This is an optimization exercise on Yosys and OpenROAD, whose aim is small area, not a production implementation.
At most, simulation tests tie the RTL to the original design; equivalence was not proved.
Not every run is shown, and edits may drop behaviour that the tests do not exercise.
Only the layout flow was run in runs 4 to 6; the RTL was not checked for function there.
No activity file was given, so power comes from the tool's default toggle rates.

Fig. 1: run 1, where the registers sit
Other sequential cells in the stronger gray, the rest of the logic in the fainter gray.
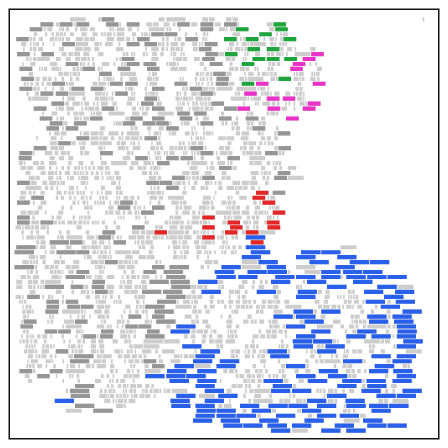
Fig. 2: run 1, full-chip view from the flow's report step
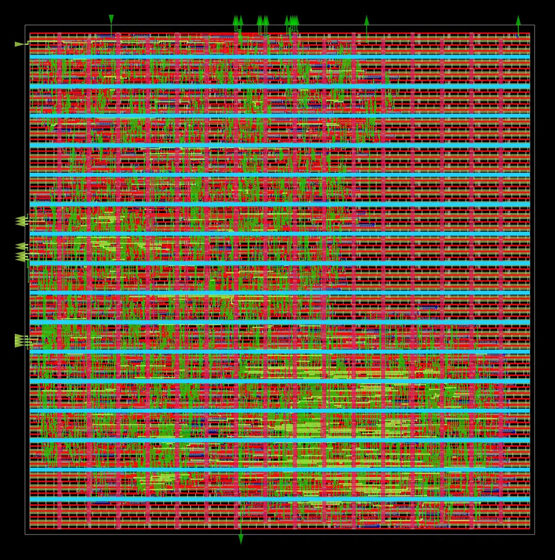
Fig. 3: run 1, signal wires by layer
Two of the layers only.
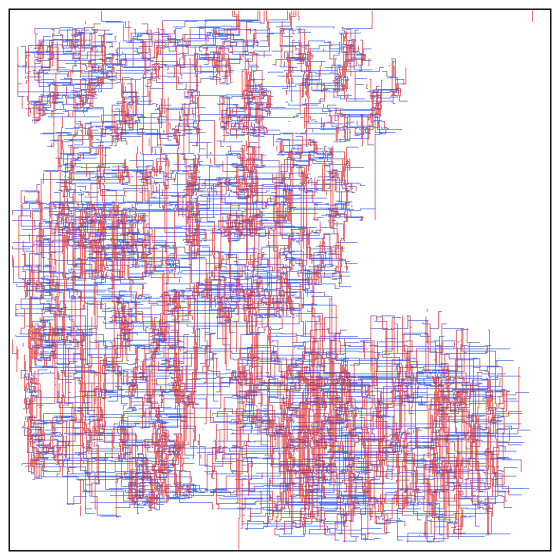
Fig. 4: run 1, local utilization
23 x 23 tiles, from dark purple (low) to yellow (high), 0 to 100% covered.
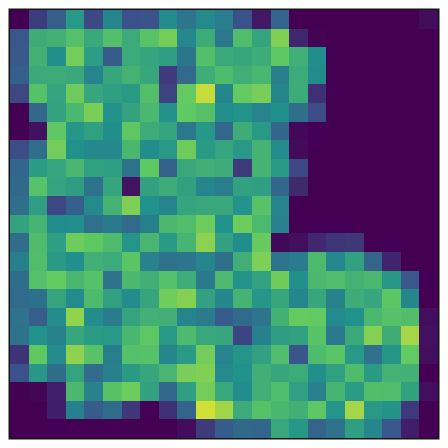
**flow/design.v**
```verilog
module CLK_1HZ(clk, rst, q15, h, tick);
input clk;
input rst;
input q15;
output reg [6:0] h;
output tick;
assign tick = q15 && (h == 7'd69);
always @(posedge clk)
    if (!rst) h <= 7'd35;
    else if (q15) h <= (h == 7'd69) ? 7'd0 : h + 7'd1;
endmodule
module CLK_100HZ(clk, rst, q);
input clk;
input rst;
output reg [3:0] q;
always @(posedge clk)
    if (!rst) q <= 4'd0;
    else q <= q + 4'd1;
endmodule
module RNG (
    input clock,
    input rst,
    input step,
    output reg [6:0] rc
);
reg [6:0] random;
wire feedback = random[6] ^ random[5];
wire [6:0] r80 = (random >= 7'd80) ? random - 7'd80 : random;
wire [1:0] row = (r80 >= 7'd60) ? 2'd3 : (r80 >= 7'd40) ? 2'd2 : (r80 >= 7'd20) ? 2'd1 : 2'd0;
wire [6:0] col = r80 - {row, 4'b0} - {row, 2'b0};
always @(posedge clock) begin
    if (!rst) begin
        random <= 7'b1010101;
        rc <= {2'd2, 5'd0};    
    end else if (step) begin
        random <= {random[5:0], feedback};
        rc <= {row, col[4:0]};
    end
end
endmodule
module DISPLAY_7SEG (
    input clk,
    input rst,
    input q15,
    input inc,
    input wrap,
    output reg [6:0] seg,
    output reg [3:0] an
);
reg [3:0] g;
reg [1:0] scan;
reg [3:0] digit;
reg [3:0] d0, d1, d2, d3;
reg d4;
always @(posedge clk) begin
    if (!rst) g <= 0;
    else if (q15) g <= g + 1;
end
wire slow_tick = q15 && (g == 4'd7);
always @(posedge clk) begin
    if (!rst || (inc && wrap)) begin
        d0 <= 0; d1 <= 0; d2 <= 0; d3 <= 0; d4 <= 0;
    end else if (inc) begin
        if (d0 != 9) d0 <= d0 + 1;
        else begin
            d0 <= 0;
            if (d1 != 9) d1 <= d1 + 1;
            else begin
                d1 <= 0;
                if (d2 != 9) d2 <= d2 + 1;
                else begin
                    d2 <= 0;
                    if (d3 != 9) d3 <= d3 + 1;
                    else begin
                        d3 <= 0;
                        d4 <= 1;
                    end
                end
            end
        end
    end
end
wire [3:0] dvi   = d0;
wire [3:0] e4    = {3'b0, d4};
wire [3:0] chuc  = d1 + 4'd10 * d2 + 4'd4 * d3 + 4'd8 * e4;
wire [3:0] tram  = d2 + 4'd10 * d3 + 4'd4 * e4;
wire [3:0] nghin = d3 + 4'd10 * e4;
function [6:0] seg_decode;
    input [3:0] num;
    case (num)
        4'h0: seg_decode = 7'b1000000;
        4'h1: seg_decode = 7'b1001111;
        4'h2: seg_decode = 7'b0100100;
        4'h3: seg_decode = 7'b0000110;
        4'h4: seg_decode = 7'b0001011;
        4'h5: seg_decode = 7'b0010010;
        4'h6: seg_decode = 7'b0010000;
        4'h7: seg_decode = 7'b1000111;
        4'h8: seg_decode = 7'b0000000;
        4'h9: seg_decode = 7'b0000010;
        default: seg_decode = 7'b1111111;
    endcase
endfunction
always @(posedge clk) begin
    if (!rst) begin
        scan <= 0;
        an <= 0;
        digit <= 0;
        seg <= 0;
    end else if (slow_tick) begin
        scan <= scan + 1;
        case (scan)
            2'b00: begin an <= 4'b1110; digit <= chuc; end
            2'b01: begin an <= 4'b1101; digit <= dvi; end
            2'b10: begin an <= 4'b1011; digit <= tram; end
            2'b11: begin an <= 4'b0111; digit <= nghin; end
        endcase
        seg <= seg_decode(digit);
    end
end
endmodule
module sound(
    input clk,
    input rst,
    output beep
);
    reg beep_r;
    reg [4:0] st;
    reg [15:0] count;
    reg [13:0] count1;
    reg [6:0] count_end;
    parameter   C4 = 7'd96,
                D4 = 7'd85,
                E4 = 7'd76,
                F4 = 7'd72,
                G4 = 7'd64,
                A4 = 7'd57,
                A4s = 7'd54,
                C5 = 7'd48;
    parameter   TIME = 10000;
    assign beep = beep_r;
    always @(*) begin
        case (st)
            5'd0, 5'd1: count_end = C4;
            5'd2, 5'd3: count_end = D4;
            5'd4, 5'd5: count_end = C4;
            5'd6, 5'd7: count_end = F4;
            5'd8, 5'd9: count_end = E4;
            5'd10, 5'd11: count_end = C4;
            5'd12, 5'd13: count_end = D4;
            5'd14, 5'd15: count_end = C4;
            5'd16, 5'd17: count_end = G4;
            5'd18, 5'd19: count_end = F4;
            5'd20, 5'd21: count_end = C4;
            5'd22, 5'd23: count_end = C5;
            5'd24: count_end = A4;
            default: count_end = 7'd0;
        endcase
    end
    always @(posedge clk) begin
        if (!rst) begin
            count <= 16'h0;
            beep_r <= 1'b0;
        end else begin
            count <= count + 1'b1;
            if (count == {9'd0, count_end}) begin
                count <= 16'h0;
                beep_r <= !beep_r;
            end
        end
    end
    always @(posedge clk) begin
        if (!rst) begin
            count1 <= 14'd0;
            st <= 5'd25;
        end else if (count1 != TIME) begin
            count1 <= count1 + 1'b1;
        end else begin
            count1 <= 14'd0;
            st <= (st == 5'd24) ? 5'd0 : (st == 5'd25) ? 5'd1 : st + 5'd1;
        end
    end
endmodule
module snake_game(clk, rs, rw, en, dat, rst, up, dwn, lef, rig, led, seg, buz);
    input up, dwn, lef, rig, rst, clk;
    output [7:0] dat;
    output rs, rw, en;
    output [3:0] led;
    output [6:0] seg;
    output buz;
    localparam [6:0] CELL_Z  = 7'b0011111;   
    localparam [6:0] CELL_19 = 7'b0010011;   
    reg [7:0] dat;
    reg rs;
    reg [4:0] next;
    reg [14:0] n;
    reg [14:0] m;
    reg [14:0] score;
    reg [1:0] dir;
    reg [1:0] ld;           
    reg [6:0] x;            
    reg [6:0] pos;          
    reg [6:0] food;
    reg clk_food;
    reg game_over;
    reg [6:0] cnt;
    reg [1:0] D [0:79];
    reg [6:0] W;            
    reg [6:0] S;            
    reg [6:0] cj;           
    reg fnd;
    reg [6:0] ci;           
    reg cif;
    integer k;
    wire [3:0] q;
    wire [6:0] h;
    wire tick;
    wire q15 = (q == 4'd15);
    wire lcd_step = (q == 4'd7);
    wire [6:0] rc;
    wire food_step;
    CLK_100HZ U3 (clk, rst, q);
    CLK_1HZ U1 (clk, rst, q15, h, tick);
    DISPLAY_7SEG U2 (clk, rst, q15, food_step, score[13:0] == 14'h3fff, seg, led);
    sound U4 (clk, rst, buz);
    RNG U5 (clk, rst, food_step, rc);
    function [6:0] mv;
        input [6:0] c;
        input [1:0] d;
        begin
            mv = c;
            case (d)
                2'd0: mv[4:0] = (c[4:0] == 5'd19) ? 5'd0 : c[4:0] + 5'd1;
                2'd1: mv[4:0] = (c[4:0] == 5'd0) ? 5'd19 : c[4:0] - 5'd1;
                2'd2: begin mv[5] = ~c[5]; mv[6] = c[6] ^ ~c[5]; end
                2'd3: begin mv[5] = ~c[5]; mv[6] = c[6] ^ c[5]; end
            endcase
        end
    endfunction
    function [7:0] conv;
        input [6:0] c;
        reg [5:0] lo;
        begin
            lo = {1'b0, c[4:0]} + (c[6] ? 6'd20 : 6'd0);
            conv = {1'b1, c[5], lo};
        end
    endfunction
    function [6:0] idx;
        input [6:0] c;
        begin
            idx = (c[6] ? 7'd40 : 7'd0) + (c[5] ? 7'd20 : 7'd0) + {2'b0, c[4:0]};
        end
    endfunction
    wire cnt0 = (cnt == 7'd0);
    wire food_z = food[4] & food[3];
    wire eq = cnt0 ? food_z : (food == pos);
    wire [6:0] fi = idx(food);
    wire live = !game_over && (score > 15'd3);
    wire forb = live && (fi != 7'd0) && (fi <= 7'd78) && ({8'd0, fi} < score);
    wire food_toggle = eq | forb;
    assign food_step = food_toggle && !clk_food;
    wire hit = live && cif && ({8'd0, ci} + 15'd1 < score);
    always @(posedge clk) begin
        if (!rst) begin
            food <= CELL_Z;
            score <= 15'd0;
        end else if (food_step) begin
            food <= rc;
            score <= score + 15'd1;
        end
    end
    always @(posedge clk) begin
        if (!rst) begin
            dir <= 0;
            clk_food <= 0;
            game_over <= 0;
        end else begin
            if (rig == 0 && dir != 1) dir <= 0;
            else if (lef == 0 && dir != 0) dir <= 1;
            else if (up == 0 && dir != 3) dir <= 2;
            else if (dwn == 0 && dir != 2) dir <= 3;
            if (food_toggle)
                clk_food <= ~clk_food;
            if (hit)
                game_over <= 1;
        end
    end
    wire [6:0] di = q[2] ? n[6:0] : {h[5:0], q[3]};
    wire [1:0] dv = D[di];
    always @(posedge clk) begin
        if (tick) begin
            D[0] <= ld;
            for (k = 79; k > 0; k = k - 1)
                D[k] <= D[k-1];
        end
    end
    wire [6:0] sj = {h[5:0], q[3]};
    wire scan_step = (q[2:0] == 3'b001) && (h <= 7'd38);
    wire [6:0] sn = mv(S, dv ^ 2'd1);
    wire sv = ({1'b0, sj} + 8'd1 < {1'b0, cnt});
    always @(posedge clk) begin
        if (!rst) begin
            x <= 7'd0;
            pos <= CELL_19;
            ld <= 2'd0;
            cnt <= 7'd0;
            fnd <= 1'b0;
            cif <= 1'b0;
        end else if (tick) begin
            x <= mv(x, dir);
            pos <= x;
            ld <= dir;
            if (cnt != 7'd81) cnt <= cnt + 7'd1;
            ci <= cj;
            cif <= fnd;
            fnd <= 1'b0;
            S <= x;
        end else if (scan_step) begin
            S <= sn;
            if (!fnd && sv && sn == x) begin
                fnd <= 1'b1;
                cj <= sj;
            end
        end
    end
    wire [6:0] base = (n == 15'd0) ? pos : W;
    wire [6:0] wv = mv(base, dv ^ {1'b0, q[0]});
    wire lcd_read = lcd_step && (next == 5'd6) && (n < score);
    wire adjust = (q == 4'd6) && (h == 7'd0) && (n != 15'd0);
    always @(posedge clk) begin
        if (lcd_read || adjust)
            W <= wv;
    end
    wire [7:0] body = (n >= 15'd80) ? 8'hff :
                      ({1'b0, n[6:0]} + 8'd1 < {1'b0, cnt}) ? conv(wv) :
                      ({1'b0, n[6:0]} + 8'd1 == {1'b0, cnt}) ? 8'h00 : 8'hff;
    always @(posedge clk) begin
    if (!rst) begin
        rs <= 0;
        dat <= 0;
        next <= 0;
        n <= 0;
        m <= 0;
    end else if (lcd_step) begin
        case (next)
            5'd0:  begin rs <= 0; dat <= 8'h38; next <= 5'd1; end
            5'd1:  begin rs <= 0; dat <= 8'h0C; next <= 5'd2; end
            5'd2:  begin rs <= 0; dat <= 8'h6; next <= 5'd3; end
            5'd3:  begin rs <= 0; dat <= 8'h1; next <= 5'd4; end
            5'd4:  begin rs <= 0; dat <= conv(food); next <= 5'd8; end
            5'd8:  begin rs <= 1; dat <= 8'h6F; next <= 5'd5; end
            5'd5:  begin rs <= 0; dat <= cnt0 ? 8'h00 : conv(pos); next <= 5'd9; end
            5'd9:  begin rs <= 1; dat <= 8'h4F;
                        if (score != 0) next <= 5'd10;
                        else next <= 5'd0;
                   end
            5'd6:  begin
                        if (n < score) begin
                            n <= n + 1;
                            rs <= 0;
                            dat <= body;
                            next <= 5'd7;
                        end else begin
                            n <= 0;
                            m <= 0;
                            next <= 5'd13;
                        end
                   end
            5'd7:  begin
                        if (m < score) begin
                            m <= m + 1;
                            rs <= 1;
                            dat <= 8'b11011011;
                            next <= 5'd10;
                        end else begin
                            next <= 5'd13;
                        end
                   end
            5'd10: begin rs <= 1; dat <= 8'h20; next <= 5'd6; end
            5'd13: begin
                        if (game_over) next <= 5'd12;
                        else next <= 5'd0;
                   end
            5'd12: begin rs <= 0; dat <= 8'h1; next <= 5'd14;  end
            5'd14: begin rs <= 0; dat <= 8'h85; next <= 5'd15; end
            5'd15: begin rs <= 1; dat <= "G"; next <= 5'd16;  end
            5'd16: begin rs <= 1; dat <= "a"; next <= 5'd17;  end
            5'd17: begin rs <= 1; dat <= "m"; next <= 5'd18;  end
            5'd18: begin rs <= 1; dat <= "e"; next <= 5'd19; end
            5'd19: begin rs <= 1; dat <= " "; next <= 5'd20; end
            5'd20: begin rs <= 1; dat <= "O"; next <= 5'd21; end
            5'd21: begin rs <= 1; dat <= "v"; next <= 5'd22; end
            5'd22: begin rs <= 1; dat <= "e"; next <= 5'd23; end
            5'd23: begin rs <= 1; dat <= "r"; next <= 5'd24; end
            5'd24: begin rs <= 0; end
            default: begin end
        endcase
    end
    end
    assign en = q[3];
    assign rw = 0;
endmodule
```
**flow/run.sh**
```bash
#!/bin/bash
# synth_recipe.tcl (not shown) runs the flow's synth.tcl, then flattens the netlist and writes it again
# the make line also repeats each setting of config.mk as NAME=value (left out here)
make -C /OpenROAD-flow-scripts/flow DESIGN_CONFIG=/design/flow/config.mk WORK_HOME=/design/flow/orfs CLKGATE_MAP_FILE= SYNTH_SCRIPT=/design/flow/synth_recipe.tcl finish
```
**flow/config.mk**
```make
export PLATFORM = sky130hd
export DESIGN_NAME = snake_game
export DESIGN_NICKNAME = snake_game
export VERILOG_FILES = /design/flow/design.v
export SDC_FILE = /design/flow/constraint.sdc
export NUM_CORES = 4
export LEC_CHECK = 0
export CAP_MARGIN = 20
export CORE_MARGIN = 2
export CORE_UTILIZATION = 40
export SLEW_MARGIN = 20
```
**flow/constraint.sdc**
```tcl
create_clock -name core_clock -period 25.0 [get_ports {clk}]
set_input_delay 5.0000 -clock core_clock [delete_from_list [all_inputs] [get_ports {clk}]]
set_output_delay 5.0000 -clock core_clock [all_outputs]
set_load 0.01 [all_outputs]
```
==> run summary, run 1 <==
status=timing/DRC/antenna clean; EDFF count, synth=188; Root Buffer=clkbuf_16; # DRC=0; syn nets=2359; layout net count=2332; Setup TNS Final=0 ns; synth top area cells=edfxtp_1 (26%), dfxtp_1 (19%), ha_1 (7.2%); Worst Max-Slew Pin Slew=1.10 ns; Die Width=235 um; drt pass-1 iters=8; largest family of logic cells by synthesized area=simple AND/OR/NAND/NOR gates; r2r worst-path depth=21; worst vdd ir=0.0505 mV; clock transition at the registers of the reported paths=0.07 ns; CTS buffer count=44; CP Max Fanout=20; post-synthesis compound-gate area fraction=0.155; PD cells=71.1 mW/mm2; Setup Fix Bufs, Post-CTS=0; Worst Path Required=20.00 ns; share of cells above drive strength 1=0.0622; grt total ovfl=0; ANT cells=0; DIE HEIGHT=235 um; Vias/cell=5.79; hold_sp=cj[2]; RSZ-0062 raised after global routing=false; Register-to-Register Setup Slack=18.47 ns; share of the synthesized area in the top cell type=0.265; first-pass GRT wire length=88100 um; adder-cell share of the synthesized area=0.0748; Cell variety after synth=102; post-synthesis mux area share=0.0237; die area=0.0552 mm2; largest net degree at the start of global routing=120; Max Cap Viol=0; clock skew after layout=0.0555 ns; hold slack=0.416 ns; CTS H-tree lvls=2; period utilization=0.282; post-placement cell area=0.0221 mm2; Netlist Area Pre-Place=0.0213 mm2; Critical Setup Path Class=flop to output pin; dpl ws=17.63 ns; Post-synth ARST share=0; flops & latches, synth=388; main flop type after synthesis=dfxtp_1; total power draw=0.00168 W; WL per Instance=19.0 um; post-cts repair resize count=0; Hold Path Cell Cnt=0; crit path DAT=2.05 ns; Filler Cell Count=4982; routability cong.=0.912; max-slew violation count=0; Worst-Skew Late Latency=0.60 ns; cell taking the most area after synthesis=edfxtp_1; Setup crit start kind=flop; Hold Vio Cnt, Final=0; antenna-violating nets left=0; Top Family by Delay on Critical Path=flip-flops; DR iter-0 viols=1669; cell chain of the critical path=clkdlybuf4s50_1; Syn Inst Count=2228; post-synthesis sequential area ratio=0.452; row cnt=84; area delta synth->final=10.8%; most frequent cells in the layout=nor2_1 (222), dfxtp_1 (200), nand2_1 (193); Sink Count=388; Pleak=8.05 nW
Notes on Fig. 1 above:
- n: red (placed flops 15; where center)
- U4.count: green (placed flops 16; where top center)
- U4.count1: magenta (placed flops 14)
- D: blue (placed flops 160)
- not colored: 183
P_seq: 0.000711 W
Seq area share: 0.408

Notes on Fig. 2 above:
I/O Pins: 29
post-route cell area: 0.0236 mm2
WL final: 55500 um

Notes on Fig. 3 above:
- met1: blue (wire length 26.0 mm)
- met2: red (wire length 24.6 mm)
global-route usage over all layers: 0.195
routed vias: 16.9k

Notes on Fig. 4 above:
- nearly empty tiles: 21%
- tiles over 75% full: 7.6%
- emptiest ninth of the die: upper right
Core Util, Final: 0.449
Core ar.: 0.0527 mm2
initial core utilization: 0.405

run 1: through the flow:
stage,utilization,cells
finish,0.449,2923
CTS,0.449,2923
floorplan,-,2228
global placement,0.420,2843
global route,0.449,2923
detailed placement,0.420,2843
run 1: cell type report:
type | count | area share
sequential | 388 | 0.408
clock inverter | 28 | 0.0160
inverter | 76 | 0.0123
timing repair buffer | 49 | 0.0182
multi-input combinational | 1642 | 0.460
clock buffer | 52 | 0.0492
tap | 688 | 0.0364
run 1: registers in the layout (all words and copies together) (netlist names), 7 cells and up:
| register | count |
|---|---|
| U5.random | 7 |
| cnt | 7 |
| pos | 7 |
| dat | 8 |
| n | 15 |
| food | 7 |
| U4.count | 16 |
| cj | 7 |
| W | 7 |
| score | 15 |
| S | 7 |
| U4.count1 | 14 |
| U5.rc | 7 |
| D | 160 |
| m | 15 |
| U2.seg | 7 |
| x | 7 |
| ci | 7 |
| U1.h | 7 |
run 1: how the worst max path moves through the flow:
stage          cells past startpoint  startpoint  slack (ns)    to
3_5_place_dp                       4         rst       17.63  S[4]
5_1_grt                            1     U3.q[3]       17.90    en
2_1_floorplan                     11     U3.q[2]       17.79  S[1]
3_3_place_gp                       4         rst       17.72  S[0]
4_1_cts                            1     U3.q[3]       17.93    en
6_report                           1     U3.q[3]       17.95    en
run 1: power breakdown:
part / switching, W / internal [W]
sequential: 0.0000284 / 0.000683
clock: 0.000281 / 0.000409
combinational: 0.000156 / 0.000124
total: 0.000466 / 0.00122
run 1: synth_stat cells (all sizes together) (16+ instances only):
cell type and instances:
xor2 49, nand4 55, nand3 82, a211oi 29
mux2i 39, buf 36, nor3b 17, dfxtp 200
ha 122, inv 74, or3 19, clkbuf 86
o21ai 129, xnor2 92, a22oi 24, or2 16
nor4 21, nor2 223, a21o 23, nand2b 24
edfxtp 188, o22ai 16, a21oi 132, nor3 44
o211ai 16, and3 27, nor2b 20, nand2 193
run 1: metal layers:
layer / vias up / track usage / routed length [um] / share of wire
li1: 8147 / - / - / -
met4: 0 / 0.0581 / 1240 / 0.022
met2: 509 / 0.301 / 24600 / 0.44
met5: - / 0 / 0 / 0
met1: 8186 / 0.274 / 26000 / 0.47
met3: 80 / 0.0411 / 3580 / 0.065
Fig. 5: run 1, clock wires, drivers and flops
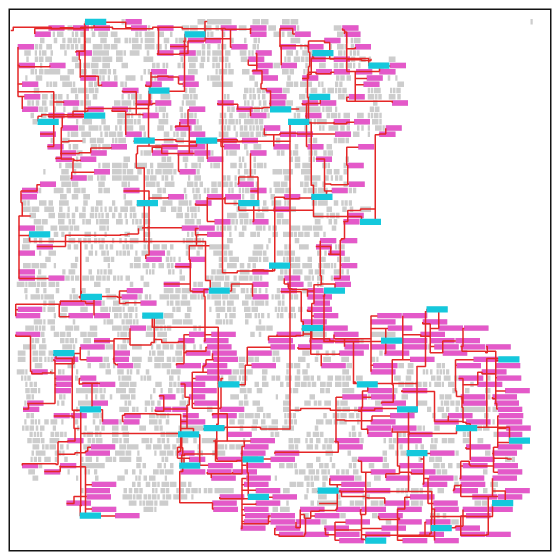

--- run 2 (diff from run 1) ---
--- a/flow/design.v
+++ b/flow/design.v
@@ -194,7 +194,7 @@
     reg rs;
     reg [4:0] next;
     reg [14:0] n;
-    reg [14:0] m;
+    reg dl;                 
     reg [14:0] score;
     reg [1:0] dir;
     reg [1:0] ld;           
@@ -203,10 +203,14 @@
     reg [6:0] food;
     reg clk_food;
     reg game_over;
-    reg [6:0] cnt;
-    reg [1:0] D [0:79];
-    reg [6:0] W;            
+    reg z;                  
+    reg [6:0] cr;           
+    reg [1:0] R [0:79];
+    reg [6:0] p;
     reg [6:0] S;            
+    reg [6:0] P, A, B;      
+    reg sa;
+    reg [1:0] d0r;
     reg [6:0] cj;           
     reg fnd;
     reg [6:0] ci;           
@@ -251,15 +255,15 @@
             idx = (c[6] ? 7'd40 : 7'd0) + (c[5] ? 7'd20 : 7'd0) + {2'b0, c[4:0]};
         end
     endfunction
-    wire cnt0 = (cnt == 7'd0);
     wire food_z = food[4] & food[3];
-    wire eq = cnt0 ? food_z : (food == pos);
+    wire eq = z ? food_z : (food == pos);
     wire [6:0] fi = idx(food);
-    wire live = !game_over && (score > 15'd3);
-    wire forb = live && (fi != 7'd0) && (fi <= 7'd78) && ({8'd0, fi} < score);
+    wire shi = |score[14:7];
+    wire live = !game_over && (shi || score[6:2] != 5'd0);
+    wire forb = live && (fi != 7'd0) && (fi <= 7'd78) && (shi || fi < score[6:0]);
     wire food_toggle = eq | forb;
     assign food_step = food_toggle && !clk_food;
-    wire hit = live && cif && ({8'd0, ci} + 15'd1 < score);
+    wire hit = live && cif && (shi || ci < score[6:0]);
     always @(posedge clk) begin
         if (!rst) begin
             food <= CELL_Z;
@@ -285,62 +289,77 @@
                 game_over <= 1;
         end
     end
-    wire [6:0] di = q[2] ? n[6:0] : {h[5:0], q[3]};
-    wire [1:0] dv = D[di];
+    wire [1:0] tv = (p == 7'd0) ? d0r : R[79];
     always @(posedge clk) begin
-        if (tick) begin
-            D[0] <= ld;
-            for (k = 79; k > 0; k = k - 1)
-                D[k] <= D[k-1];
-        end
+        R[0] <= tv;
+        for (k = 1; k < 80; k = k + 1)
+            R[k] <= R[k-1];
+    end
+    always @(posedge clk) begin
+        if (!rst) p <= 7'd0;
+        else if (tick) p <= (p == 7'd78) ? 7'd0 : (p == 7'd79) ? 7'd1 : p + 7'd2;
+        else p <= (p == 7'd79) ? 7'd0 : p + 7'd1;
     end
-    wire [6:0] sj = {h[5:0], q[3]};
-    wire scan_step = (q[2:0] == 3'b001) && (h <= 7'd38);
-    wire [6:0] sn = mv(S, dv ^ 2'd1);
-    wire sv = ({1'b0, sj} + 8'd1 < {1'b0, cnt});
+    wire [6:0] sb = (p == 7'd0) ? pos : S;
+    wire [6:0] sn = mv(sb, tv ^ 2'd1);
+    always @(posedge clk) S <= (tick && p == 7'd79) ? pos : sn;
+    wire sreal = (p <= cr) && !z;
     always @(posedge clk) begin
         if (!rst) begin
             x <= 7'd0;
             pos <= CELL_19;
             ld <= 2'd0;
-            cnt <= 7'd0;
+            z <= 1'b1;
+            cr <= 7'd0;
             fnd <= 1'b0;
+            sa <= 1'b0;
             cif <= 1'b0;
         end else if (tick) begin
             x <= mv(x, dir);
             pos <= x;
             ld <= dir;
-            if (cnt != 7'd81) cnt <= cnt + 7'd1;
+            d0r <= ld;
+            z <= 1'b0;
+            if (!z && cr != 7'd80) cr <= cr + 7'd1;
             ci <= cj;
             cif <= fnd;
             fnd <= 1'b0;
-            S <= x;
-        end else if (scan_step) begin
-            S <= sn;
-            if (!fnd && sv && sn == x) begin
+            sa <= 1'b0;
+        end else begin
+            if (p == 7'd0) sa <= 1'b1;
+            if (sa && !fnd && sreal && p != 7'd0 && p <= 7'd78 && S == x) begin
                 fnd <= 1'b1;
-                cj <= sj;
+                cj <= p;
             end
         end
     end
-    wire [6:0] base = (n == 15'd0) ? pos : W;
-    wire [6:0] wv = mv(base, dv ^ {1'b0, q[0]});
-    wire lcd_read = lcd_step && (next == 5'd6) && (n < score);
-    wire adjust = (q == 4'd6) && (h == 7'd0) && (n != 15'd0);
-    always @(posedge clk) begin
-        if (lcd_read || adjust)
-            W <= wv;
-    end
-    wire [7:0] body = (n >= 15'd80) ? 8'hff :
-                      ({1'b0, n[6:0]} + 8'd1 < {1'b0, cnt}) ? conv(wv) :
-                      ({1'b0, n[6:0]} + 8'd1 == {1'b0, cnt}) ? 8'h00 : 8'hff;
+    wire st7 = (next == 5'd7);
+    wire [15:0] cs = {1'b0, n} + {1'b0, ~score} + {15'd0, !(st7 && dl)};
+    wire lt = !cs[15];
+    wire lcd_read = lcd_step && (next == 5'd6) && lt;
+    wire [6:0] b = n[6:0] + (st7 ? 7'd0 : 7'h7f) + (lcd_read ? 7'd1 : 7'd0) + (tick ? 7'h7f : 7'd0);
+    wire [6:0] pd = p - b;
+    wire n0 = (n == 15'd0) && !st7;
+    always @(posedge clk) begin
+        if (pd == 7'd0) P <= sn;
+        else if (n0 && !lcd_read) P <= pos;
+        else if (lcd_read) P <= A;
+        if (pd == 7'd1) A <= sn;
+        else if (lcd_read) A <= B;
+        else if (tick) A <= P;
+        if (pd == 7'd2) B <= sn;
+        else if (tick) B <= A;
+    end
+    wire [7:0] body = (n[14:7] != 8'd0 || n[6:0] >= 7'd80) ? 8'hff :
+                      (n[6:0] < cr) ? conv(A) :
+                      (n[6:0] == cr && !z) ? 8'h00 : 8'hff;
     always @(posedge clk) begin
     if (!rst) begin
         rs <= 0;
         dat <= 0;
         next <= 0;
         n <= 0;
-        m <= 0;
+        dl <= 0;
     end else if (lcd_step) begin
         case (next)
             5'd0:  begin rs <= 0; dat <= 8'h38; next <= 5'd1; end
@@ -349,30 +368,30 @@
             5'd3:  begin rs <= 0; dat <= 8'h1; next <= 5'd4; end
             5'd4:  begin rs <= 0; dat <= conv(food); next <= 5'd8; end
             5'd8:  begin rs <= 1; dat <= 8'h6F; next <= 5'd5; end
-            5'd5:  begin rs <= 0; dat <= cnt0 ? 8'h00 : conv(pos); next <= 5'd9; end
+            5'd5:  begin rs <= 0; dat <= z ? 8'h00 : conv(pos); next <= 5'd9; end
             5'd9:  begin rs <= 1; dat <= 8'h4F;
                         if (score != 0) next <= 5'd10;
                         else next <= 5'd0;
                    end
             5'd6:  begin
-                        if (n < score) begin
-                            n <= n + 1;
+                        if (lt) begin
                             rs <= 0;
                             dat <= body;
                             next <= 5'd7;
                         end else begin
                             n <= 0;
-                            m <= 0;
+                            dl <= 0;
                             next <= 5'd13;
                         end
                    end
             5'd7:  begin
-                        if (m < score) begin
-                            m <= m + 1;
+                        n <= n + 1;
+                        if (lt) begin
                             rs <= 1;
                             dat <= 8'b11011011;
                             next <= 5'd10;
                         end else begin
+                            dl <= 1;
                             next <= 5'd13;
                         end
                    end
--- a/flow/config.mk
+++ b/flow/config.mk
@@ -8,4 +8,6 @@
 export CAP_MARGIN = 20
 export CORE_MARGIN = 2
 export CORE_UTILIZATION = 40
+export CTS_BUF_LIST = sky130_fd_sc_hd__clkbuf_4
+export CTS_CLUSTER_SIZE = 30
 export SLEW_MARGIN = 20
Fig. 6: run 2, clock wires, drivers and flops
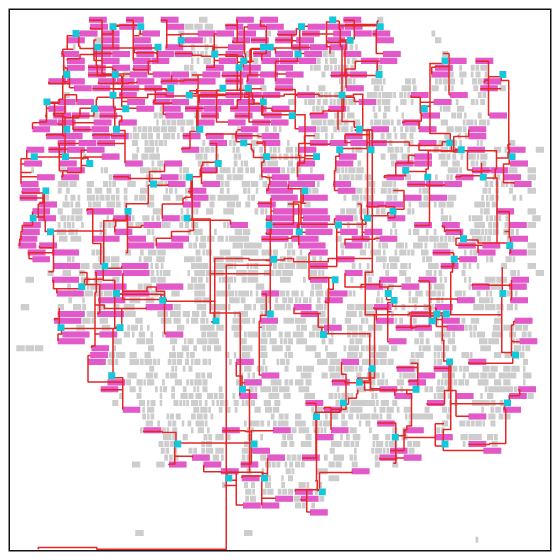
- flip-flops: magenta (count 399)
- clock wires: red (length 5600 um)
- cells driving clock nets: cyan (count 102)
- flops lie: spread over the die

Fig. 7: run 2, full-chip view from the flow's report step
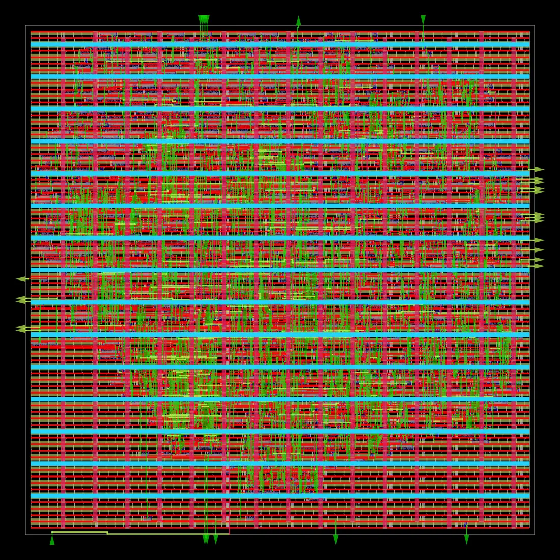
WL final: 39000 um
Die Width: 215 um
Layout Cells excl Fill: 2588
die area: 0.0461 mm2
Core Util, Final: 0.451

==> run 2 against run 1 <==
- still clean
- worst hold slack got worse by 0.10 ns
- via count fell by 20%
- first-iteration DRC count fell by 57%
- clock power fell by about 20%
- global-route usage fell by 2.4 points
- cell area fell by 16%
==> run summary, run 2 <==
I/O Buffers=27; Syn Inst Count=1846 (-17%); Top reg by flops=R; EDFF count, synth=37 (-80%); CTS H-tree lvls=3 (+1); max-slew violation count=0 (unchanged); row cnt=77 (-8.3%); CTS buffer count=102 (+130%); met2 Usage GRT=0.275 (-0.0260); Final Worst Setup Slack=17.81 ns; Worst Max-Slew Pin Slew=1.02 ns (-0.0845 ns); Setup TNS Final=0 ns (unchanged); commonest non-fill, non-tap cell in the layout=dfxtp_1; relative slew slack=0.320; DR iter-0 viols=713 (-57%); status=timing/DRC/antenna clean; met1 usage=0.222 (-0.0521); CP max stage delay=0.89 ns; Slowest-stage cell, CP=dfxtp_1; Setup crit end kind=flop; Root Buffer=clkbuf_4; top post-synthesis cells by count=dfxtp_1 (362), nor2_1 (178), nand2_1 (159); dpl ws=17.74 ns (+0.112 ns); Setup crit start kind=flop; routed vias=13.5k (-20%); antenna-violating nets left=0 (unchanged); post-cts repair resize count=0 (unchanged); RSZ-0062 raised after global routing=false; flops & latches, synth=399 (+2.8%); # DRC=0 (unchanged); global-route usage over all layers=0.171 (-0.0235); Critical Setup Path Class=flop to flop; Core ar.=0.0440 mm2 (-16%); Post-synth ARST share=0 (unchanged); cell taking the most area after synthesis=dfxtp_1; routability cong.=0.858 (-5.9%); share of the synthesized area in the top cell type=0.408 (+0.144); I/O Pins=29 (unchanged); main flop type after synthesis=dfxtp_1; Sink Count=399 (+2.8%); largest registers=R (160), U4.count (16); cell chain of the critical path=nor3b_1 -> a31oi_1 -> o211ai_1 -> a211oi_2 -> nor2_1 -> buf_4 -> fa_1 -> inv_1 -> fa_1 -> inv_1 -> fa_1 -> inv_1 -> ha_1 -> or2_2 -> fa_1 -> o21ai_0 -> o21ai_0 -> a311oi_1 -> o211ai_1 -> nor3_2 -> or3_1; clock skew after layout=0.0721 ns (+0.0167 ns); synth warn=7; CP Max Fanout=27 (+35%); clock transition at the registers of the reported paths=0.07 ns (about the same); Netlist Area Pre-Place=0.0178 mm2 (-17%); synth top area cells=dfxtp_1 (41%), ha_1 (8.3%), edfxtp_1 (6.3%); PD cells=80.6 mW/mm2 (+13%); Setup Fix Bufs, Post-CTS=0 (unchanged); crit path DAT=7.69 ns (+5.64 ns); Worst-Skew Late Latency=0.87 ns (+0.27 ns); max reg flops=160 (unchanged); Crit path top cell by count=fa_1; Pleak=7.80 nW (-3.2%); syn nets=1982 (-16%); drt pass-1 iters=5 (-3); most frequent cells in the layout=dfxtp_1 (362), nor2_1 (178), nand2_1 (159); worst vdd ir=0.0463 mV (-8.3%); Vias/cell=5.21 (-10%); first-pass GRT wire length=65600 um (-25%); largest net degree at the start of global routing=75 (-38%); shortest period the worst path allows=7.19 ns; Final setup viols=0; WL per Instance=15.1 um (-21%); Worst Path Required=25.49 ns (+5.49 ns); share of cells above drive strength 1=0.110 (+0.0482); number of global-route vias before repair=13.2k; grt total ovfl=0 (unchanged); post-synthesis sequential area ratio=0.471 (+0.0185); layout net count=2050 (-12%); Cell variety after synth=88 (-14%); clock tree buffer depth=3; area delta synth->final=11.8%; CTS tree=done; Max Clk Rate=139 MHz; initial core utilization=0.403 (-0.00200); dpl cells=2402 (-16%); total power draw=0.00160 W (-4.8%); period utilization=0.288 (+0.00562); Hold Vio Cnt, Final=0 (unchanged); hold slack=0.314 ns (-0.102 ns); gr busiest metal=met2; GR Util met3=0.0415 (+0.000354); Max Cap Viol=0 (unchanged); count leader, synth=dfxtp_1; DP HPWL=26000 um; hold buffer count at cts=0
Fig. 8: run 2, where the registers sit
Other sequential cells in the stronger gray, the rest of the logic in the fainter gray.
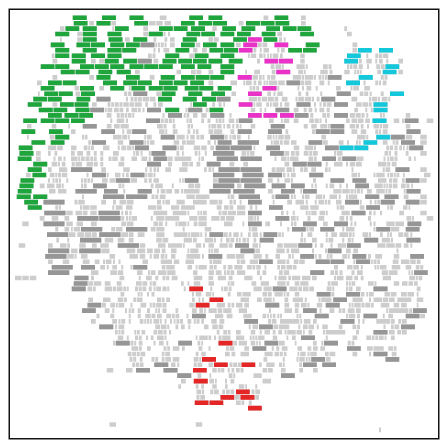
- n: red (placed flops 15; where bottom center)
- R: green (placed flops 160)
- U4.count1: magenta (placed flops 14; where top center)
- U4.count: cyan (placed flops 16; where upper right)
FF/Latch Area: 0.00836 mm2
P_seq: 0.000740 W
Seq area share: 0.421

==> run 2: area by class of cell <==
cell class,count,area (um2)
clock inverters,29,150
repair buffers,36,333
clock buffers,153,1150
well taps,592,741
multi-input cells,1279,8750
flip-flops and latches,399,8360
inverters,96,360
diodes,4,10.0
fillers,4246,24200
==> run 2: routing by layer <==
metal	part of all wire	up-vias
met5	0	-
li1	-	6732
met3	0.053	88
met4	0.028	0
met2	0.45	300
met1	0.47	6360
==> run 2: final timing paths <==
kind                            endpoint  cells past startpoint     start  slack (ns)
worst min-delay path            R[49][1]                      0  R[48][1]        0.31
worst max-delay path                A[3]                     21   next[4]       17.81
worst min register to register  R[49][1]                      0  R[48][1]        0.31
worst max register to register      A[3]                     21   next[4]       17.81
==> run 2: metrics by stage <==
stage,util,cell area [um2]
4_1_cts,0.450,19800
3_3_place_gp,0.421,18500
3_5_place_dp,0.421,18500
6_report,0.451,19800
2_1_floorplan,-,17800
5_1_grt,0.451,19800
==> run 2: worst max-delay path, delay by kind of cell, from the launching register on <==
family / cells / cell delay, ns
adders and majority gates: 5 / 2.18
DFF: 1 / 0.89
and+or+nand+nor: 5 / 1.64
AOI/OAI and AO/OA: 7 / 1.69
buffers and inverters: 4 / 0.40
==> run 2: cells by family after synthesis <==
group / Yosys count / synth area share
AO/OA/AOI/OAI: 388 / 0.147
XOR/XNOR: 113 / 0.0565
adder cells (fa/ha/maj): 131 / 0.0972
buffers and inverters: 168 / 0.0372
flip-flops: 399 / 0.471
multiplexers: 52 / 0.0295
other: 1 / 0.000211
AND/OR/NAND/NOR: 594 / 0.162
==> run 2: power by group <==
part / internal [W] / switching, W
clock: 0.000282 / 0.000267
combinational: 0.000131 / 0.000180
sequential: 0.000692 / 0.0000478
total: 0.00111 / 0.000495
Fig. 9: run 2, local utilization
21 x 21 tiles, from dark purple (low) to yellow (high), 0 to 100% covered.
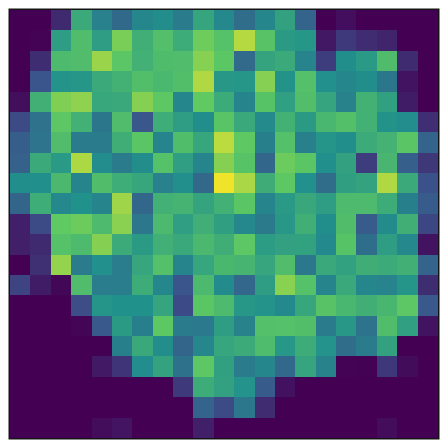

--- run 3 (diff from run 2) ---
--- a/flow/config.mk
+++ b/flow/config.mk
@@ -8,6 +8,4 @@
 export CAP_MARGIN = 20
 export CORE_MARGIN = 2
 export CORE_UTILIZATION = 40
-export CTS_BUF_LIST = sky130_fd_sc_hd__clkbuf_4
-export CTS_CLUSTER_SIZE = 30
 export SLEW_MARGIN = 20
Fig. 10: run 3, local utilization
21 x 21 tiles, from dark purple (low) to yellow (high), 0 to 100% covered.
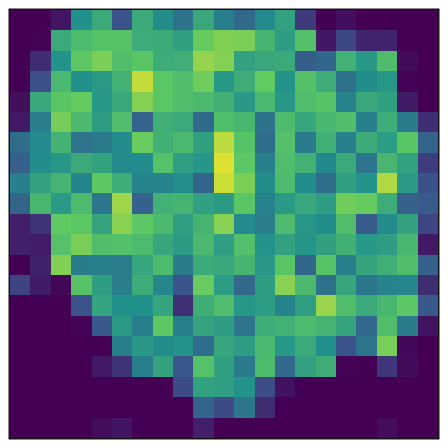
- nearly empty tiles: 20%
- tiles over 75% full: 6.8%
- mean over tiles: 42%
- fullest tile: 95%

Fig. 11: run 3, signal wires by layer
Two of the layers only.
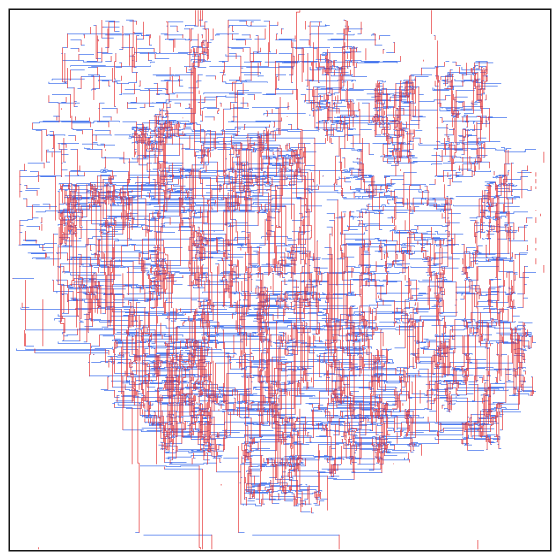
- met2: red (wire length 17400 um)
- met1: blue (wire length 18000 um)

Fig. 12: run 3, clock wires, drivers and flops
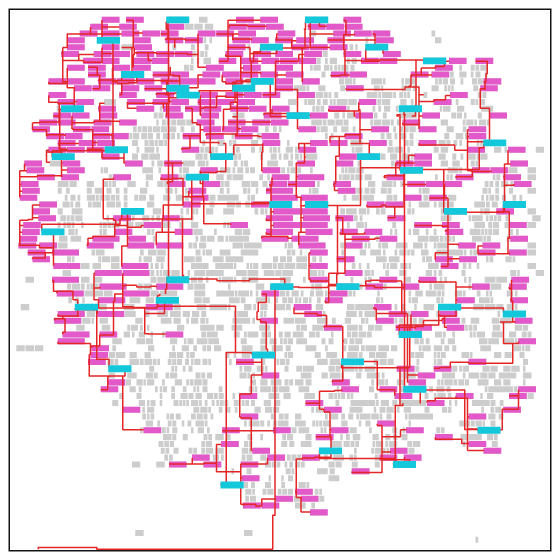
- cells driving clock nets: cyan (count 43)
- flip-flops: magenta (count 399)
- clock wires: red (length 4940 um)
- flops lie: spread over the die
- routed clock nets: 44

==> run 3 against run 2 <==
- clock skew is 0.028 ns lower
- power is 4.7% higher
- cell count is 4.2% lower
- wire length is 1.7% lower
- critical path depth is 1 lower
- die area stayed put
- maximum frequency is 0.13% higher
- via count is 2.9% lower
- sequential cell count stayed put
- clock power is 14% higher
- largest power group unchanged
- highest routed layer unchanged
==> run summary, run 3 <==
status=timing/DRC/antenna clean; WL final=38400 um (-1.7%); Top Family by Delay on Critical Path=simple AND/OR/NAND/NOR gates; Setup crit start=next[2]; Net Sw Power=0.000491 W (-0.80%); Worst Path Required=25.27 ns (-0.22 ns); commonest non-fill, non-tap cell in the layout=dfxtp_1; synth warn=7 (unchanged); Top reg by flops=R; flops & latches, synth=399 (unchanged); dpl ws=17.74 ns (unchanged); antenna-violating nets left=0 (unchanged); Syn Inst Count=1846 (unchanged); Filler Cell Count=4161 (-2.0%); Die Width=215 um (unchanged); sequential share of power=0.442 (-0.021); CP max stage delay=0.89 ns (about the same); Netlist Area Pre-Place=0.0178 mm2 (unchanged); hold buffer count at cts=0 (unchanged); worst min-delay path class=flop to flop; DP HPWL=26000 um (unchanged); main flop type after synthesis=dfxtp_1; max reg flops=160 (unchanged); syn_area_per_cell=9.62 um2; met2 Usage GRT=0.273 (-0.00151); Max Cap Viol=0 (unchanged); RSZ-0062 raised after global routing=false; multi-input logic area=0.00875 mm2 (unchanged); WL per Instance=15.5 um (+2.7%); synth top area cells=dfxtp_1 (41%), ha_1 (8.3%), edfxtp_1 (6.3%); count leader, synth=dfxtp_1; CP Max Fanout=26 (-3.7%); initial antenna violation count=0; CP Buf/Inv Count=3 (-1); met1 usage=0.223 (+0.000756); most frequent cells in the layout=dfxtp_1 (362), nor2_1 (178), nand2_1 (159); Pleak=7.72 nW (-1.0%); Final Worst Setup Slack=17.82 ns (+0.00900 ns); R2R Path Start=next[2]; relative slew slack=0.313 (-0.00707); drt pass-1 iters=5 (unchanged); number of global-route vias before repair=12.8k (-3.6%); Setup crit end kind=flop; Setup TNS Final=0 ns (unchanged); Crit path top cell by count=fa_1; CTS H-tree lvls=2 (-1); FF/Latch Area=0.00836 mm2 (unchanged); Core ar.=0.0440 mm2 (unchanged); Slowest-stage cell, CP=dfxtp_1; Cell variety after synth=88 (unchanged); max-slew violation count=0 (unchanged); first-pass GRT wire length=64400 um (-1.9%); Worst Max-Slew Pin Slew=1.02 ns (+0.00821 ns); routability cong.=0.858 (unchanged); Vias/cell=5.28 (+1.4%); GR Util met3=0.0270 (-0.0144); area delta synth->final=12.4%; post-synthesis sequential area ratio=0.471 (unchanged); Pint=0.00118 W (+7.1%); shortest period the worst path allows=7.18 ns (-0.00900 ns); top post-synthesis cells by count=dfxtp_1 (362), nor2_1 (178), nand2_1 (159); Combinational Power Share=0.185 (-0.009); global-route usage over all layers=0.168 (-0.00362); crit path DAT=7.45 ns (-0.24 ns); share of the synthesized area in the top cell type=0.408 (unchanged); row cnt=77 (unchanged); Setup Fix Bufs, Post-CTS=0 (unchanged); Critical Setup Path Class=flop to flop; switching share of power=0.293 (-0.0161); Hold Vio Cnt, Final=0 (unchanged); CTS buffer count=43 (-58%); I/O Buffers=27 (unchanged); largest net degree at the start of global routing=75 (unchanged); DR iter-0 viols=766 (+7.4%); gr busiest metal=met2; share of cells above drive strength 1=0.0668 (-0.0437); grt total ovfl=0 (unchanged); Root Buffer=clkbuf_16; ANT cells=0 (-4); syn nets=1982 (unchanged); Max Clk Rate=139 MHz (+0.13%); PD cells=83.9 mW/mm2 (+4.1%); clock skew after layout=0.0441 ns (-0.0280 ns); Setup crit start kind=flop; hold_sp=R[12][0]; largest registers=R (160), U4.count (16); worst vdd ir=0.0516 mV (+11%); DIE HEIGHT=215 um; Clk pwr share=0.373 (+0.030); layout net count=1991 (-2.9%); Post-synth ARST share=0 (unchanged); Worst-Skew Late Latency=0.59 ns (-0.28 ns); clock transition at the registers of the reported paths=0.06 ns (about the same); I/O Pins=29 (unchanged); routed vias=13.1k (-2.9%); initial core utilization=0.403 (unchanged); Sink Count=399 (unchanged); post-cts repair resize count=0 (unchanged); cell chain of the critical path=nor2b_1 -> nand2_1 -> nor2_1 -> o2111ai_1 -> nor2_1 -> buf_4 -> fa_1 -> inv_1 -> fa_1 -> inv_1 -> fa_1 -> ha_1 -> or2_2 -> fa_1 -> o21ai_0 -> o21ai_0 -> a311oi_1 -> o211ai_1 -> nor3_2 -> or3_1; die area=0.0461 mm2 (unchanged); cell taking the most area after synthesis=dfxtp_1; clock tree buffer depth=3 (unchanged); EDFF count, synth=37 (unchanged); Final setup viols=0 (unchanged); CTS tree=done; # DRC=0 (unchanged); period utilization=0.287 (-0.000360)
[run 3: cell counts after synthesis]
Identical to the previous run, type by type.
[run 3: cell families (layout without fill, tap and decap cells)]
group / count (synthesis) / after routing / synth area share
simple gates: 594 / 594 / 0.162
flops: 399 / 399 / 0.471
compound gates: 388 / 388 / 0.147
buf+inv: 168 / 209 / 0.0372
fa+ha+maj: 131 / 131 / 0.0972
xor+xnor: 113 / 113 / 0.0565
mux: 52 / 52 / 0.0295
other cells: 1 / 1 / 0.000211
[run 3: area by class of cell]
| cell class | count | area share |
|---|---|---|
| repair buffers | 36 | 0.0167 |
| flip-flops and latches | 399 | 0.419 |
| inverters | 96 | 0.0181 |
| multi-input cells | 1279 | 0.438 |
| clock buffers | 57 | 0.0616 |
| well taps | 592 | 0.0371 |
| clock inverters | 20 | 0.00947 |
[run 3: power groups by stage]
stage	sequential, W	clock, W	combinational [W]
6_report	0.000740	0.000625	0.000310
5_1_grt	0.000747	0.000668	0.000353
2_1_floorplan	0.000732	0	0.000261
4_1_cts	0.000741	0.000641	0.000313
3_5_place_dp	0.000754	0	0.000310
3_3_place_gp	0.000753	0	0.000302
[run 3: stage by stage]
stage / utilization / cells / total power [W] / area, um2 / hold WS, ns
floorplan: - / 1846 / 0.000993 / 17800 / 0.310
global placement: 0.421 / 2402 / 0.00105 / 18500 / 0.310
detailed placement: 0.421 / 2402 / 0.00106 / 18500 / 0.312
CTS: 0.453 / 2479 / 0.00169 / 20000 / 0.325
global route: 0.453 / 2479 / 0.00177 / 20000 / 0.329
finish: 0.453 / 2479 / 0.00167 / 20000 / 0.324
[run 3: worst paths after layout]
path	endpoint	slack (ns)	cells past startpoint
max	A[3]	17.82	20
min	R[13][0]	0.32	0
max reg2reg	A[3]	17.82	20
min reg2reg	R[13][0]	0.32	0
[run 3: metal layers]
layer / part of all wire / up-vias
met5: 0 / -
met4: 0.029 / 0
met3: 0.051 / 72
met2: 0.45 / 268
met1: 0.47 / 6202
li1: - / 6553
Fig. 13: run 3, where the registers sit
Other sequential cells in the stronger gray, the rest of the logic in the fainter gray.
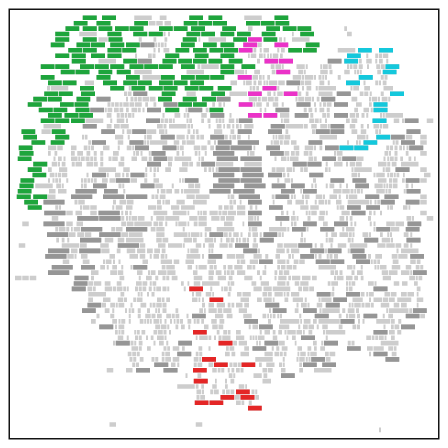

--- run 4 (diff from run 3) ---
--- a/flow/design.v
+++ b/flow/design.v
@@ -21,20 +21,26 @@
     input clock,
     input rst,
     input step,
-    output reg [6:0] rc
+    output f0,
+    output [6:0] fi
 );
 reg [6:0] random;
+reg f0r, f1r;
 wire feedback = random[6] ^ random[5];
-wire [6:0] r80 = (random >= 7'd80) ? random - 7'd80 : random;
-wire [1:0] row = (r80 >= 7'd60) ? 2'd3 : (r80 >= 7'd40) ? 2'd2 : (r80 >= 7'd20) ? 2'd1 : 2'd0;
-wire [6:0] col = r80 - {row, 4'b0} - {row, 2'b0};
+wire [6:0] r1 = {random[0] ^ random[6], random[6:1]};
+wire [6:0] r2 = {r1[0] ^ r1[6], r1[6:1]};
+wire [6:0] r80 = (r2 >= 7'd80) ? r2 - 7'd80 : r2;
+assign f0 = f0r;
+assign fi = f1r ? 7'd40 : r80;
 always @(posedge clock) begin
     if (!rst) begin
         random <= 7'b1010101;
-        rc <= {2'd2, 5'd0};    
+        f0r <= 1'b1;
+        f1r <= 1'b0;
     end else if (step) begin
         random <= {random[5:0], feedback};
-        rc <= {row, col[4:0]};
+        f0r <= 1'b0;
+        f1r <= f0r;
     end
 end
 endmodule
@@ -44,12 +50,14 @@
     input q15,
     input inc,
     input wrap,
-    output reg [6:0] seg,
-    output reg [3:0] an
+    output [6:0] seg,
+    output [3:0] an
 );
 reg [3:0] g;
 reg [1:0] scan;
 reg [3:0] digit;
+reg [3:0] dp;           
+reg on;                 
 reg [3:0] d0, d1, d2, d3;
 reg d4;
 always @(posedge clk) begin
@@ -101,21 +109,27 @@
         default: seg_decode = 7'b1111111;
     endcase
 endfunction
+assign seg = seg_decode(dp);
+assign an = !on ? 4'b0000 :
+            (scan == 2'b01) ? 4'b1110 :
+            (scan == 2'b10) ? 4'b1101 :
+            (scan == 2'b11) ? 4'b1011 : 4'b0111;
 always @(posedge clk) begin
     if (!rst) begin
         scan <= 0;
-        an <= 0;
+        on <= 0;
         digit <= 0;
-        seg <= 0;
+        dp <= 4'd8;
     end else if (slow_tick) begin
         scan <= scan + 1;
+        on <= 1;
         case (scan)
-            2'b00: begin an <= 4'b1110; digit <= chuc; end
-            2'b01: begin an <= 4'b1101; digit <= dvi; end
-            2'b10: begin an <= 4'b1011; digit <= tram; end
-            2'b11: begin an <= 4'b0111; digit <= nghin; end
+            2'b00: digit <= chuc;
+            2'b01: digit <= dvi;
+            2'b10: digit <= tram;
+            2'b11: digit <= nghin;
         endcase
-        seg <= seg_decode(digit);
+        dp <= digit;
     end
 end
 endmodule
@@ -128,6 +142,7 @@
     reg [4:0] st;
     reg [15:0] count;
     reg [13:0] count1;
+    wire [13:0] count1_nx = {count1[12:0], count1[13] ^ count1[12] ^ count1[11] ^ count1[1]};
     reg [6:0] count_end;
     parameter   C4 = 7'd96,
                 D4 = 7'd85,
@@ -171,12 +186,12 @@
     end
     always @(posedge clk) begin
         if (!rst) begin
-            count1 <= 14'd0;
+            count1 <= 14'd1;
             st <= 5'd25;
-        end else if (count1 != TIME) begin
-            count1 <= count1 + 1'b1;
+        end else if (count1 != 14'd1470) begin
+            count1 <= count1_nx;
         end else begin
-            count1 <= 14'd0;
+            count1 <= 14'd1;
             st <= (st == 5'd24) ? 5'd0 : (st == 5'd25) ? 5'd1 : st + 5'd1;
         end
     end
@@ -198,9 +213,7 @@
     reg [14:0] score;
     reg [1:0] dir;
     reg [1:0] ld;           
-    reg [6:0] x;            
     reg [6:0] pos;          
-    reg [6:0] food;
     reg clk_food;
     reg game_over;
     reg z;                  
@@ -221,13 +234,14 @@
     wire tick;
     wire q15 = (q == 4'd15);
     wire lcd_step = (q == 4'd7);
-    wire [6:0] rc;
+    wire f0;
+    wire [6:0] fi;
     wire food_step;
     CLK_100HZ U3 (clk, rst, q);
     CLK_1HZ U1 (clk, rst, q15, h, tick);
     DISPLAY_7SEG U2 (clk, rst, q15, food_step, score[13:0] == 14'h3fff, seg, led);
     sound U4 (clk, rst, buz);
-    RNG U5 (clk, rst, food_step, rc);
+    RNG U5 (clk, rst, food_step, f0, fi);
     function [6:0] mv;
         input [6:0] c;
         input [1:0] d;
@@ -255,9 +269,11 @@
             idx = (c[6] ? 7'd40 : 7'd0) + (c[5] ? 7'd20 : 7'd0) + {2'b0, c[4:0]};
         end
     endfunction
-    wire food_z = food[4] & food[3];
-    wire eq = z ? food_z : (food == pos);
-    wire [6:0] fi = idx(food);
+    wire [1:0] frow = (fi >= 7'd60) ? 2'd3 : (fi >= 7'd40) ? 2'd2 : (fi >= 7'd20) ? 2'd1 : 2'd0;
+    wire [6:0] fcol = fi - {frow, 4'b0} - {frow, 2'b0};
+    wire [6:0] food = {frow, fcol[4:0]};
+    wire [6:0] x = mv(pos, ld);    
+    wire eq = f0 ? z : (!z && food == pos);
     wire shi = |score[14:7];
     wire live = !game_over && (shi || score[6:2] != 5'd0);
     wire forb = live && (fi != 7'd0) && (fi <= 7'd78) && (shi || fi < score[6:0]);
@@ -265,13 +281,10 @@
     assign food_step = food_toggle && !clk_food;
     wire hit = live && cif && (shi || ci < score[6:0]);
     always @(posedge clk) begin
-        if (!rst) begin
-            food <= CELL_Z;
+        if (!rst)
             score <= 15'd0;
-        end else if (food_step) begin
-            food <= rc;
+        else if (food_step)
             score <= score + 15'd1;
-        end
     end
     always @(posedge clk) begin
         if (!rst) begin
@@ -306,7 +319,6 @@
     wire sreal = (p <= cr) && !z;
     always @(posedge clk) begin
         if (!rst) begin
-            x <= 7'd0;
             pos <= CELL_19;
             ld <= 2'd0;
             z <= 1'b1;
@@ -315,7 +327,6 @@
             sa <= 1'b0;
             cif <= 1'b0;
         end else if (tick) begin
-            x <= mv(x, dir);
             pos <= x;
             ld <= dir;
             d0r <= ld;
@@ -350,8 +361,9 @@
         if (pd == 7'd2) B <= sn;
         else if (tick) B <= A;
     end
+    wire [6:0] cv = (next == 5'd4) ? food : (next == 5'd5) ? pos : A;
     wire [7:0] body = (n[14:7] != 8'd0 || n[6:0] >= 7'd80) ? 8'hff :
-                      (n[6:0] < cr) ? conv(A) :
+                      (n[6:0] < cr) ? conv(cv) :
                       (n[6:0] == cr && !z) ? 8'h00 : 8'hff;
     always @(posedge clk) begin
     if (!rst) begin
@@ -366,9 +378,9 @@
             5'd1:  begin rs <= 0; dat <= 8'h0C; next <= 5'd2; end
             5'd2:  begin rs <= 0; dat <= 8'h6; next <= 5'd3; end
             5'd3:  begin rs <= 0; dat <= 8'h1; next <= 5'd4; end
-            5'd4:  begin rs <= 0; dat <= conv(food); next <= 5'd8; end
+            5'd4:  begin rs <= 0; dat <= conv(cv); next <= 5'd8; end
             5'd8:  begin rs <= 1; dat <= 8'h6F; next <= 5'd5; end
-            5'd5:  begin rs <= 0; dat <= z ? 8'h00 : conv(pos); next <= 5'd9; end
+            5'd5:  begin rs <= 0; dat <= z ? 8'h00 : conv(cv); next <= 5'd9; end
             5'd9:  begin rs <= 1; dat <= 8'h4F;
                         if (score != 0) next <= 5'd10;
                         else next <= 5'd0;
--- a/flow/config.mk
+++ b/flow/config.mk
@@ -8,4 +8,7 @@
 export CAP_MARGIN = 20
 export CORE_MARGIN = 2
 export CORE_UTILIZATION = 40
+export CTS_BUF_LIST = sky130_fd_sc_hd__clkbuf_4
+export CTS_CLUSTER_DIAMETER = 40
+export CTS_CLUSTER_SIZE = 10
 export SLEW_MARGIN = 20
Fig. 14: run 4, where the registers sit
Other sequential cells in the stronger gray, the rest of the logic in the fainter gray.
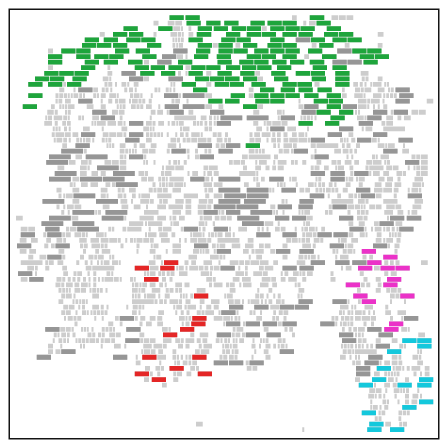
Seq area share: 0.430
FF/Latch Area: 0.00800 mm2
P_seq: 0.000671 W
Core Util, Final: 0.445

Fig. 15: run 4, local utilization
21 x 21 tiles, from dark purple (low) to yellow (high), 0 to 100% covered.
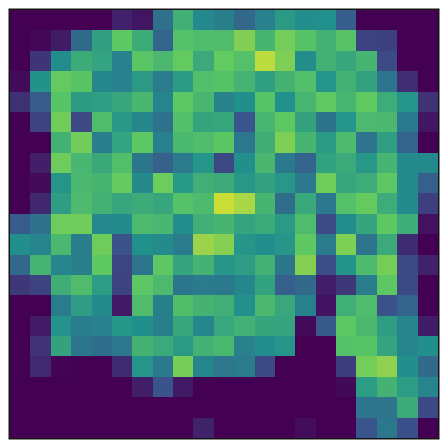
- tiles over 75% full: 6.8%
- fullest tile: 92%
- nearly empty tiles: 20%
- emptiest ninth of the die: lower left
- mean over tiles: 41%
initial core utilization: 0.403
Core ar.: 0.0418 mm2

==> run 4 against run 3 <==
- still clean
- sequential power is 9.3% lower
- combinational power is 35% lower
- synthesized cell count is 4.2% lower
- clock power is 19% lower
- die area is 5.2% lower
- cell area is 6.8% lower
- critical path depth is 3 higher
- sequential share of layout area is 1.1 points higher
- clock-buffer cell count is 19 higher
==> run summary, run 4 <==
max-slew violation count=0 (unchanged); count leader, synth=dfxtp_1; post-synthesis mux area share=0.0380 (+0.00849); area delta synth->final=10.6%; clock skew after layout=0.0394 ns (-0.00476 ns); crit path DAT=8.93 ns (+1.48 ns); Worst-Skew Late Latency=0.78 ns (+0.19 ns); largest registers=R (160), U4.count (16); clock tree buffer depth=3 (unchanged); synth top area cells=dfxtp_1 (41%), ha_1 (7.8%), edfxtp_1 (6.6%); Slowest-stage cell, CP=dfxtp_1; layout net count=1921 (-3.5%); clock transition at the registers of the reported paths=0.09 ns (+0.03 ns); CP max stage delay=0.78 ns (-0.11 ns); DP HPWL=25900 um (-0.50%); post-synthesis xor/xnor area fraction=0.0513 (-0.00518); WL per Instance=16.1 um (+3.7%); post-synthesis compound-gate area fraction=0.144 (-0.00261); Hold Vio Cnt, Final=0 (unchanged); largest family of logic cells by synthesized area=simple AND/OR/NAND/NOR gates; share of the synthesized area in the top cell type=0.409 (+0.00131); syn_area_per_cell=9.51 um2 (-1.2%); initial antenna violation count=3 (+3); Setup crit start kind=flop; post-cts repair resize count=0 (unchanged); r2r worst-path depth=23 (+15%); RSZ-0062 raised after global routing=false; row cnt=75 (-2.6%); I/O Buffers=27 (unchanged); worst min-delay path class=flop to flop; Setup crit end kind=flop; syn nets=1891 (-4.6%); hold_sp=R[19][0]; relative slew slack=0.252 (-0.0612); drt pass-1 iters=5 (unchanged); Filler Cell Count=3912 (-6.0%); Syn Inst Count=1769 (-4.2%); grt total ovfl=0 (unchanged); routed vias=12.7k (-2.7%); Vias/cell=5.33 (+0.84%); PD cells=74.1 mW/mm2 (-12%); hold buffer count at cts=0 (unchanged); CP Max Fanout=21 (-19%); Worst Path Required=25.44 ns (+0.17 ns); WL final=38400 um (about the same); routability cong.=0.871 (+1.5%); main flop type after synthesis=dfxtp_1; Post-synth ARST share=0 (unchanged); Max Clk Rate=118 MHz (-15%); I/O Pins=29 (unchanged); Hold Path Cell Cnt=0 (unchanged); global-route usage over all layers=0.178 (+0.00993); CTS H-tree lvls=3 (+1); CTS tree=done; cell taking the most area after synthesis=dfxtp_1; Top reg by flops=R; status=timing/DRC/antenna clean; Setup TNS Final=0 ns (unchanged); multi-input logic area=0.00817 mm2 (-6.6%); # DRC=0 (unchanged); flops & latches, synth=381 (-4.5%); Crit path top cell by count=fa_1; Final setup viols=0 (unchanged); antenna-violating nets left=0 (unchanged); CP Buf/Inv Count=2 (-1); Reg-to-Reg End=A[6]; Setup Fix Bufs, Post-CTS=0 (unchanged); adder-cell share of the synthesized area=0.0912 (-0.00604); Die Width=209 um (-2.6%); Top Family by Delay on Critical Path=simple AND/OR/NAND/NOR gates; Critical Setup Path Class=flop to flop; Root Buffer=clkbuf_4; period utilization=0.340 (+0.0525); synth warn=7 (unchanged); hold worst-path end=R[20][0]; Register-to-Register Setup Slack=16.50 ns (-1.31 ns); max reg flops=160 (unchanged); Netlist Area Pre-Place=0.0168 mm2 (-5.3%); post-synthesis sequential area ratio=0.475 (+0.00480); first-pass GRT wire length=63100 um (-2.0%); Cell variety after synth=83 (-5.7%); Pleak=7.43 nW (-3.7%); commonest non-fill, non-tap cell in the layout=dfxtp_1; largest net degree at the start of global routing=55 (-27%); most frequent cells in the layout=dfxtp_1 (344), nor2_1 (161), nand2_1 (142); Sink Count=381 (-4.5%); Max Cap Viol=0 (unchanged); CTS buffer count=68 (+58%); post-synthesis simple-gate area fraction=0.161 (-0.00139); worst vdd ir=0.0621 mV (+20%); shortest period the worst path allows=8.50 ns (+1.31 ns); top post-synthesis cells by count=dfxtp_1 (344), nor2_1 (161), nand2_1 (142); DR iter-0 viols=847 (+11%); R2R Path Start=next[2]; cell chain of the critical path=nor3b_2 -> a31oi_1 -> o21ai_0 -> a211o_1 -> a21oi_1 -> o31ai_1 -> nand2_1 -> inv_1 -> fa_1 -> fa_1 -> fa_1 -> inv_1 -> ha_1 -> or2_2 -> fa_1 -> o21a_1 -> nor3_1 -> a21oi_1 -> o32a_1 -> o21ai_0 -> nand4_1 -> nor3_2 -> or3_1; EDFF count, synth=37 (unchanged); Layout Cells excl Fill=2392 (-3.5%); number of global-route vias before repair=12.4k (-2.5%); dpl cells=2268 (-5.6%); share of cells above drive strength 1=0.0800 (+0.0133); Worst Max-Slew Pin Slew=1.12 ns (+0.0987 ns)
Fig. 16: run 4, full-chip view from the flow's report step
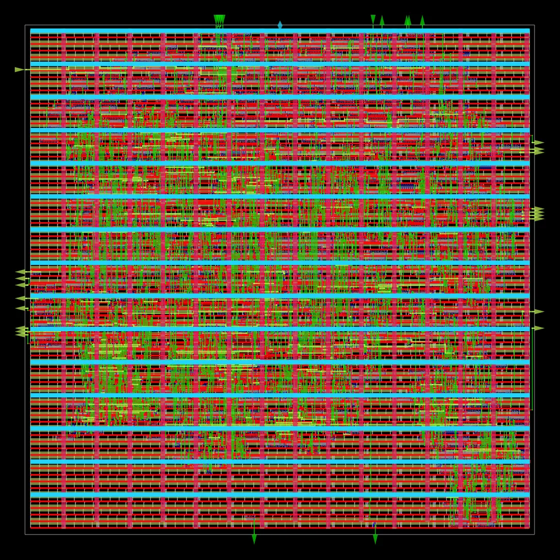
post-route cell area: 0.0186 mm2
DIE HEIGHT: 209 um
die area: 0.0437 mm2

run 4: cell types whose count changed in the layout (fill, tap and decap cells not counted), sizes merged, moves of 13 or more:
cell    change
nand2      -18
xor2       -15
clkbuf     +19
nand4      +14
ha         -13
nor2       -17
dfxtp      -18
run 4: cell families (layout without fill, tap and decap cells):
logic type      after synthesis  in the layout
compound gates              385            385
xor+xnor                     97             97
fa+ha+maj                   116            116
buf+inv                     172            252
simple gates                554            554
other cells                   1              5
flops                       381            381
mux                          63             63
run 4: how the worst max path moves through the flow:
stage | from | to | slack [ns] | cells past startpoint
final | next[2] | A[6] | 16.50 | 23
after global routing | next[2] | A[5] | 16.01 | 23
after CTS | next[2] | A[6] | 16.26 | 23
after detailed placement | next[2] | A[4] | 16.29 | 23
after global placement | next[2] | A[1] | 16.50 | 23
after floorplan | next[3] | A[0] | 17.83 | 24
run 4: power by group:
part | total (W) | switching (W) | leakage (nW) | internal (W)
combinational | 0.000203 | 0.000124 | 3.68 | 0.0000788
clock | 0.000505 | 0.000247 | 0.591 | 0.000258
sequential | 0.000671 | 0.0000215 | 3.16 | 0.000649
total | 0.00138 | 0.000392 | 7.43 | 0.000986
run 4: layout make-up:
class / count / area share
Inverter: 97 / 0.0196
Clock inverter: 44 / 0.0261
Clock buffer: 76 / 0.0307
Tap cell: 539 / 0.0363
Multi-Input combinational cell: 1216 / 0.439
Sequential cell: 381 / 0.430
Timing Repair Buffer: 35 / 0.0175
Antenna cell: 4 / 0.000538
run 4: per-stage QoR:
step	utilization	total power [W]	area [um2]	hold WS, ns	setup slack (ns)
6_report	0.445	0.00138	18600	0.326	16.50
2_1_floorplan	-	0.000826	16800	0.310	17.83
3_3_place_gp	0.420	0.000879	17500	0.312	16.50
5_1_grt	0.445	0.00145	18600	0.332	16.01
4_1_cts	0.445	0.00140	18600	0.319	16.26
3_5_place_dp	0.420	0.000885	17500	0.312	16.29
run 4: per-layer routing:
layer | wire (um) | track usage | vias to the layer above
met1 | 17500 | 0.230 | 6003
li1 | - | - | 6340
met3 | 2220 | 0.0439 | 76
met5 | 0 | 0 | -
met2 | 17500 | 0.285 | 323
met4 | 1140 | 0.0709 | 0
Fig. 17: run 4, clock wires, drivers and flops
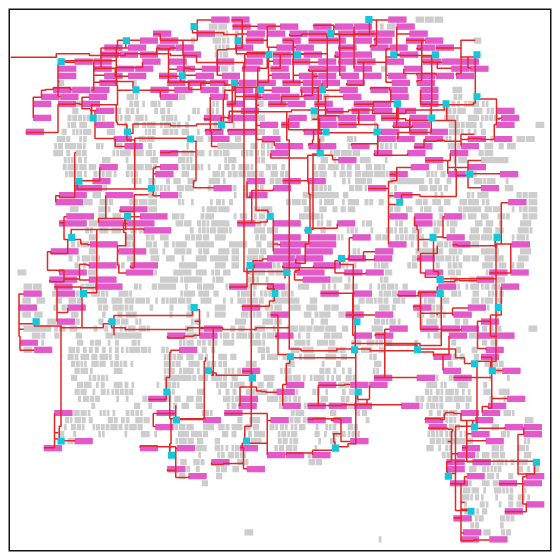

--- run 5 (diff from run 4) ---
--- a/flow/config.mk
+++ b/flow/config.mk
@@ -8,7 +8,7 @@
 export CAP_MARGIN = 20
 export CORE_MARGIN = 2
 export CORE_UTILIZATION = 40
-export CTS_BUF_LIST = sky130_fd_sc_hd__clkbuf_4
-export CTS_CLUSTER_DIAMETER = 40
-export CTS_CLUSTER_SIZE = 10
+export CTS_BUF_LIST = sky130_fd_sc_hd__clkbuf_8
+export CTS_CLUSTER_DIAMETER = 50
+export CTS_CLUSTER_SIZE = 20
 export SLEW_MARGIN = 20
Fig. 18: run 5, clock wires, drivers and flops
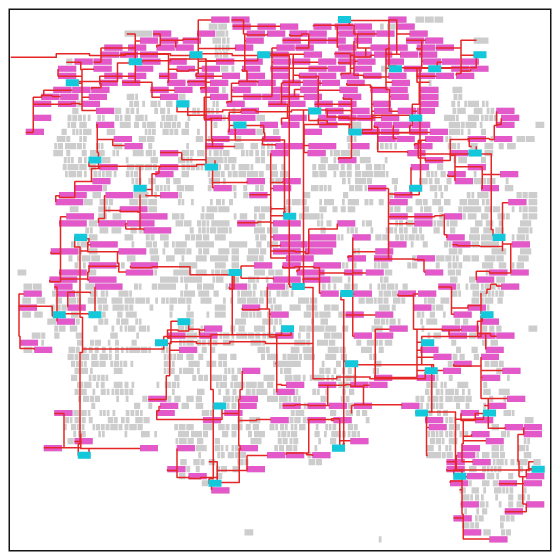
- clock wires: red (length 4840 um)
- flip-flops: magenta (count 381)
- cells driving clock nets: cyan (count 41)
- flops lie: spread over the die

Fig. 19: run 5, signal wires by layer
Two of the layers only.
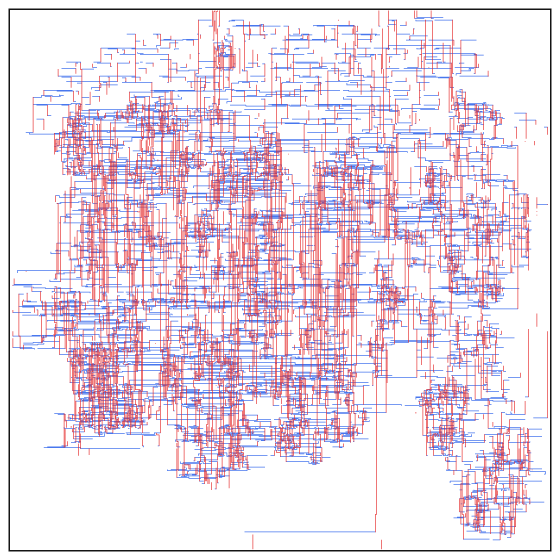
- met2: red (wire length 17200 um)
- met1: blue (wire length 17400 um)
routed vias: 12.6k
WL per Instance: 16.3 um
WL final: 38000 um
global-route usage over all layers: 0.174

==> run 5 against run 4 <==
- worst hold slack got worse by 0.0018 ns
- wire length fell by 1.1%
- combinational power about the same
- register-to-register slack got worse by 0.06 ns
- first-iteration DRC count is 15% higher
- cell count fell by 2.3%
- global-route usage decreased by 0.36 points
- non-clock buffer count unchanged
- via count is 1.1% lower
- sequential power about the same
- power shrank 4.6%
==> run summary, run 5 <==
Final setup viols=0 (unchanged); Vias/cell=5.39 (+1.1%); multi-input logic area=0.00817 mm2 (unchanged); Hold Vio Cnt, Final=0 (unchanged); Cell variety after synth=83 (unchanged); Critical Setup Path Class=flop to flop; shortest period the worst path allows=8.55 ns (+0.0553 ns); max-slew violation count=0 (unchanged); clock skew after layout=0.0347 ns (-0.00465 ns); Syn Inst Count=1769 (unchanged); die area=0.0437 mm2 (unchanged); area delta synth->final=9.54%; routability cong.=0.871 (unchanged); Setup Fix Bufs, Post-CTS=0 (unchanged); cell taking the most area after synthesis=dfxtp_1; Root Buffer=clkbuf_8; Setup TNS Final=0 ns (unchanged); count leader, synth=dfxtp_1; share of the synthesized area in the top cell type=0.409 (unchanged); layout net count=1894 (-1.4%); post-synthesis sequential area ratio=0.475 (unchanged); Max Cap Viol=0 (unchanged); WL met1=17400 um (-0.72%); dpl ws=16.29 ns (unchanged); Netlist Area Pre-Place=0.0168 mm2 (unchanged); DR iter-0 viols=976 (+15%); Worst Path Required=25.26 ns (-0.18 ns); initial core utilization=0.403 (unchanged); most frequent cells in the layout=dfxtp_1 (344), nor2_1 (161), nand2_1 (142); max reg flops=160 (unchanged); clock tree buffer depth=3 (unchanged); CTS buffer count=41 (-40%); row cnt=75 (unchanged); met3 wire len=2280 um (+2.4%); grt total ovfl=0 (unchanged); number of global-route vias before repair=12.1k (-2.8%); Core ar.=0.0418 mm2 (unchanged); post-cts repair resize count=0 (unchanged); commonest non-fill, non-tap cell in the layout=dfxtp_1; main flop type after synthesis=dfxtp_1; relative slew slack=0.213 (-0.0387); DP HPWL=25900 um (unchanged); syn nets=1891 (unchanged); largest registers=R (160), U4.count (16); hold buffer count at cts=0 (unchanged); Die Width=209 um (unchanged); worst min-delay path class=flop to flop; synth warn=7 (unchanged); Final Worst Setup Slack=16.45 ns (-0.0553 ns); top post-synthesis cells by count=dfxtp_1 (344), nor2_1 (161), nand2_1 (142); first-pass GRT wire length=61900 um (-1.8%); crit path DAT=8.82 ns (-0.11 ns); synth top area cells=dfxtp_1 (41%), ha_1 (7.8%), edfxtp_1 (6.6%); DIE HEIGHT=209 um (unchanged); Max Clk Rate=117 MHz (-0.65%); EDFF count, synth=37 (unchanged); clock transition at the registers of the reported paths=0.10 ns (about the same); DR top layer=met4; Filler Cell Count=3893 (-0.49%); Pleak=7.29 nW (-1.9%); Worst Max-Slew Pin Slew=1.18 ns (+0.0581 ns); CTS H-tree lvls=2 (-1); hold slack=0.325 ns (-0.00180 ns); largest net degree at the start of global routing=55 (unchanged); flops & latches, synth=381 (unchanged); I/O Pins=29 (unchanged); Setup crit start kind=flop; drt pass-1 iters=5 (unchanged); # DRC=0 (unchanged); antenna-violating nets left=0 (unchanged); I/O Buffers=27 (unchanged); CTS tree=done; Worst-Skew Late Latency=0.62 ns (-0.16 ns); period utilization=0.342 (+0.00221); FF/Latch Area=0.00800 mm2 (unchanged); Top reg by flops=R; worst vdd ir=0.0355 mV (-43%); DR WL met2=17200 um (-1.7%); initial antenna violation count=0 (-3); Setup crit end kind=flop; share of cells above drive strength 1=0.0567 (-0.0233); Sink Count=381 (unchanged); Post-synth ARST share=0 (unchanged); status=timing/DRC/antenna clean; PD cells=71.4 mW/mm2 (-3.7%); ANT cells=0 (-4); CP Max Fanout=21 (unchanged); RSZ-0062 raised after global routing=false; syn_area_per_cell=9.51 um2 (unchanged)
Fig. 20: run 5, where the registers sit
Other sequential cells in the stronger gray, the rest of the logic in the fainter gray.
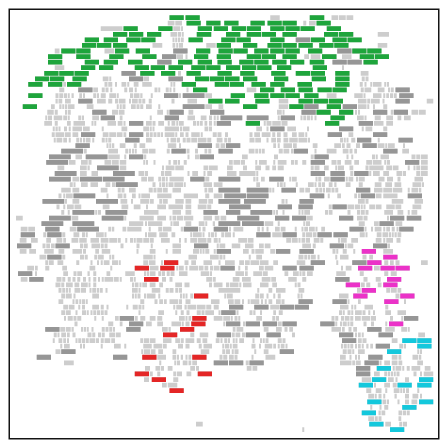
Core Util, Final: 0.441
Seq area share: 0.434

-- run 5: cell counts after synthesis --
No cell type changed its count.
-- run 5: worst max-delay path, cell delays in order, from the launching register on --
cell     delay [ns]
dfxtp_1        0.78
nor3b_2        0.67
a31oi_1        0.18
o21ai_0        0.21
a211o_1        0.16
a21oi_1        0.09
o31ai_1        0.72
nand2_1        0.53
inv_1          0.27
fa_1           0.46
fa_1           0.45
fa_1           0.59
inv_1          0.08
ha_1           0.17
or2_2          0.31
fa_1           0.42
o21a_1         0.23
nor3_1         0.14
a21oi_1        0.06
o32a_1         0.18
o21ai_0        0.15
nand4_1        0.30
nor3_2         0.67
or3_1          0.40
-- run 5: worst paths after layout --
check,from,endpoint,slack [ns],depth (start not counted)
hold reg to reg,R[47][1],R[48][1],0.32,0
setup / recovery,next[2],A[5],16.45,23
hold / removal,R[47][1],R[48][1],0.32,0
setup reg to reg,next[2],A[5],16.45,23
-- run 5: kinds of logic after synthesis --
kind of cell	synth area share
AND/OR/NAND/NOR	0.161
buffers and inverters	0.0391
other	0.000223
AO/OA/AOI/OAI	0.144
flip-flops	0.475
XOR/XNOR	0.0513
multiplexers	0.0380
adder cells (fa/ha/maj)	0.0912
-- run 5: final cells by class --
class / count / area share
well taps: 539 / 0.0366
flip-flops and latches: 381 / 0.434
multi-input cells: 1216 / 0.444
clock inverters: 28 / 0.0170
inverters: 97 / 0.0198
clock buffers: 42 / 0.0314
repair buffers: 35 / 0.0177
-- run 5: routing by layer --
layer / track usage / vias up
met3: 0.0403 / 68
li1: - / 6237
met1: 0.230 / 5969
met2: 0.280 / 323
met5: 0 / -
met4: 0.0599 / 0
-- run 5: report_power, final --
group          internal (W)  switching, W  total, W
Sequential         0.000649     0.0000214  0.000671
Clock              0.000194      0.000248  0.000442
Combinational     0.0000786      0.000124  0.000203
Total              0.000922      0.000394   0.00132
-- run 5: through the flow --
stage / util / instances / total power, W / cell area (um2)
after floorplan: - / 1769 / 0.000826 / 16800
after global placement: 0.420 / 2268 / 0.000879 / 17500
after detailed placement: 0.420 / 2268 / 0.000885 / 17500
after CTS: 0.441 / 2338 / 0.00133 / 18400
after global routing: 0.441 / 2338 / 0.00138 / 18400
final: 0.441 / 2338 / 0.00132 / 18400
Fig. 21: run 5, full-chip view from the flow's report step
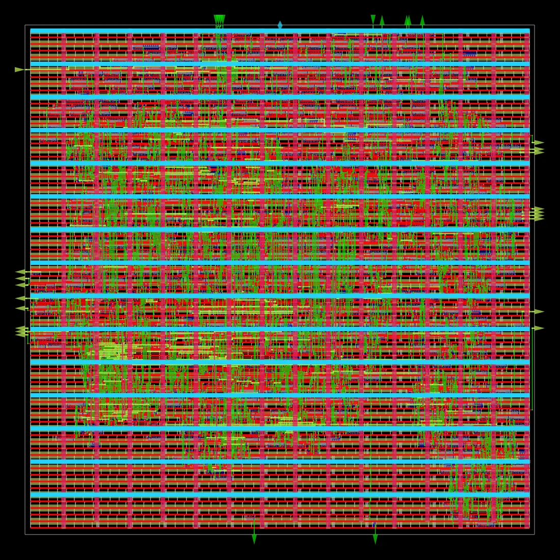

--- run 6 (diff from run 5) ---
==> flow/config.mk (replaced) <==
export PLATFORM = sky130hd
export DESIGN_NAME = snake_game
export DESIGN_NICKNAME = snake_game
export VERILOG_FILES = /design/flow/design.v
export SDC_FILE = /design/flow/constraint.sdc
export NUM_CORES = 4
export LEC_CHECK = 0
export CAP_MARGIN = 0
export CORE_MARGIN = 2
export CORE_UTILIZATION = 40
export CTS_BUF_LIST = sky130_fd_sc_hd__clkbuf_4 sky130_fd_sc_hd__clkbuf_8
export CTS_CLUSTER_DIAMETER = 50
export CTS_CLUSTER_SIZE = 20
export SLEW_MARGIN = 0
Fig. 22: run 6, full-chip view from the flow's report step
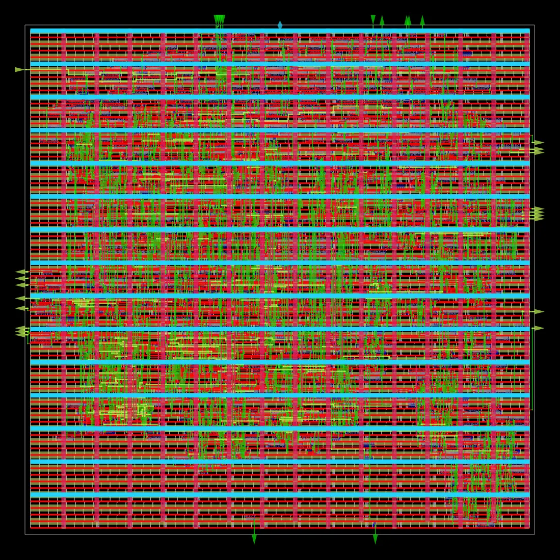
WL final: 37900 um
Layout Cells excl Fill: 2345

Fig. 23: run 6, where the registers sit
Other sequential cells in the stronger gray, the rest of the logic in the fainter gray.
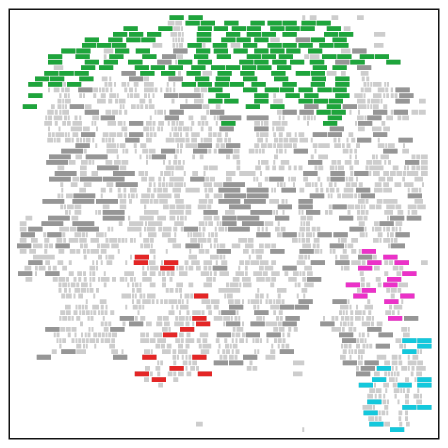
Seq area share: 0.432
Core Util, Final: 0.444

==> run 6 against run 5 <==
- power grew 2.3%
- clock power rose by 7.5%
- global-route usage up 0.13 points
- critical path type unchanged
- largest cell class unchanged
- largest power group unchanged
==> run summary, run 6 <==
Netlist Area Pre-Place=0.0168 mm2 (unchanged); first-pass GRT wire length=62400 um (+0.73%); PD cells=72.7 mW/mm2 (+1.8%); Die Width=209 um (unchanged); clock tree buffer depth=3 (unchanged); Worst Path Required=25.27 ns (about the same); largest net degree at the start of global routing=55 (unchanged); layout net count=1896 (+0.11%); max-slew violation count=0 (unchanged); antenna-violating nets left=0 (unchanged); die area=0.0437 mm2 (unchanged); # DRC=0 (unchanged); I/O Pins=29 (unchanged); synth warn=7 (unchanged); EDFF count, synth=37 (unchanged); Setup Fix Bufs, Post-CTS=0 (unchanged); area delta synth->final=10.1%; Max Clk Rate=114 MHz (-2.7%); Worst Max-Slew Pin Slew=1.25 ns (+0.0669 ns); top post-synthesis cells by count=dfxtp_1 (344), nor2_1 (161), nand2_1 (142); post-cts repair resize count=0 (unchanged); Core ar.=0.0418 mm2 (unchanged); max reg flops=160 (unchanged); Cell variety after synth=83 (unchanged); Register-to-Register Setup Slack=16.22 ns (-0.23 ns); hold buffer count at cts=0 (unchanged); routed vias=12.5k (-0.48%); Root Buffer=clkbuf_8; syn_area_per_cell=9.51 um2 (unchanged); period utilization=0.351 (+0.00936); Worst-Skew Late Latency=0.62 ns (about the same); cell chain of the critical path=nor3b_2 -> a31oi_1 -> o21ai_0 -> a211o_1 -> a21oi_1 -> o31ai_1 -> nand2_1 -> inv_1 -> fa_1 -> fa_1 -> fa_1 -> inv_1 -> ha_1 -> or2_2 -> fa_1 -> o21a_1 -> nor3_1 -> a21oi_1 -> o32a_1 -> o21ai_0 -> nand4_1 -> nor3_1 -> or3_1; Crit path top cell by count=fa_1; Setup crit end kind=flop; Vias/cell=5.35 (-0.77%); post-placement cell area=0.0175 mm2 (about the same); worst vdd ir=0.0375 mV (+5.7%); CP max stage delay=1.03 ns (+0.25 ns); Filler Cell Count=3968 (+1.9%); count leader, synth=dfxtp_1; crit path DAT=9.05 ns (+0.23 ns); clock skew after layout=0.0335 ns (-0.00126 ns); routability cong.=0.871 (unchanged); main flop type after synthesis=dfxtp_1; status=timing/DRC/antenna clean; Slowest-stage cell, CP=nor3_1; Setup crit start kind=flop; share of the synthesized area in the top cell type=0.409 (unchanged); DP HPWL=25900 um (+0.21%); Sink Count=381 (unchanged); number of global-route vias before repair=12.2k (+0.65%); CTS H-tree lvls=2 (unchanged); Pleak=7.33 nW (+0.58%); hold_sp=R[77][1]; Post-synth ARST share=0 (unchanged); initial antenna violation count=0 (unchanged); hold worst-path end=R[78][1]; Top reg by flops=R; hold slack=0.331 ns (+0.00661 ns); worst min-delay path class=flop to flop; DIE HEIGHT=209 um (unchanged); largest registers=R (160), U4.count (16); synth top area cells=dfxtp_1 (41%), ha_1 (7.8%), edfxtp_1 (6.6%); CTS tree=done; most frequent cells in the layout=dfxtp_1 (344), nor2_1 (161), nand2_1 (142); WL per Instance=16.1 um (-0.67%); Final setup viols=0 (unchanged); flops & latches, synth=381 (unchanged); post-synthesis sequential area ratio=0.475 (unchanged); Hold Path Cell Cnt=0 (unchanged); shortest period the worst path allows=8.78 ns (+0.234 ns); DR iter-0 viols=839 (-14%); grt total ovfl=0 (unchanged); CTS buffer count=43 (+4.9%); ANT cells=0 (unchanged); Hold Vio Cnt, Final=0 (unchanged); commonest non-fill, non-tap cell in the layout=dfxtp_1; R2R Path Start=next[2]; relative slew slack=0.163 (-0.0502); row cnt=75 (unchanged); CP Max Fanout=21 (unchanged); syn nets=1891 (unchanged); Max Cap Viol=0 (unchanged); RSZ-0062 raised after global routing=false; clock transition at the registers of the reported paths=0.10 ns (about the same); I/O Buffers=27 (unchanged); global-route usage over all layers=0.175 (+0.00130); r2r worst-path depth=23 (unchanged); Syn Inst Count=1769 (unchanged); drt pass-1 iters=7 (+2); post-route cell area=0.0185 mm2 (+0.51%); cell taking the most area after synthesis=dfxtp_1
Fig. 24: run 6, clock wires, drivers and flops
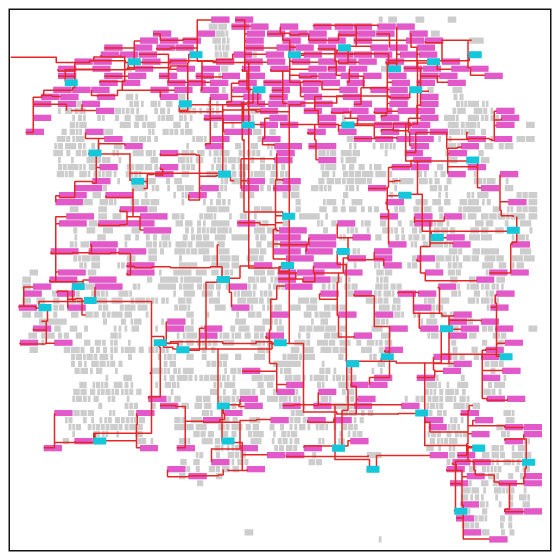
- cells driving clock nets: cyan (count 43)
- flip-flops: magenta (count 381)
- clock wires: red (length 4890 um)
- flops lie: spread over the die
- routed clock nets: 44

## run 6: where the power goes
part	switching, W	leakage, nW	internal (W)
Combinational	0.000122	3.68	0.0000784
Sequential	0.0000214	3.16	0.000649
Clock	0.000262	0.496	0.000213
## run 6: per-stage QoR
step / power [W] / setup WS, ns / instances
final: 0.00135 / 16.22 / 2345
after CTS: 0.00136 / 16.32 / 2345
after detailed placement: 0.000885 / 16.37 / 2268
after global routing: 0.00141 / 15.63 / 2345
after floorplan: 0.000826 / 17.83 / 1769
after global placement: 0.000879 / 16.50 / 2268
## run 6: worst max path at each step
| stage | startpoint | end | slack (ns) | cells after the start |
|---|---|---|---|---|
| global route | next[2] | A[5] | 15.63 | 23 |
| global placement | next[2] | A[1] | 16.50 | 23 |
| floorplan | next[3] | A[0] | 17.83 | 24 |
| detailed placement | next[2] | A[3] | 16.37 | 23 |
| CTS | next[2] | A[5] | 16.32 | 23 |
| finish | next[2] | A[5] | 16.22 | 23 |
## run 6: cell families (layout without fill, tap and decap cells)
logic type	count (synthesis)	after routing	synth area share
buffers and inverters	172	209	0.0391
flip-flops	381	381	0.475
other	1	1	0.000223
AO/OA/AOI/OAI	385	385	0.144
multiplexers	63	63	0.0380
adder cells (fa/ha/maj)	116	116	0.0912
AND/OR/NAND/NOR	554	554	0.161
XOR/XNOR	97	97	0.0513
## run 6: critical path: cells and delay by family, from the launching register on
kind | cells | cell delay (ns)
flip-flops | 1 | 0.77
AND/OR/NAND/NOR | 7 | 3.36
AO/OA/AOI/OAI | 9 | 1.93
buffers and inverters | 2 | 0.34
adder cells (fa/ha/maj) | 5 | 2.07
## run 6: final cells by class
cell class | count | area (um2) | share of cell area
multi-input combinational | 1216 | 8170 | 0.441
sequential | 381 | 8000 | 0.432
tap | 539 | 674 | 0.0364
clock buffer | 48 | 642 | 0.0347
inverter | 97 | 364 | 0.0197
clock inverter | 29 | 352 | 0.0190
timing repair buffer | 35 | 325 | 0.0176
## run 6: routing by layer
layer / vias up / GRT usage / share of wire
met5: - / 0 / 0
met4: 0 / 0.0628 / 0.029
met3: 79 / 0.0355 / 0.055
met2: 297 / 0.280 / 0.45
met1: 5912 / 0.236 / 0.47
li1: 6249 / - / -
Fig. 25: run 6, signal wires by layer
Two of the layers only.
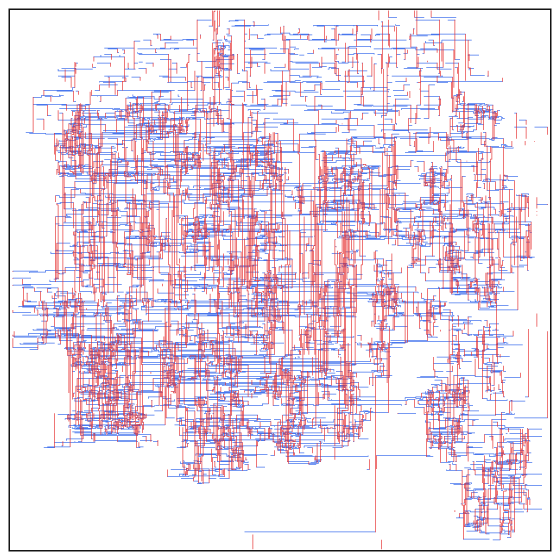

--- run 7 (diff from run 6) ---
--- a/flow/design.v
+++ b/flow/design.v
@@ -221,7 +221,8 @@
     reg [1:0] R [0:79];
     reg [6:0] p;
     reg [6:0] S;            
-    reg [6:0] P, A, B;      
+    reg [6:0] A;            
+    reg [1:0] dA, dB, dC;   
     reg sa;
     reg [1:0] d0r;
     reg [6:0] cj;           
@@ -348,18 +349,21 @@
     wire [15:0] cs = {1'b0, n} + {1'b0, ~score} + {15'd0, !(st7 && dl)};
     wire lt = !cs[15];
     wire lcd_read = lcd_step && (next == 5'd6) && lt;
-    wire [6:0] b = n[6:0] + (st7 ? 7'd0 : 7'h7f) + (lcd_read ? 7'd1 : 7'd0) + (tick ? 7'h7f : 7'd0);
-    wire [6:0] pd = p - b;
+    wire [6:0] base = n[6:0] + (st7 ? 7'd1 : 7'd0) + (lcd_read ? 7'd1 : 7'd0) + (tick ? 7'h7f : 7'd0);
+    wire [6:0] pd = p - base;
     wire n0 = (n == 15'd0) && !st7;
+    wire [6:0] am = mv(A, lcd_read ? (dB ^ 2'd1) : dA);
     always @(posedge clk) begin
-        if (pd == 7'd0) P <= sn;
-        else if (n0 && !lcd_read) P <= pos;
-        else if (lcd_read) P <= A;
-        if (pd == 7'd1) A <= sn;
-        else if (lcd_read) A <= B;
-        else if (tick) A <= P;
-        if (pd == 7'd2) B <= sn;
-        else if (tick) B <= A;
+        if (pd == 7'd0) A <= sn;
+        else if (tick) A <= n0 ? pos : am;
+        else if (lcd_read) A <= am;
+        if (pd == 7'd0) dA <= tv;
+        else if (lcd_read) dA <= dB;
+        if (pd == 7'd1) dB <= tv;
+        else if (lcd_read) dB <= dC;
+        else if (tick) dB <= dA;
+        if (pd == 7'd2) dC <= tv;
+        else if (tick) dC <= dB;
     end
     wire [6:0] cv = (next == 5'd4) ? food : (next == 5'd5) ? pos : A;
     wire [7:0] body = (n[14:7] != 8'd0 || n[6:0] >= 7'd80) ? 8'hff :
--- a/flow/config.mk
+++ b/flow/config.mk
@@ -7,8 +7,8 @@
 export LEC_CHECK = 0
 export CAP_MARGIN = 0
 export CORE_MARGIN = 2
-export CORE_UTILIZATION = 40
-export CTS_BUF_LIST = sky130_fd_sc_hd__clkbuf_4 sky130_fd_sc_hd__clkbuf_8
+export CORE_UTILIZATION = 60
+export CTS_BUF_LIST = sky130_fd_sc_hd__clkbuf_8
 export CTS_CLUSTER_DIAMETER = 50
 export CTS_CLUSTER_SIZE = 20
 export SLEW_MARGIN = 0
Fig. 26: run 7, signal wires by layer
Two of the layers only.
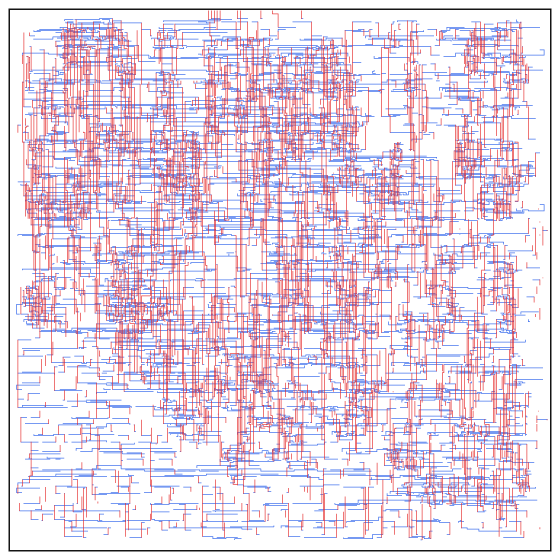
- met1: blue (wire length 16600 um)
- met2: red (wire length 15800 um)

Fig. 27: run 7, full-chip view from the flow's report step
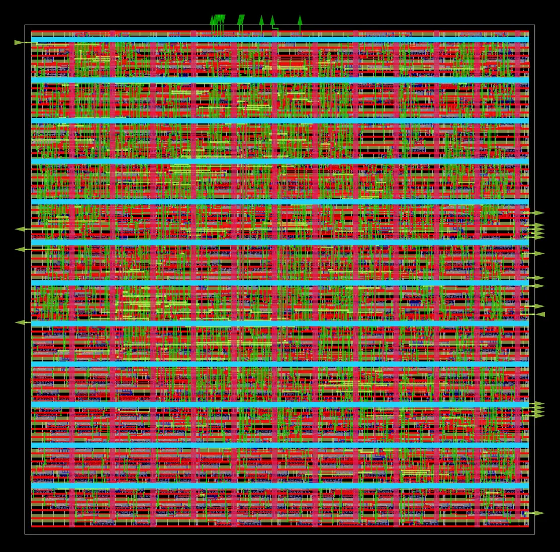
Core Util, Final: 0.652
row cnt: 61
die area: 0.0292 mm2

Fig. 28: run 7, local utilization
17 x 17 tiles, from dark purple (low) to yellow (high), 0 to 100% covered.
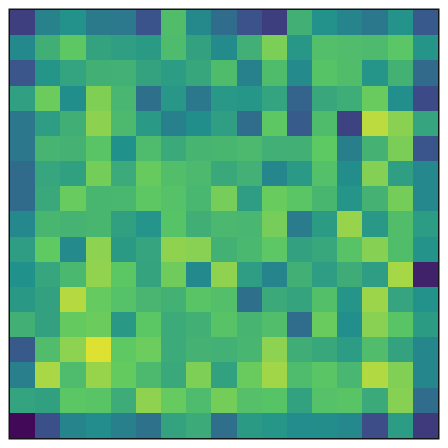
Core ar.: 0.0276 mm2
initial core utilization: 0.605

==> run 7 against run 6 <==
- non-clock buffer count is 4 higher
- clock skew is 0.0038 ns higher
- critical path depth is 1 higher
- sequential power is 0.7% lower
- largest cell class unchanged
- clock-buffer cell count is 12 lower
- register-to-register slack better by 1.3 ns
- global-route usage is 6.9 points higher
- critical path type unchanged
- sequential cell count is 8 lower
==> run summary, run 7 <==
hold_sp=R[0][0]; Combinational Power Share=0.180 (+0.031); clock transition at the registers of the reported paths=0.10 ns (about the same); CLK BUF=36 (-25%); R2R Path Start=score[12]; Cell variety after synth=80 (-3.6%); Setup crit start kind=flop; share of the synthesized area in the top cell type=0.412 (+0.00279); Max Cap Viol=0 (unchanged); Clk pwr share=0.308 (-0.045); Max-area cell class=multi-input combinational cells; Worst-Skew Late Latency=0.58 ns (-0.04 ns); top post-synthesis cells by count=dfxtp_1 (344), nor2_1 (152), nand2_1 (151); Netlist Area Pre-Place=0.0167 mm2 (-0.68%); I/O Buffers=27 (unchanged); Setup TNS Final=0 ns; post-placement cell area=0.0172 mm2 (-1.7%); max-slew violation count=0 (unchanged); ClkCell Share=0.0440 (-0.00969); DIE HEIGHT=171 um (-18%); RSZ-0062 raised after global routing=false; grt total ovfl=0 (unchanged); initial antenna violation count=0 (unchanged); CTS H-tree lvls=2 (unchanged); cell taking the most area after synthesis=dfxtp_1; inverters=111 (+14%); CTS buffer count=36 (-16%); layout net count=1913 (+0.90%); most frequent cells in the layout=dfxtp_1 (344), nor2_1 (152), nand2_1 (151); Post-synth ARST share=0 (unchanged); shortest period the worst path allows=7.47 ns (-1.31 ns); sequential share of power=0.513 (+0.015); max reg flops=160 (unchanged); number of global-route vias before repair=11.6k (-4.6%); worst min-delay path class=flop to flop; syn_area_per_cell=9.32 um2 (-2.0%); WL per Instance=16.0 um (-0.99%); global-route usage over all layers=0.244 (+0.0690); hold buffer count at cts=0 (unchanged); CP Max Fanout=20 (-4.8%); crit path DAT=7.70 ns (-1.35 ns); largest net degree at the start of global routing=66 (+20%); EDFF count, synth=29 (-22%); Pwr top=registers; Die Width=171 um (-18%); share of cells above drive strength 1=0.0545; Filler Cell Count=2384 (-40%); CTS tree=done; fraction of area in multi-input gates=0.456 (+0.0156); syn nets=1913 (+1.2%); post-route cell area=0.0180 mm2 (-2.7%); Net Sw Power=0.000401 W (-1.0%); Hold Vio Cnt, Final=0 (unchanged); Pleak=6.99 nW (-4.6%); total combinational power=0.000233 W (+16%); Seq area share=0.430 (-0.00134); flops & latches, synth=373 (-2.1%); DP HPWL=24200 um (-6.7%); multi-input logic area=0.00823 mm2 (+0.74%); largest registers=R (160), U4.count (16); routed vias=12.5k (-0.45%); drt pass-1 iters=5 (-2); Top reg by flops=R; switching share of power=0.309 (+0.00748); Worst Max-Slew Pin Slew=1.13 ns (-0.115 ns); status=timing/DRC/antenna clean; count leader, synth=dfxtp_1; Root Buffer=clkbuf_8; DR iter-0 viols=964 (+15%); relative slew slack=0.240 (+0.0771); clock tree buffer depth=3 (unchanged); num sequential=373 (-2.1%); synth warn=7 (unchanged); Setup crit end kind=flop; post-synthesis sequential area ratio=0.464 (-0.0111); dpl ws=17.35 ns (+0.979 ns); Sink Count=373 (-2.1%); first-pass GRT wire length=58400 um (-6.5%); FF/Latch Area=0.00776 mm2 (-3.0%); synth top area cells=dfxtp_1 (41%), ha_1 (7.7%), edfxtp_1 (5.2%); Final setup viols=0 (unchanged); WL final=35100 um (-7.3%); Setup Fix Bufs, Post-CTS=0 (unchanged); antenna-violating nets left=0 (unchanged); # DRC=0 (unchanged); multi-input gates=1232 (+1.3%); P_seq=0.000666 W (-0.7%); PD cells=72.2 mW/mm2 (-0.74%); post-cts repair resize count=0 (unchanged); bufs w/o clock=39 (+11%); commonest non-fill, non-tap cell in the layout=dfxtp_1; Pint=0.000899 W (-4.5%); Syn Inst Count=1793 (+1.4%); buffer share of cell area=0.0197 (+0.00215); Well Taps=378 (-30%); Setup crit start=score[12]; I/O Pins=29 (unchanged); Critical Setup Path Class=flop to flop; Vias/cell=5.68 (+6.3%); period utilization=0.299 (-0.0526); P_clk=0.000400 W (-16%); Final Worst Setup Slack=17.53 ns (+1.31 ns); ANT cells=0 (unchanged); routability cong.=0.851 (-2.3%); worst vdd ir=0.0656 mV (+75%); area delta synth->final=7.86%; clock skew after layout=0.0372 ns (+0.00377 ns); Worst Path Required=25.22 ns (-0.05 ns); Max Clk Rate=134 MHz (+18%); main flop type after synthesis=dfxtp_1
## run 7: cell count changes after synthesis, moves of 9 or more
cell	before	now
o21ai_0	81	102
a21oi_1	129	111
inv_1	94	109
mux2i_1	56	41
and2_1	10	23
xnor2_1	65	77
nand2_1	142	151
nand4_1	37	28
nor2_1	161	152
nor3_1	22	31
## run 7: worst paths after layout
kind | to | slack [ns] | cells after the start
worst max-delay path | A[1] | 17.53 | 24
worst min-delay path | R[1][0] | 0.32 | 0
worst max register to register | A[1] | 17.53 | 24
worst min register to register | R[1][0] | 0.32 | 0
## run 7: layer usage
| layer | vias to the layer above | share of wire | GRT usage |
|---|---|---|---|
| li1 | 6293 | - | - |
| met1 | 5836 | 0.47 | 0.335 |
| met2 | 283 | 0.45 | 0.396 |
| met3 | 68 | 0.046 | 0.0345 |
| met4 | 0 | 0.030 | 0.0870 |
| met5 | - | 0 | 0 |
## run 7: cell families after synthesis
kind of cell / count (synthesis) / share of synthesized area
fa+ha+maj: 114 / 0.0903
compound gates: 387 / 0.148
other cells: 1 / 0.000224
xor+xnor: 108 / 0.0566
mux: 47 / 0.0286
flops: 373 / 0.464
buf+inv: 188 / 0.0434
simple gates: 575 / 0.168
## run 7: critical path, stage by stage, from the launching register on
cell	delay, ns
dfxtp_1	0.40
inv_1	0.09
ha_1	0.29
a21o_1	0.18
a21o_1	0.16
a221oi_1	0.65
and3_1	0.37
and2_1	0.32
inv_2	0.18
fa_1	0.51
inv_1	0.05
fa_1	0.45
fa_1	0.59
inv_1	0.07
ha_1	0.16
or2_2	0.31
fa_1	0.41
nand2_1	0.08
nand2_1	0.05
a21oi_1	0.18
o31ai_1	0.10
o2bb2ai_1	0.14
and4_1	0.26
nand3b_1	0.57
nand3_1	0.56
## run 7: per-stage QoR
| stage | util | total power [W] | cells | hold slack, ns |
|---|---|---|---|---|
| 5_1_grt | 0.652 | 0.00137 | 2196 | 0.314 |
| 3_3_place_gp | 0.624 | 0.000905 | 2133 | 0.311 |
| 6_report | 0.652 | 0.00130 | 2196 | 0.319 |
| 2_1_floorplan | - | 0.000853 | 1793 | 0.310 |
| 3_5_place_dp | 0.624 | 0.000910 | 2133 | 0.312 |
| 4_1_cts | 0.652 | 0.00131 | 2196 | 0.314 |
Fig. 29: run 7, where the registers sit
Other sequential cells in the stronger gray, the rest of the logic in the fainter gray.
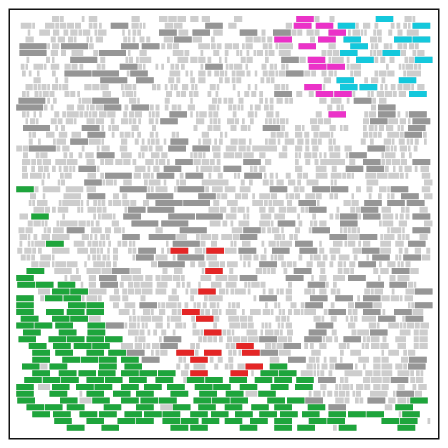

--- run 8 (diff from run 7) ---
==> flow/config.mk (replaced) <==
export PLATFORM = sky130hd
export DESIGN_NAME = snake_game
export DESIGN_NICKNAME = snake_game
export VERILOG_FILES = /design/flow/design.v
export SDC_FILE = /design/flow/constraint.sdc
export NUM_CORES = 4
export LEC_CHECK = 0
export CAP_MARGIN = 20
export CORE_MARGIN = 2
export CORE_UTILIZATION = 40
export CTS_BUF_LIST = sky130_fd_sc_hd__clkbuf_8
export CTS_CLUSTER_DIAMETER = 50
export CTS_CLUSTER_SIZE = 20
export SLEW_MARGIN = 20
Fig. 30: run 8, where the registers sit
Other sequential cells in the stronger gray, the rest of the logic in the fainter gray.
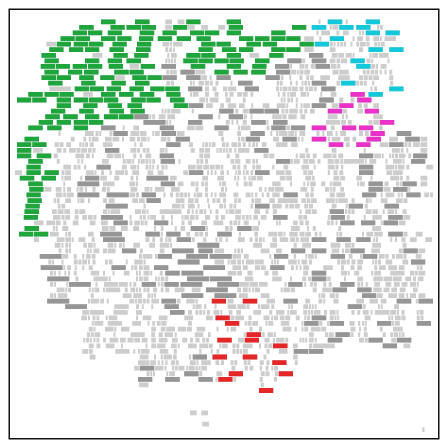
- U4.count: cyan (placed flops 16; where upper right)
- U4.count1: magenta (placed flops 14; where upper right)
- R: green (placed flops 160)
- n: red (placed flops 15; where bottom center)
- not colored: 168
FF/Latch Area: 0.00776 mm2
Core Util, Final: 0.448
Seq area share: 0.422

Fig. 31: run 8, clock wires, drivers and flops
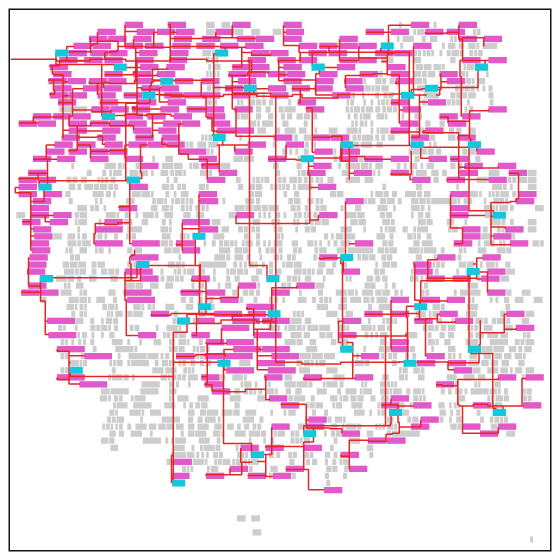
P_clk: 0.000454 W
Worst-Skew Late Latency: 0.62 ns
Clk pwr share: 0.335

==> run 8 against run 7 <==
- largest cell class unchanged
- sequential power is essentially flat
- via count about the same
- utilization fell by 20 points
- still clean
- worst setup slack better by 0.19 ns
- wire length increased by 2.7%
- sequential share of layout area shrank 0.81 points
- clock skew decreased by 0.010 ns
- global-route usage fell by 7.7 points
- clock power rose by 13%
- worst hold slack improved by 0.0049 ns
==> run summary, run 8 <==
die area=0.0434 mm2 (+49%); synth warn=7 (unchanged); worst min-delay path class=flop to flop; CP Max Fanout=20 (unchanged); top post-synthesis cells by count=dfxtp_1 (344), nor2_1 (152), nand2_1 (151); post-cts repair resize count=0 (unchanged); relative slew slack=0.341 (+0.101); period utilization=0.291 (-0.00766); Setup crit start kind=flop; main flop type after synthesis=dfxtp_1; syn_area_per_cell=9.32 um2 (unchanged); layout net count=1919 (+0.31%); WL met1=17100 um (+2.8%); global-route usage over all layers=0.168 (-0.0767); most frequent cells in the layout=dfxtp_1 (344), nor2_1 (151), nand2_1 (151); DR WL met2=16300 um (+2.8%); Top reg by flops=R; number of global-route vias before repair=12.0k (+3.3%); synth top area cells=dfxtp_1 (41%), ha_1 (7.7%), edfxtp_1 (5.2%); Worst Path Required=25.27 ns (+0.05 ns); EDFF count, synth=29 (unchanged); Setup crit start=score[12]; # DRC=0 (unchanged); WL final=36100 um (+2.7%); Syn Inst Count=1793 (unchanged); share of the synthesized area in the top cell type=0.412 (unchanged); status=timing/DRC/antenna clean; Netlist Area Pre-Place=0.0167 mm2 (unchanged); Setup TNS Final=0 ns (unchanged); largest net degree at the start of global routing=59 (-11%); met3 wire len=1780 um (+10%); I/O Buffers=27 (unchanged); Post-synth ARST share=0 (unchanged); crit path DAT=7.55 ns (-0.15 ns); max-slew violation count=0 (unchanged); total power draw=0.00136 W (+4.3%); DP HPWL=25100 um (+3.9%); Register-to-Register Setup Slack=17.72 ns (+0.19 ns); Hold Vio Cnt, Final=0 (unchanged); routability cong.=0.903 (+6.1%); Die Width=208 um (+22%); Max Cap Viol=0 (unchanged); largest registers=R (160), U4.count (16); first-pass GRT wire length=60400 um (+3.4%); cell taking the most area after synthesis=dfxtp_1; hold_sp=R[75][0]; Pleak=7.06 nW (+1.1%); PD cells=73.8 mW/mm2 (+2.3%); Final Worst Setup Slack=17.72 ns (+0.192 ns); max reg flops=160 (unchanged); Root Buffer=clkbuf_8; DR top layer=met4; flops & latches, synth=373 (unchanged); CTS buffer count=40 (+11%); Filler Cell Count=3967 (+66%); DIE HEIGHT=208 um (+22%); worst vdd ir=0.0595 mV (-9.3%); clock transition at the registers of the reported paths=0.11 ns (about the same); commonest non-fill, non-tap cell in the layout=dfxtp_1; CTS tree=done; ANT cells=0 (unchanged); Sink Count=373 (unchanged); area delta synth->final=9.92%; Reg-to-Reg End=A[3]; dpl ws=17.36 ns (+0.00590 ns); Critical Setup Path Class=flop to flop; Final setup viols=0 (unchanged); I/O Pins=29 (unchanged); Vias/cell=5.30 (-6.8%); clock skew after layout=0.0268 ns (-0.0104 ns); r2r worst-path depth=24 (unchanged); share of cells above drive strength 1=0.0592 (+0.00476); RSZ-0062 raised after global routing=false; antenna-violating nets left=0 (unchanged); row cnt=74 (+21%); Cell variety after synth=80 (unchanged); critical path endpoint=A[3]; Setup crit end kind=flop; clock tree buffer depth=3 (unchanged); Setup Fix Bufs, Post-CTS=0 (unchanged); syn nets=1913 (unchanged); grt total ovfl=0 (unchanged); drt pass-1 iters=5 (unchanged); Max Clk Rate=137 MHz (+2.6%); initial antenna violation count=0 (unchanged); post-synthesis sequential area ratio=0.464 (unchanged); R2R Path Start=score[12]; CTS H-tree lvls=2 (unchanged); initial core utilization=0.407 (-0.197); multi-input logic area=0.00823 mm2 (about the same); hold buffer count at cts=0 (unchanged); DR iter-0 viols=804 (-17%); shortest period the worst path allows=7.28 ns (-0.192 ns); count leader, synth=dfxtp_1; Worst Max-Slew Pin Slew=0.986 ns (-0.146 ns); Core ar.=0.0410 mm2 (+48%)
Fig. 32: run 8, signal wires by layer
Two of the layers only.
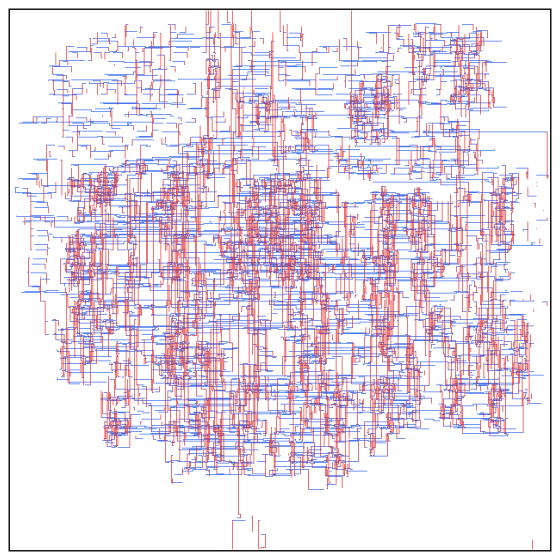
- met1: blue (wire length 17100 um)
- met2: red (wire length 16300 um)
WL per Instance: 15.3 um
routed vias: 12.5k

[run 8: cell counts after synthesis]
No cell type changed its count.
[run 8: metal layers]
metal  vias up  global-route usage
li1       6290                   -
met1      5869               0.222
met2       268               0.276
met3        55              0.0325
met4         0              0.0528
met5         -                   0
[run 8: worst max-delay path, stage by stage (launching register included)]
cell and delay (ns):
dfxtp_1 0.40, inv_1 0.08, ha_1 0.29, a21o_1 0.18, a21o_1 0.17, a221oi_1 0.47, and3_1 0.36, and2_1 0.32
inv_2 0.16, fa_1 0.50, inv_1 0.05, fa_1 0.44, fa_1 0.58, inv_1 0.07, ha_1 0.18, or2_2 0.31
fa_1 0.40, nand2_1 0.08, nand2_1 0.05, a21oi_1 0.19, o31ai_1 0.11, o2bb2ai_1 0.17, and4_1 0.28, nand3b_1 0.55
nand3_1 0.54
[run 8: final cells by class]
cell class,instances,share of cell area
clock buffers,43,0.0322
clock inverters,24,0.0182
inverters,111,0.0227
flip-flops and latches,373,0.422
multi-input cells,1232,0.448
well taps,532,0.0362
repair buffers,41,0.0200
[run 8: power breakdown]
group / internal (W) / total (W) / switching, W
Sequential: 0.000636 / 0.000667 / 0.0000310
Clock: 0.000208 / 0.000454 / 0.000246
Combinational: 0.0000984 / 0.000235 / 0.000136
[run 8: worst min-delay path by stage]
stage               slack, ns        to  cells past startpoint
floorplan                0.31  R[10][0]                      0
global placement         0.31  R[66][1]                      0
detailed placement       0.31  R[12][1]                      0
CTS                      0.33  R[75][0]                      0
global route             0.32  R[67][1]                      0
finish                   0.32  R[76][0]                      0
[run 8: metrics by stage]
step	hold slack, ns	util	cell area, um2	instances
after floorplan	0.310	-	16700	1793
after global placement	0.312	0.425	17400	2288
after detailed placement	0.312	0.425	17400	2288
after CTS	0.331	0.447	18400	2355
after global routing	0.324	0.448	18400	2356
final	0.324	0.448	18400	2356
[run 8: kinds of logic (layout without fill, tap and decap cells)]
family	count (synthesis)	in the layout	share of synthesized area
flops	373	373	0.464
xor+xnor	108	108	0.0566
buf+inv	188	219	0.0434
other cells	1	1	0.000224
simple gates	575	575	0.168
fa+ha+maj	114	114	0.0903
mux	47	47	0.0286
compound gates	387	387	0.148
Fig. 33: run 8, full-chip view from the flow's report step
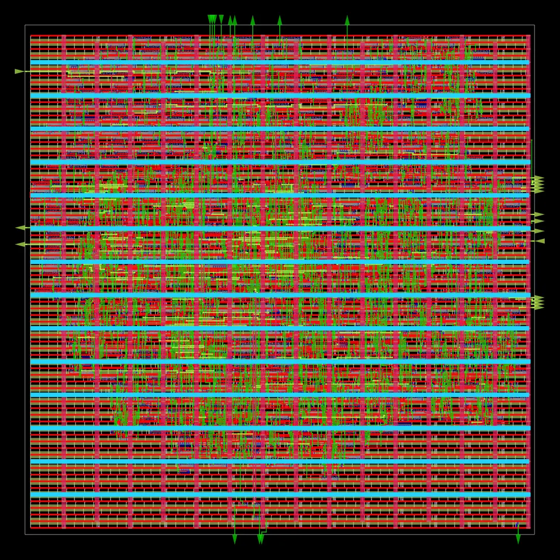

--- run 9 (diff from run 8) ---
==> flow/flow/run.sh (new file) <==
#!/bin/bash
# Own flow: the standard synthesis, then the combinational logic between
# the registers re-mapped by ABC for area (flow/remap.tcl; every register keeps
# its instance, cell type and nets), then the standard layout from there.
set -euo pipefail
R="$PWD/orfs/results/$FLOW_PLATFORM/snake_game/base"
YOSYS="$FLOW_HOME/../tools/install/yosys/bin/yosys"
[[ -x "$YOSYS" ]] || YOSYS=yosys

bash standard.sh synth > synth.log 2>&1

cp "$R/1_2_yosys.v" standard_1_2_yosys.v
REMAP_LIB="$FLOW_HOME/platforms/$FLOW_PLATFORM/lib/sky130_fd_sc_hd__tt_025C_1v80.lib" \
REMAP_NETLIST="$PWD/standard_1_2_yosys.v" \
REMAP_OUT="$R/1_2_yosys.v" \
    "$YOSYS" -c flow/remap.tcl > remap.log 2>&1

bash standard.sh > layout.log 2>&1
==> flow/flow/remap.tcl (new file) <==
# Re-map the combinational logic of the standard synthesis netlist for area.
# Every sequential cell and tie cell is kept as it is (same instance, cell
# type and nets); only the logic between them is re-optimised by ABC.
yosys -import
set lib $::env(REMAP_LIB)
set net $::env(REMAP_NETLIST)
set top $::env(FLOW_TOP)
read_liberty -ignore_miss_func $lib
read_verilog $net
hierarchy -top $top
tee -o remap_before.txt stat -liberty $lib
setattr -mod -set keep_hierarchy 1 sky130_fd_sc_hd__*df* sky130_fd_sc_hd__*dl* sky130_fd_sc_hd__conb_1
flatten
yosys rename -hide w:_*_.*
opt_clean -purge
select -module $top
set dont_use {sky130_fd_sc_hd__probe_p_8 sky130_fd_sc_hd__probec_p_8 sky130_fd_sc_hd__lpflow_bleeder_1 sky130_fd_sc_hd__lpflow_clkbufkapwr_1 sky130_fd_sc_hd__lpflow_clkbufkapwr_16 sky130_fd_sc_hd__lpflow_clkbufkapwr_2 sky130_fd_sc_hd__lpflow_clkbufkapwr_4 sky130_fd_sc_hd__lpflow_clkbufkapwr_8 sky130_fd_sc_hd__lpflow_clkinvkapwr_1 sky130_fd_sc_hd__lpflow_clkinvkapwr_16 sky130_fd_sc_hd__lpflow_clkinvkapwr_2 sky130_fd_sc_hd__lpflow_clkinvkapwr_4 sky130_fd_sc_hd__lpflow_clkinvkapwr_8 sky130_fd_sc_hd__lpflow_decapkapwr_12 sky130_fd_sc_hd__lpflow_decapkapwr_3 sky130_fd_sc_hd__lpflow_decapkapwr_4 sky130_fd_sc_hd__lpflow_decapkapwr_6 sky130_fd_sc_hd__lpflow_decapkapwr_8 sky130_fd_sc_hd__lpflow_inputiso0n_1 sky130_fd_sc_hd__lpflow_inputiso0p_1 sky130_fd_sc_hd__lpflow_inputiso1n_1 sky130_fd_sc_hd__lpflow_inputiso1p_1 sky130_fd_sc_hd__lpflow_inputisolatch_1 sky130_fd_sc_hd__lpflow_isobufsrc_1 sky130_fd_sc_hd__lpflow_isobufsrc_16 sky130_fd_sc_hd__lpflow_isobufsrc_2 sky130_fd_sc_hd__lpflow_isobufsrc_4 sky130_fd_sc_hd__lpflow_isobufsrc_8 sky130_fd_sc_hd__lpflow_isobufsrckapwr_16 sky130_fd_sc_hd__lpflow_lsbuf_lh_hl_isowell_tap_1 sky130_fd_sc_hd__lpflow_lsbuf_lh_hl_isowell_tap_2 sky130_fd_sc_hd__lpflow_lsbuf_lh_hl_isowell_tap_4 sky130_fd_sc_hd__lpflow_lsbuf_lh_isowell_4 sky130_fd_sc_hd__lpflow_lsbuf_lh_isowell_tap_1 sky130_fd_sc_hd__lpflow_lsbuf_lh_isowell_tap_2 sky130_fd_sc_hd__lpflow_lsbuf_lh_isowell_tap_4 sky130_fd_sc_hd__fill_1 sky130_fd_sc_hd__fill_2 sky130_fd_sc_hd__fill_4 sky130_fd_sc_hd__fill_8 }
set du {}
foreach c $dont_use { lappend du -dont_use $c }
abc -liberty $lib {*}$du -script "+strash;ifraig;dc2;strash;dch,-f;map,-a"
opt_clean -purge
select -clear
hilomap -singleton -hicell sky130_fd_sc_hd__conb_1 HI -locell sky130_fd_sc_hd__conb_1 LO
insbuf -buf sky130_fd_sc_hd__buf_1 A X
opt_clean -purge

tee -o remap_after.txt stat -liberty $lib
select $top
write_verilog -noattr -nohex -nodec -selected $::env(REMAP_OUT)
==> flow/standard.sh (new file) <==
#!/bin/bash
# synth_recipe.tcl (not shown) runs the flow's synth.tcl, then flattens the netlist and writes it again
# the make line also repeats each setting of config.mk as NAME=value (left out here)
make -C /OpenROAD-flow-scripts/flow DESIGN_CONFIG=/design/flow/config.mk WORK_HOME=/design/flow/orfs CLKGATE_MAP_FILE= SYNTH_SCRIPT=/design/flow/synth_recipe.tcl "${@:-finish}"
removed: flow/run.sh
Fig. 34: run 9, full-chip view from the flow's report step
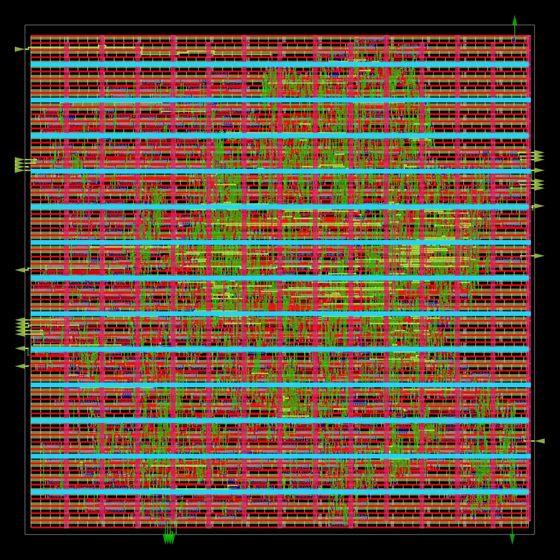
die area: 0.0378 mm2
Die Width: 195 um
WL final: 34300 um
Core Util, Final: 0.457

Fig. 35: run 9, clock wires, drivers and flops
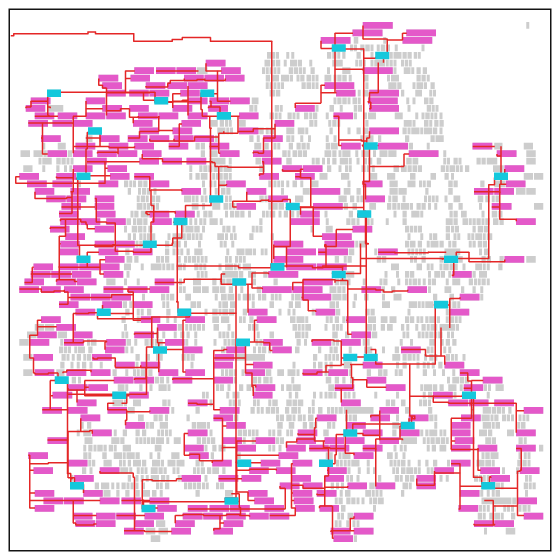
Worst-Skew Late Latency: 0.58 ns
Clk pwr share: 0.361

Fig. 36: run 9, signal wires by layer
Two of the layers only.
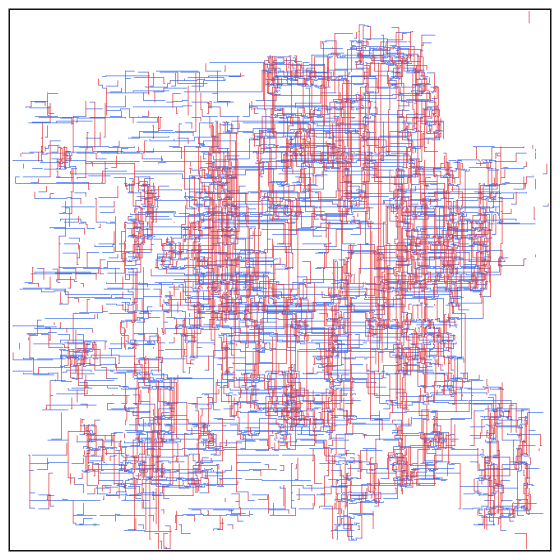
- met2: red (wire length 15000 um)
- met1: blue (wire length 16600 um)

==> run 9 against run 8 <==
- maximum frequency is 1.9% lower
- worst hold slack worse by 0.011 ns
- utilization is 0.96 points higher
- highest routed layer unchanged
- sequential cell count stayed put
- clock skew is 0.0092 ns higher
- largest power group unchanged
- sequential power is 3% lower
- area after synthesis is 13% lower
- critical path type is now primary input to flop
- synthesized cell count is 0.50% higher
- first-iteration DRC count is 26% higher
- still clean
==> run summary, run 9 <==
R2R Path Start=U5.random[1]; Sink Count=373 (unchanged); Core ar.=0.0357 mm2 (-13%); Final Worst Setup Slack=17.58 ns (-0.142 ns); CP Max Fanout=34 (+70%); Setup crit start kind=primary input; relative slew slack=0.471 (+0.130); share of cells above drive strength 1=0.0410 (-0.0182); routed vias=12.3k (-1.7%); number of global-route vias before repair=11.7k (-2.4%); largest registers=R (160), U4.count (16); grt total ovfl=0 (unchanged); Register-to-Register Setup Slack=18.62 ns (+0.90 ns); initial antenna violation count=0 (unchanged); I/O Pins=29 (unchanged); Max Clk Rate=135 MHz (-1.9%); Setup TNS Final=0 ns (unchanged); RSZ-0062 raised after global routing=false; initial core utilization=0.407 (about the same); FF/Latch Area=0.00776 mm2 (unchanged); row cnt=69 (-6.8%); Hold Path Cell Cnt=0 (unchanged); hold worst-path end=R[20][0]; I/O Buffers=27 (unchanged); status=timing/DRC/antenna clean; CTS H-tree lvls=2 (unchanged); Vias/cell=5.19 (-2.1%); CTS tree=done; Setup crit end kind=flop; shortest period the worst path allows=7.42 ns (+0.142 ns); Reg-to-Reg End=U2.d3[3]; Netlist Area Pre-Place=0.0145 mm2 (-13%); post-cts repair resize count=0 (unchanged); Worst Max-Slew Pin Slew=0.791 ns (-0.195 ns); Setup Fix Bufs, Post-CTS=0 (unchanged); commonest non-fill, non-tap cell in the layout=dfxtp_1; Worst Path Required=25.48 ns (+0.21 ns); Syn Inst Count=1802 (+0.50%); Critical Setup Path Class=primary input to flop; hold buffer count at cts=0 (unchanged); period utilization=0.297 (+0.00569); drt pass-1 iters=5 (unchanged); syn nets=1808 (-5.5%); total power draw=0.00122 W (-9.9%); DR iter-0 viols=1011 (+26%); Top reg by flops=R; worst vdd ir=0.0385 mV (-35%); max reg flops=160 (unchanged); most frequent cells in the layout=dfxtp_1 (344), nor2_1 (322), clkinv_1 (269); Max Cap Viol=0 (unchanged); layout net count=1881 (-2.0%); worst min-delay path class=flop to flop; syn_area_per_cell=8.06 um2 (-14%); Pleak=6.01 nW (-15%); clock skew after layout=0.0359 ns (+0.00915 ns); DP HPWL=24600 um (-2.0%); Final setup viols=0 (unchanged); ANT cells=0 (unchanged); # DRC=0 (unchanged); max-slew violation count=0 (unchanged); antenna-violating nets left=0 (unchanged); routability cong.=0.887 (-1.8%); dpl ws=16.95 ns (-0.409 ns); largest net degree at the start of global routing=35 (-41%); hold slack=0.313 ns (-0.0107 ns); hold_sp=R[19][0]; clock transition at the registers of the reported paths=0.11 ns (about the same); crit path DAT=7.90 ns (+0.35 ns); Filler Cell Count=3542 (-11%); WL per Instance=14.5 um (-5.2%)
==> run 9: worst max path at each step <==
stage                     from     to  slack, ns  cells past startpoint
after floorplan            rst  cj[0]      17.86                      6
after global placement     rst   p[6]      17.07                      8
after global routing       rst   p[3]      17.16                      8
final                      rst   p[6]      17.58                      8
after CTS                  rst   p[6]      17.56                      8
after detailed placement   rst   p[6]      16.95                      8
==> run 9: final cells by class <==
type | instances | share of cell area
clock buffer | 39 | 0.0329
clock inverter | 30 | 0.0219
inverter | 269 | 0.0619
multi-input combinational | 1160 | 0.353
sequential | 373 | 0.476
tap | 461 | 0.0354
timing repair buffer | 33 | 0.0190
==> run 9: power by group <==
part	switching, W	internal (W)
Combinational	0.0000900	0.0000428
Clock	0.000244	0.000197
Sequential	0.0000171	0.000630
==> run 9: metrics by stage <==
| stage | instance area [um2] | instances |
|---|---|---|
| floorplan | 14500 | 1802 |
| global placement | 15400 | 2296 |
| detailed placement | 15400 | 2296 |
| CTS | 16300 | 2365 |
| global route | 16300 | 2365 |
| finish | 16300 | 2365 |
==> run 9: metal layers <==
metal  GRT usage  share of wire  vias to the layer above
met5           0              0                        -
met4      0.0573          0.025                        0
met3      0.0304          0.057                       65
met2       0.293           0.44                      317
met1       0.251           0.48                     5620
li1            -              -                     6266
==> run 9: worst max-delay path, cell delays in order <==
cell	delay, ns
buf_2	0.08
buf_4	0.31
clkinv_1	0.64
nor2_1	0.72
clkinv_1	0.44
o31ai_1	0.31
nand3_1	0.13
o41ai_1	0.24

==> gallery <==
Local utilization.
(a)
21 x 21 tiles, from dark purple (low) to yellow (high), 0 to 100% covered.
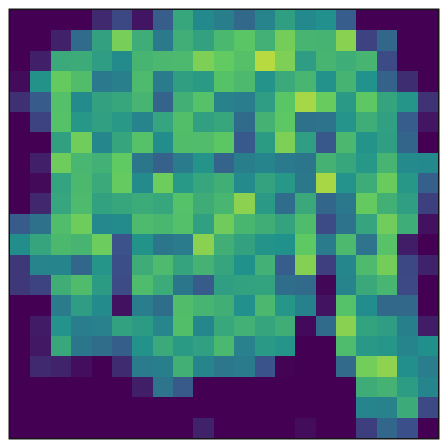
(b)
19 x 19 tiles, from dark purple (low) to yellow (high), 0 to 100% covered.
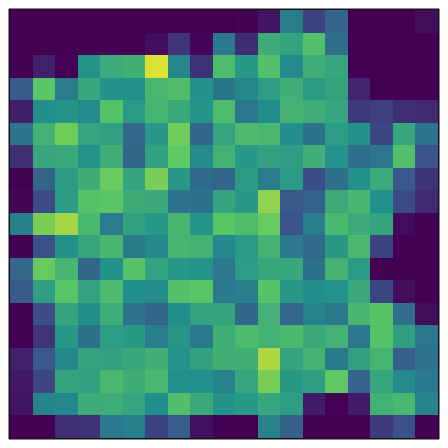
(c)
21 x 21 tiles, from dark purple (low) to yellow (high), 0 to 100% covered.
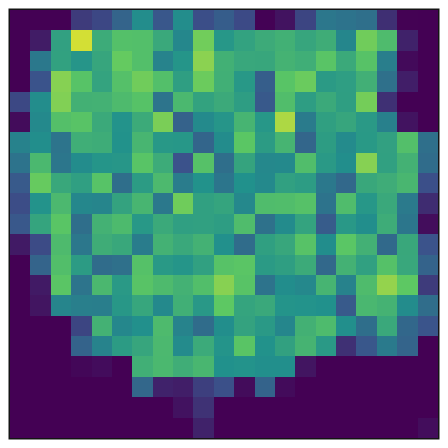
(a) -> run 5
(b) -> run 9
(c) -> run 8

Key to (c):
- fullest tile: 93%
- tiles over 75% full: 4.1%
- mean over tiles: 41%
- nearly empty tiles: 20%
- emptiest ninth of the die: lower left

afterwards: timing with drivers on the ports:
Ports are ideal in the flow. The routed layouts listed here were re-timed in OpenROAD.
Step 1 (the two cells are an assumption about what drives the block):
set clk [get_ports {clk}]
set_driving_cell -lib_cell sky130_fd_sc_hd__clkbuf_16 $clk
set_driving_cell -lib_cell sky130_fd_sc_hd__buf_2 [delete_from_list [all_inputs] $clk]
Step 2 also shifts input and output timing later by t, the mid clock arrival at the registers, as if the neighbouring blocks saw the same clock.
Slacks: ideal / step 1 / step 2; pairs: ideal / step 1.
| run | t (ns) | slack for setup (ns) | worst hold slack (ns) | worst register clock-pin slew, ns |
|---|---|---|---|---|
| run 1 | 0.635 | 17.948 / 17.889 / 17.633 | 0.416 / 0.416 / 0.416 | 0.07 / 0.07 |
| run 2 | 0.880 | 17.807 / 17.807 / 17.724 | 0.314 / 0.314 / 0.314 | 0.07 / 0.07 |
| run 3 | 0.623 | 17.816 / 17.816 / 17.751 | 0.324 / 0.324 / 0.324 | 0.06 / 0.06 |
| run 4 | 0.807 | 16.504 / 16.504 / 16.504 | 0.326 / 0.326 / 0.326 | 0.10 / 0.10 |
| run 5 | 0.651 | 16.449 / 16.449 / 16.449 | 0.325 / 0.325 / 0.325 | 0.11 / 0.11 |
| run 6 | 0.655 | 16.215 / 16.215 / 16.215 | 0.331 / 0.331 / 0.331 | 0.11 / 0.11 |
| run 7 | 0.614 | 17.529 / 17.529 / 17.354 | 0.319 / 0.319 / 0.319 | 0.11 / 0.11 |
| run 8 | 0.649 | 17.721 / 17.721 / 17.410 | 0.324 / 0.324 / 0.324 | 0.11 / 0.11 |
| run 9 | 0.605 | 17.578 / 17.603 / 16.998 | 0.313 / 0.313 / 0.313 | 0.11 / 0.11 |
After both steps setup and hold are still met in every run listed. The setup slack of run 9, which loses most, moves by +0.025 ns with the drivers and by -0.580 ns with both steps.
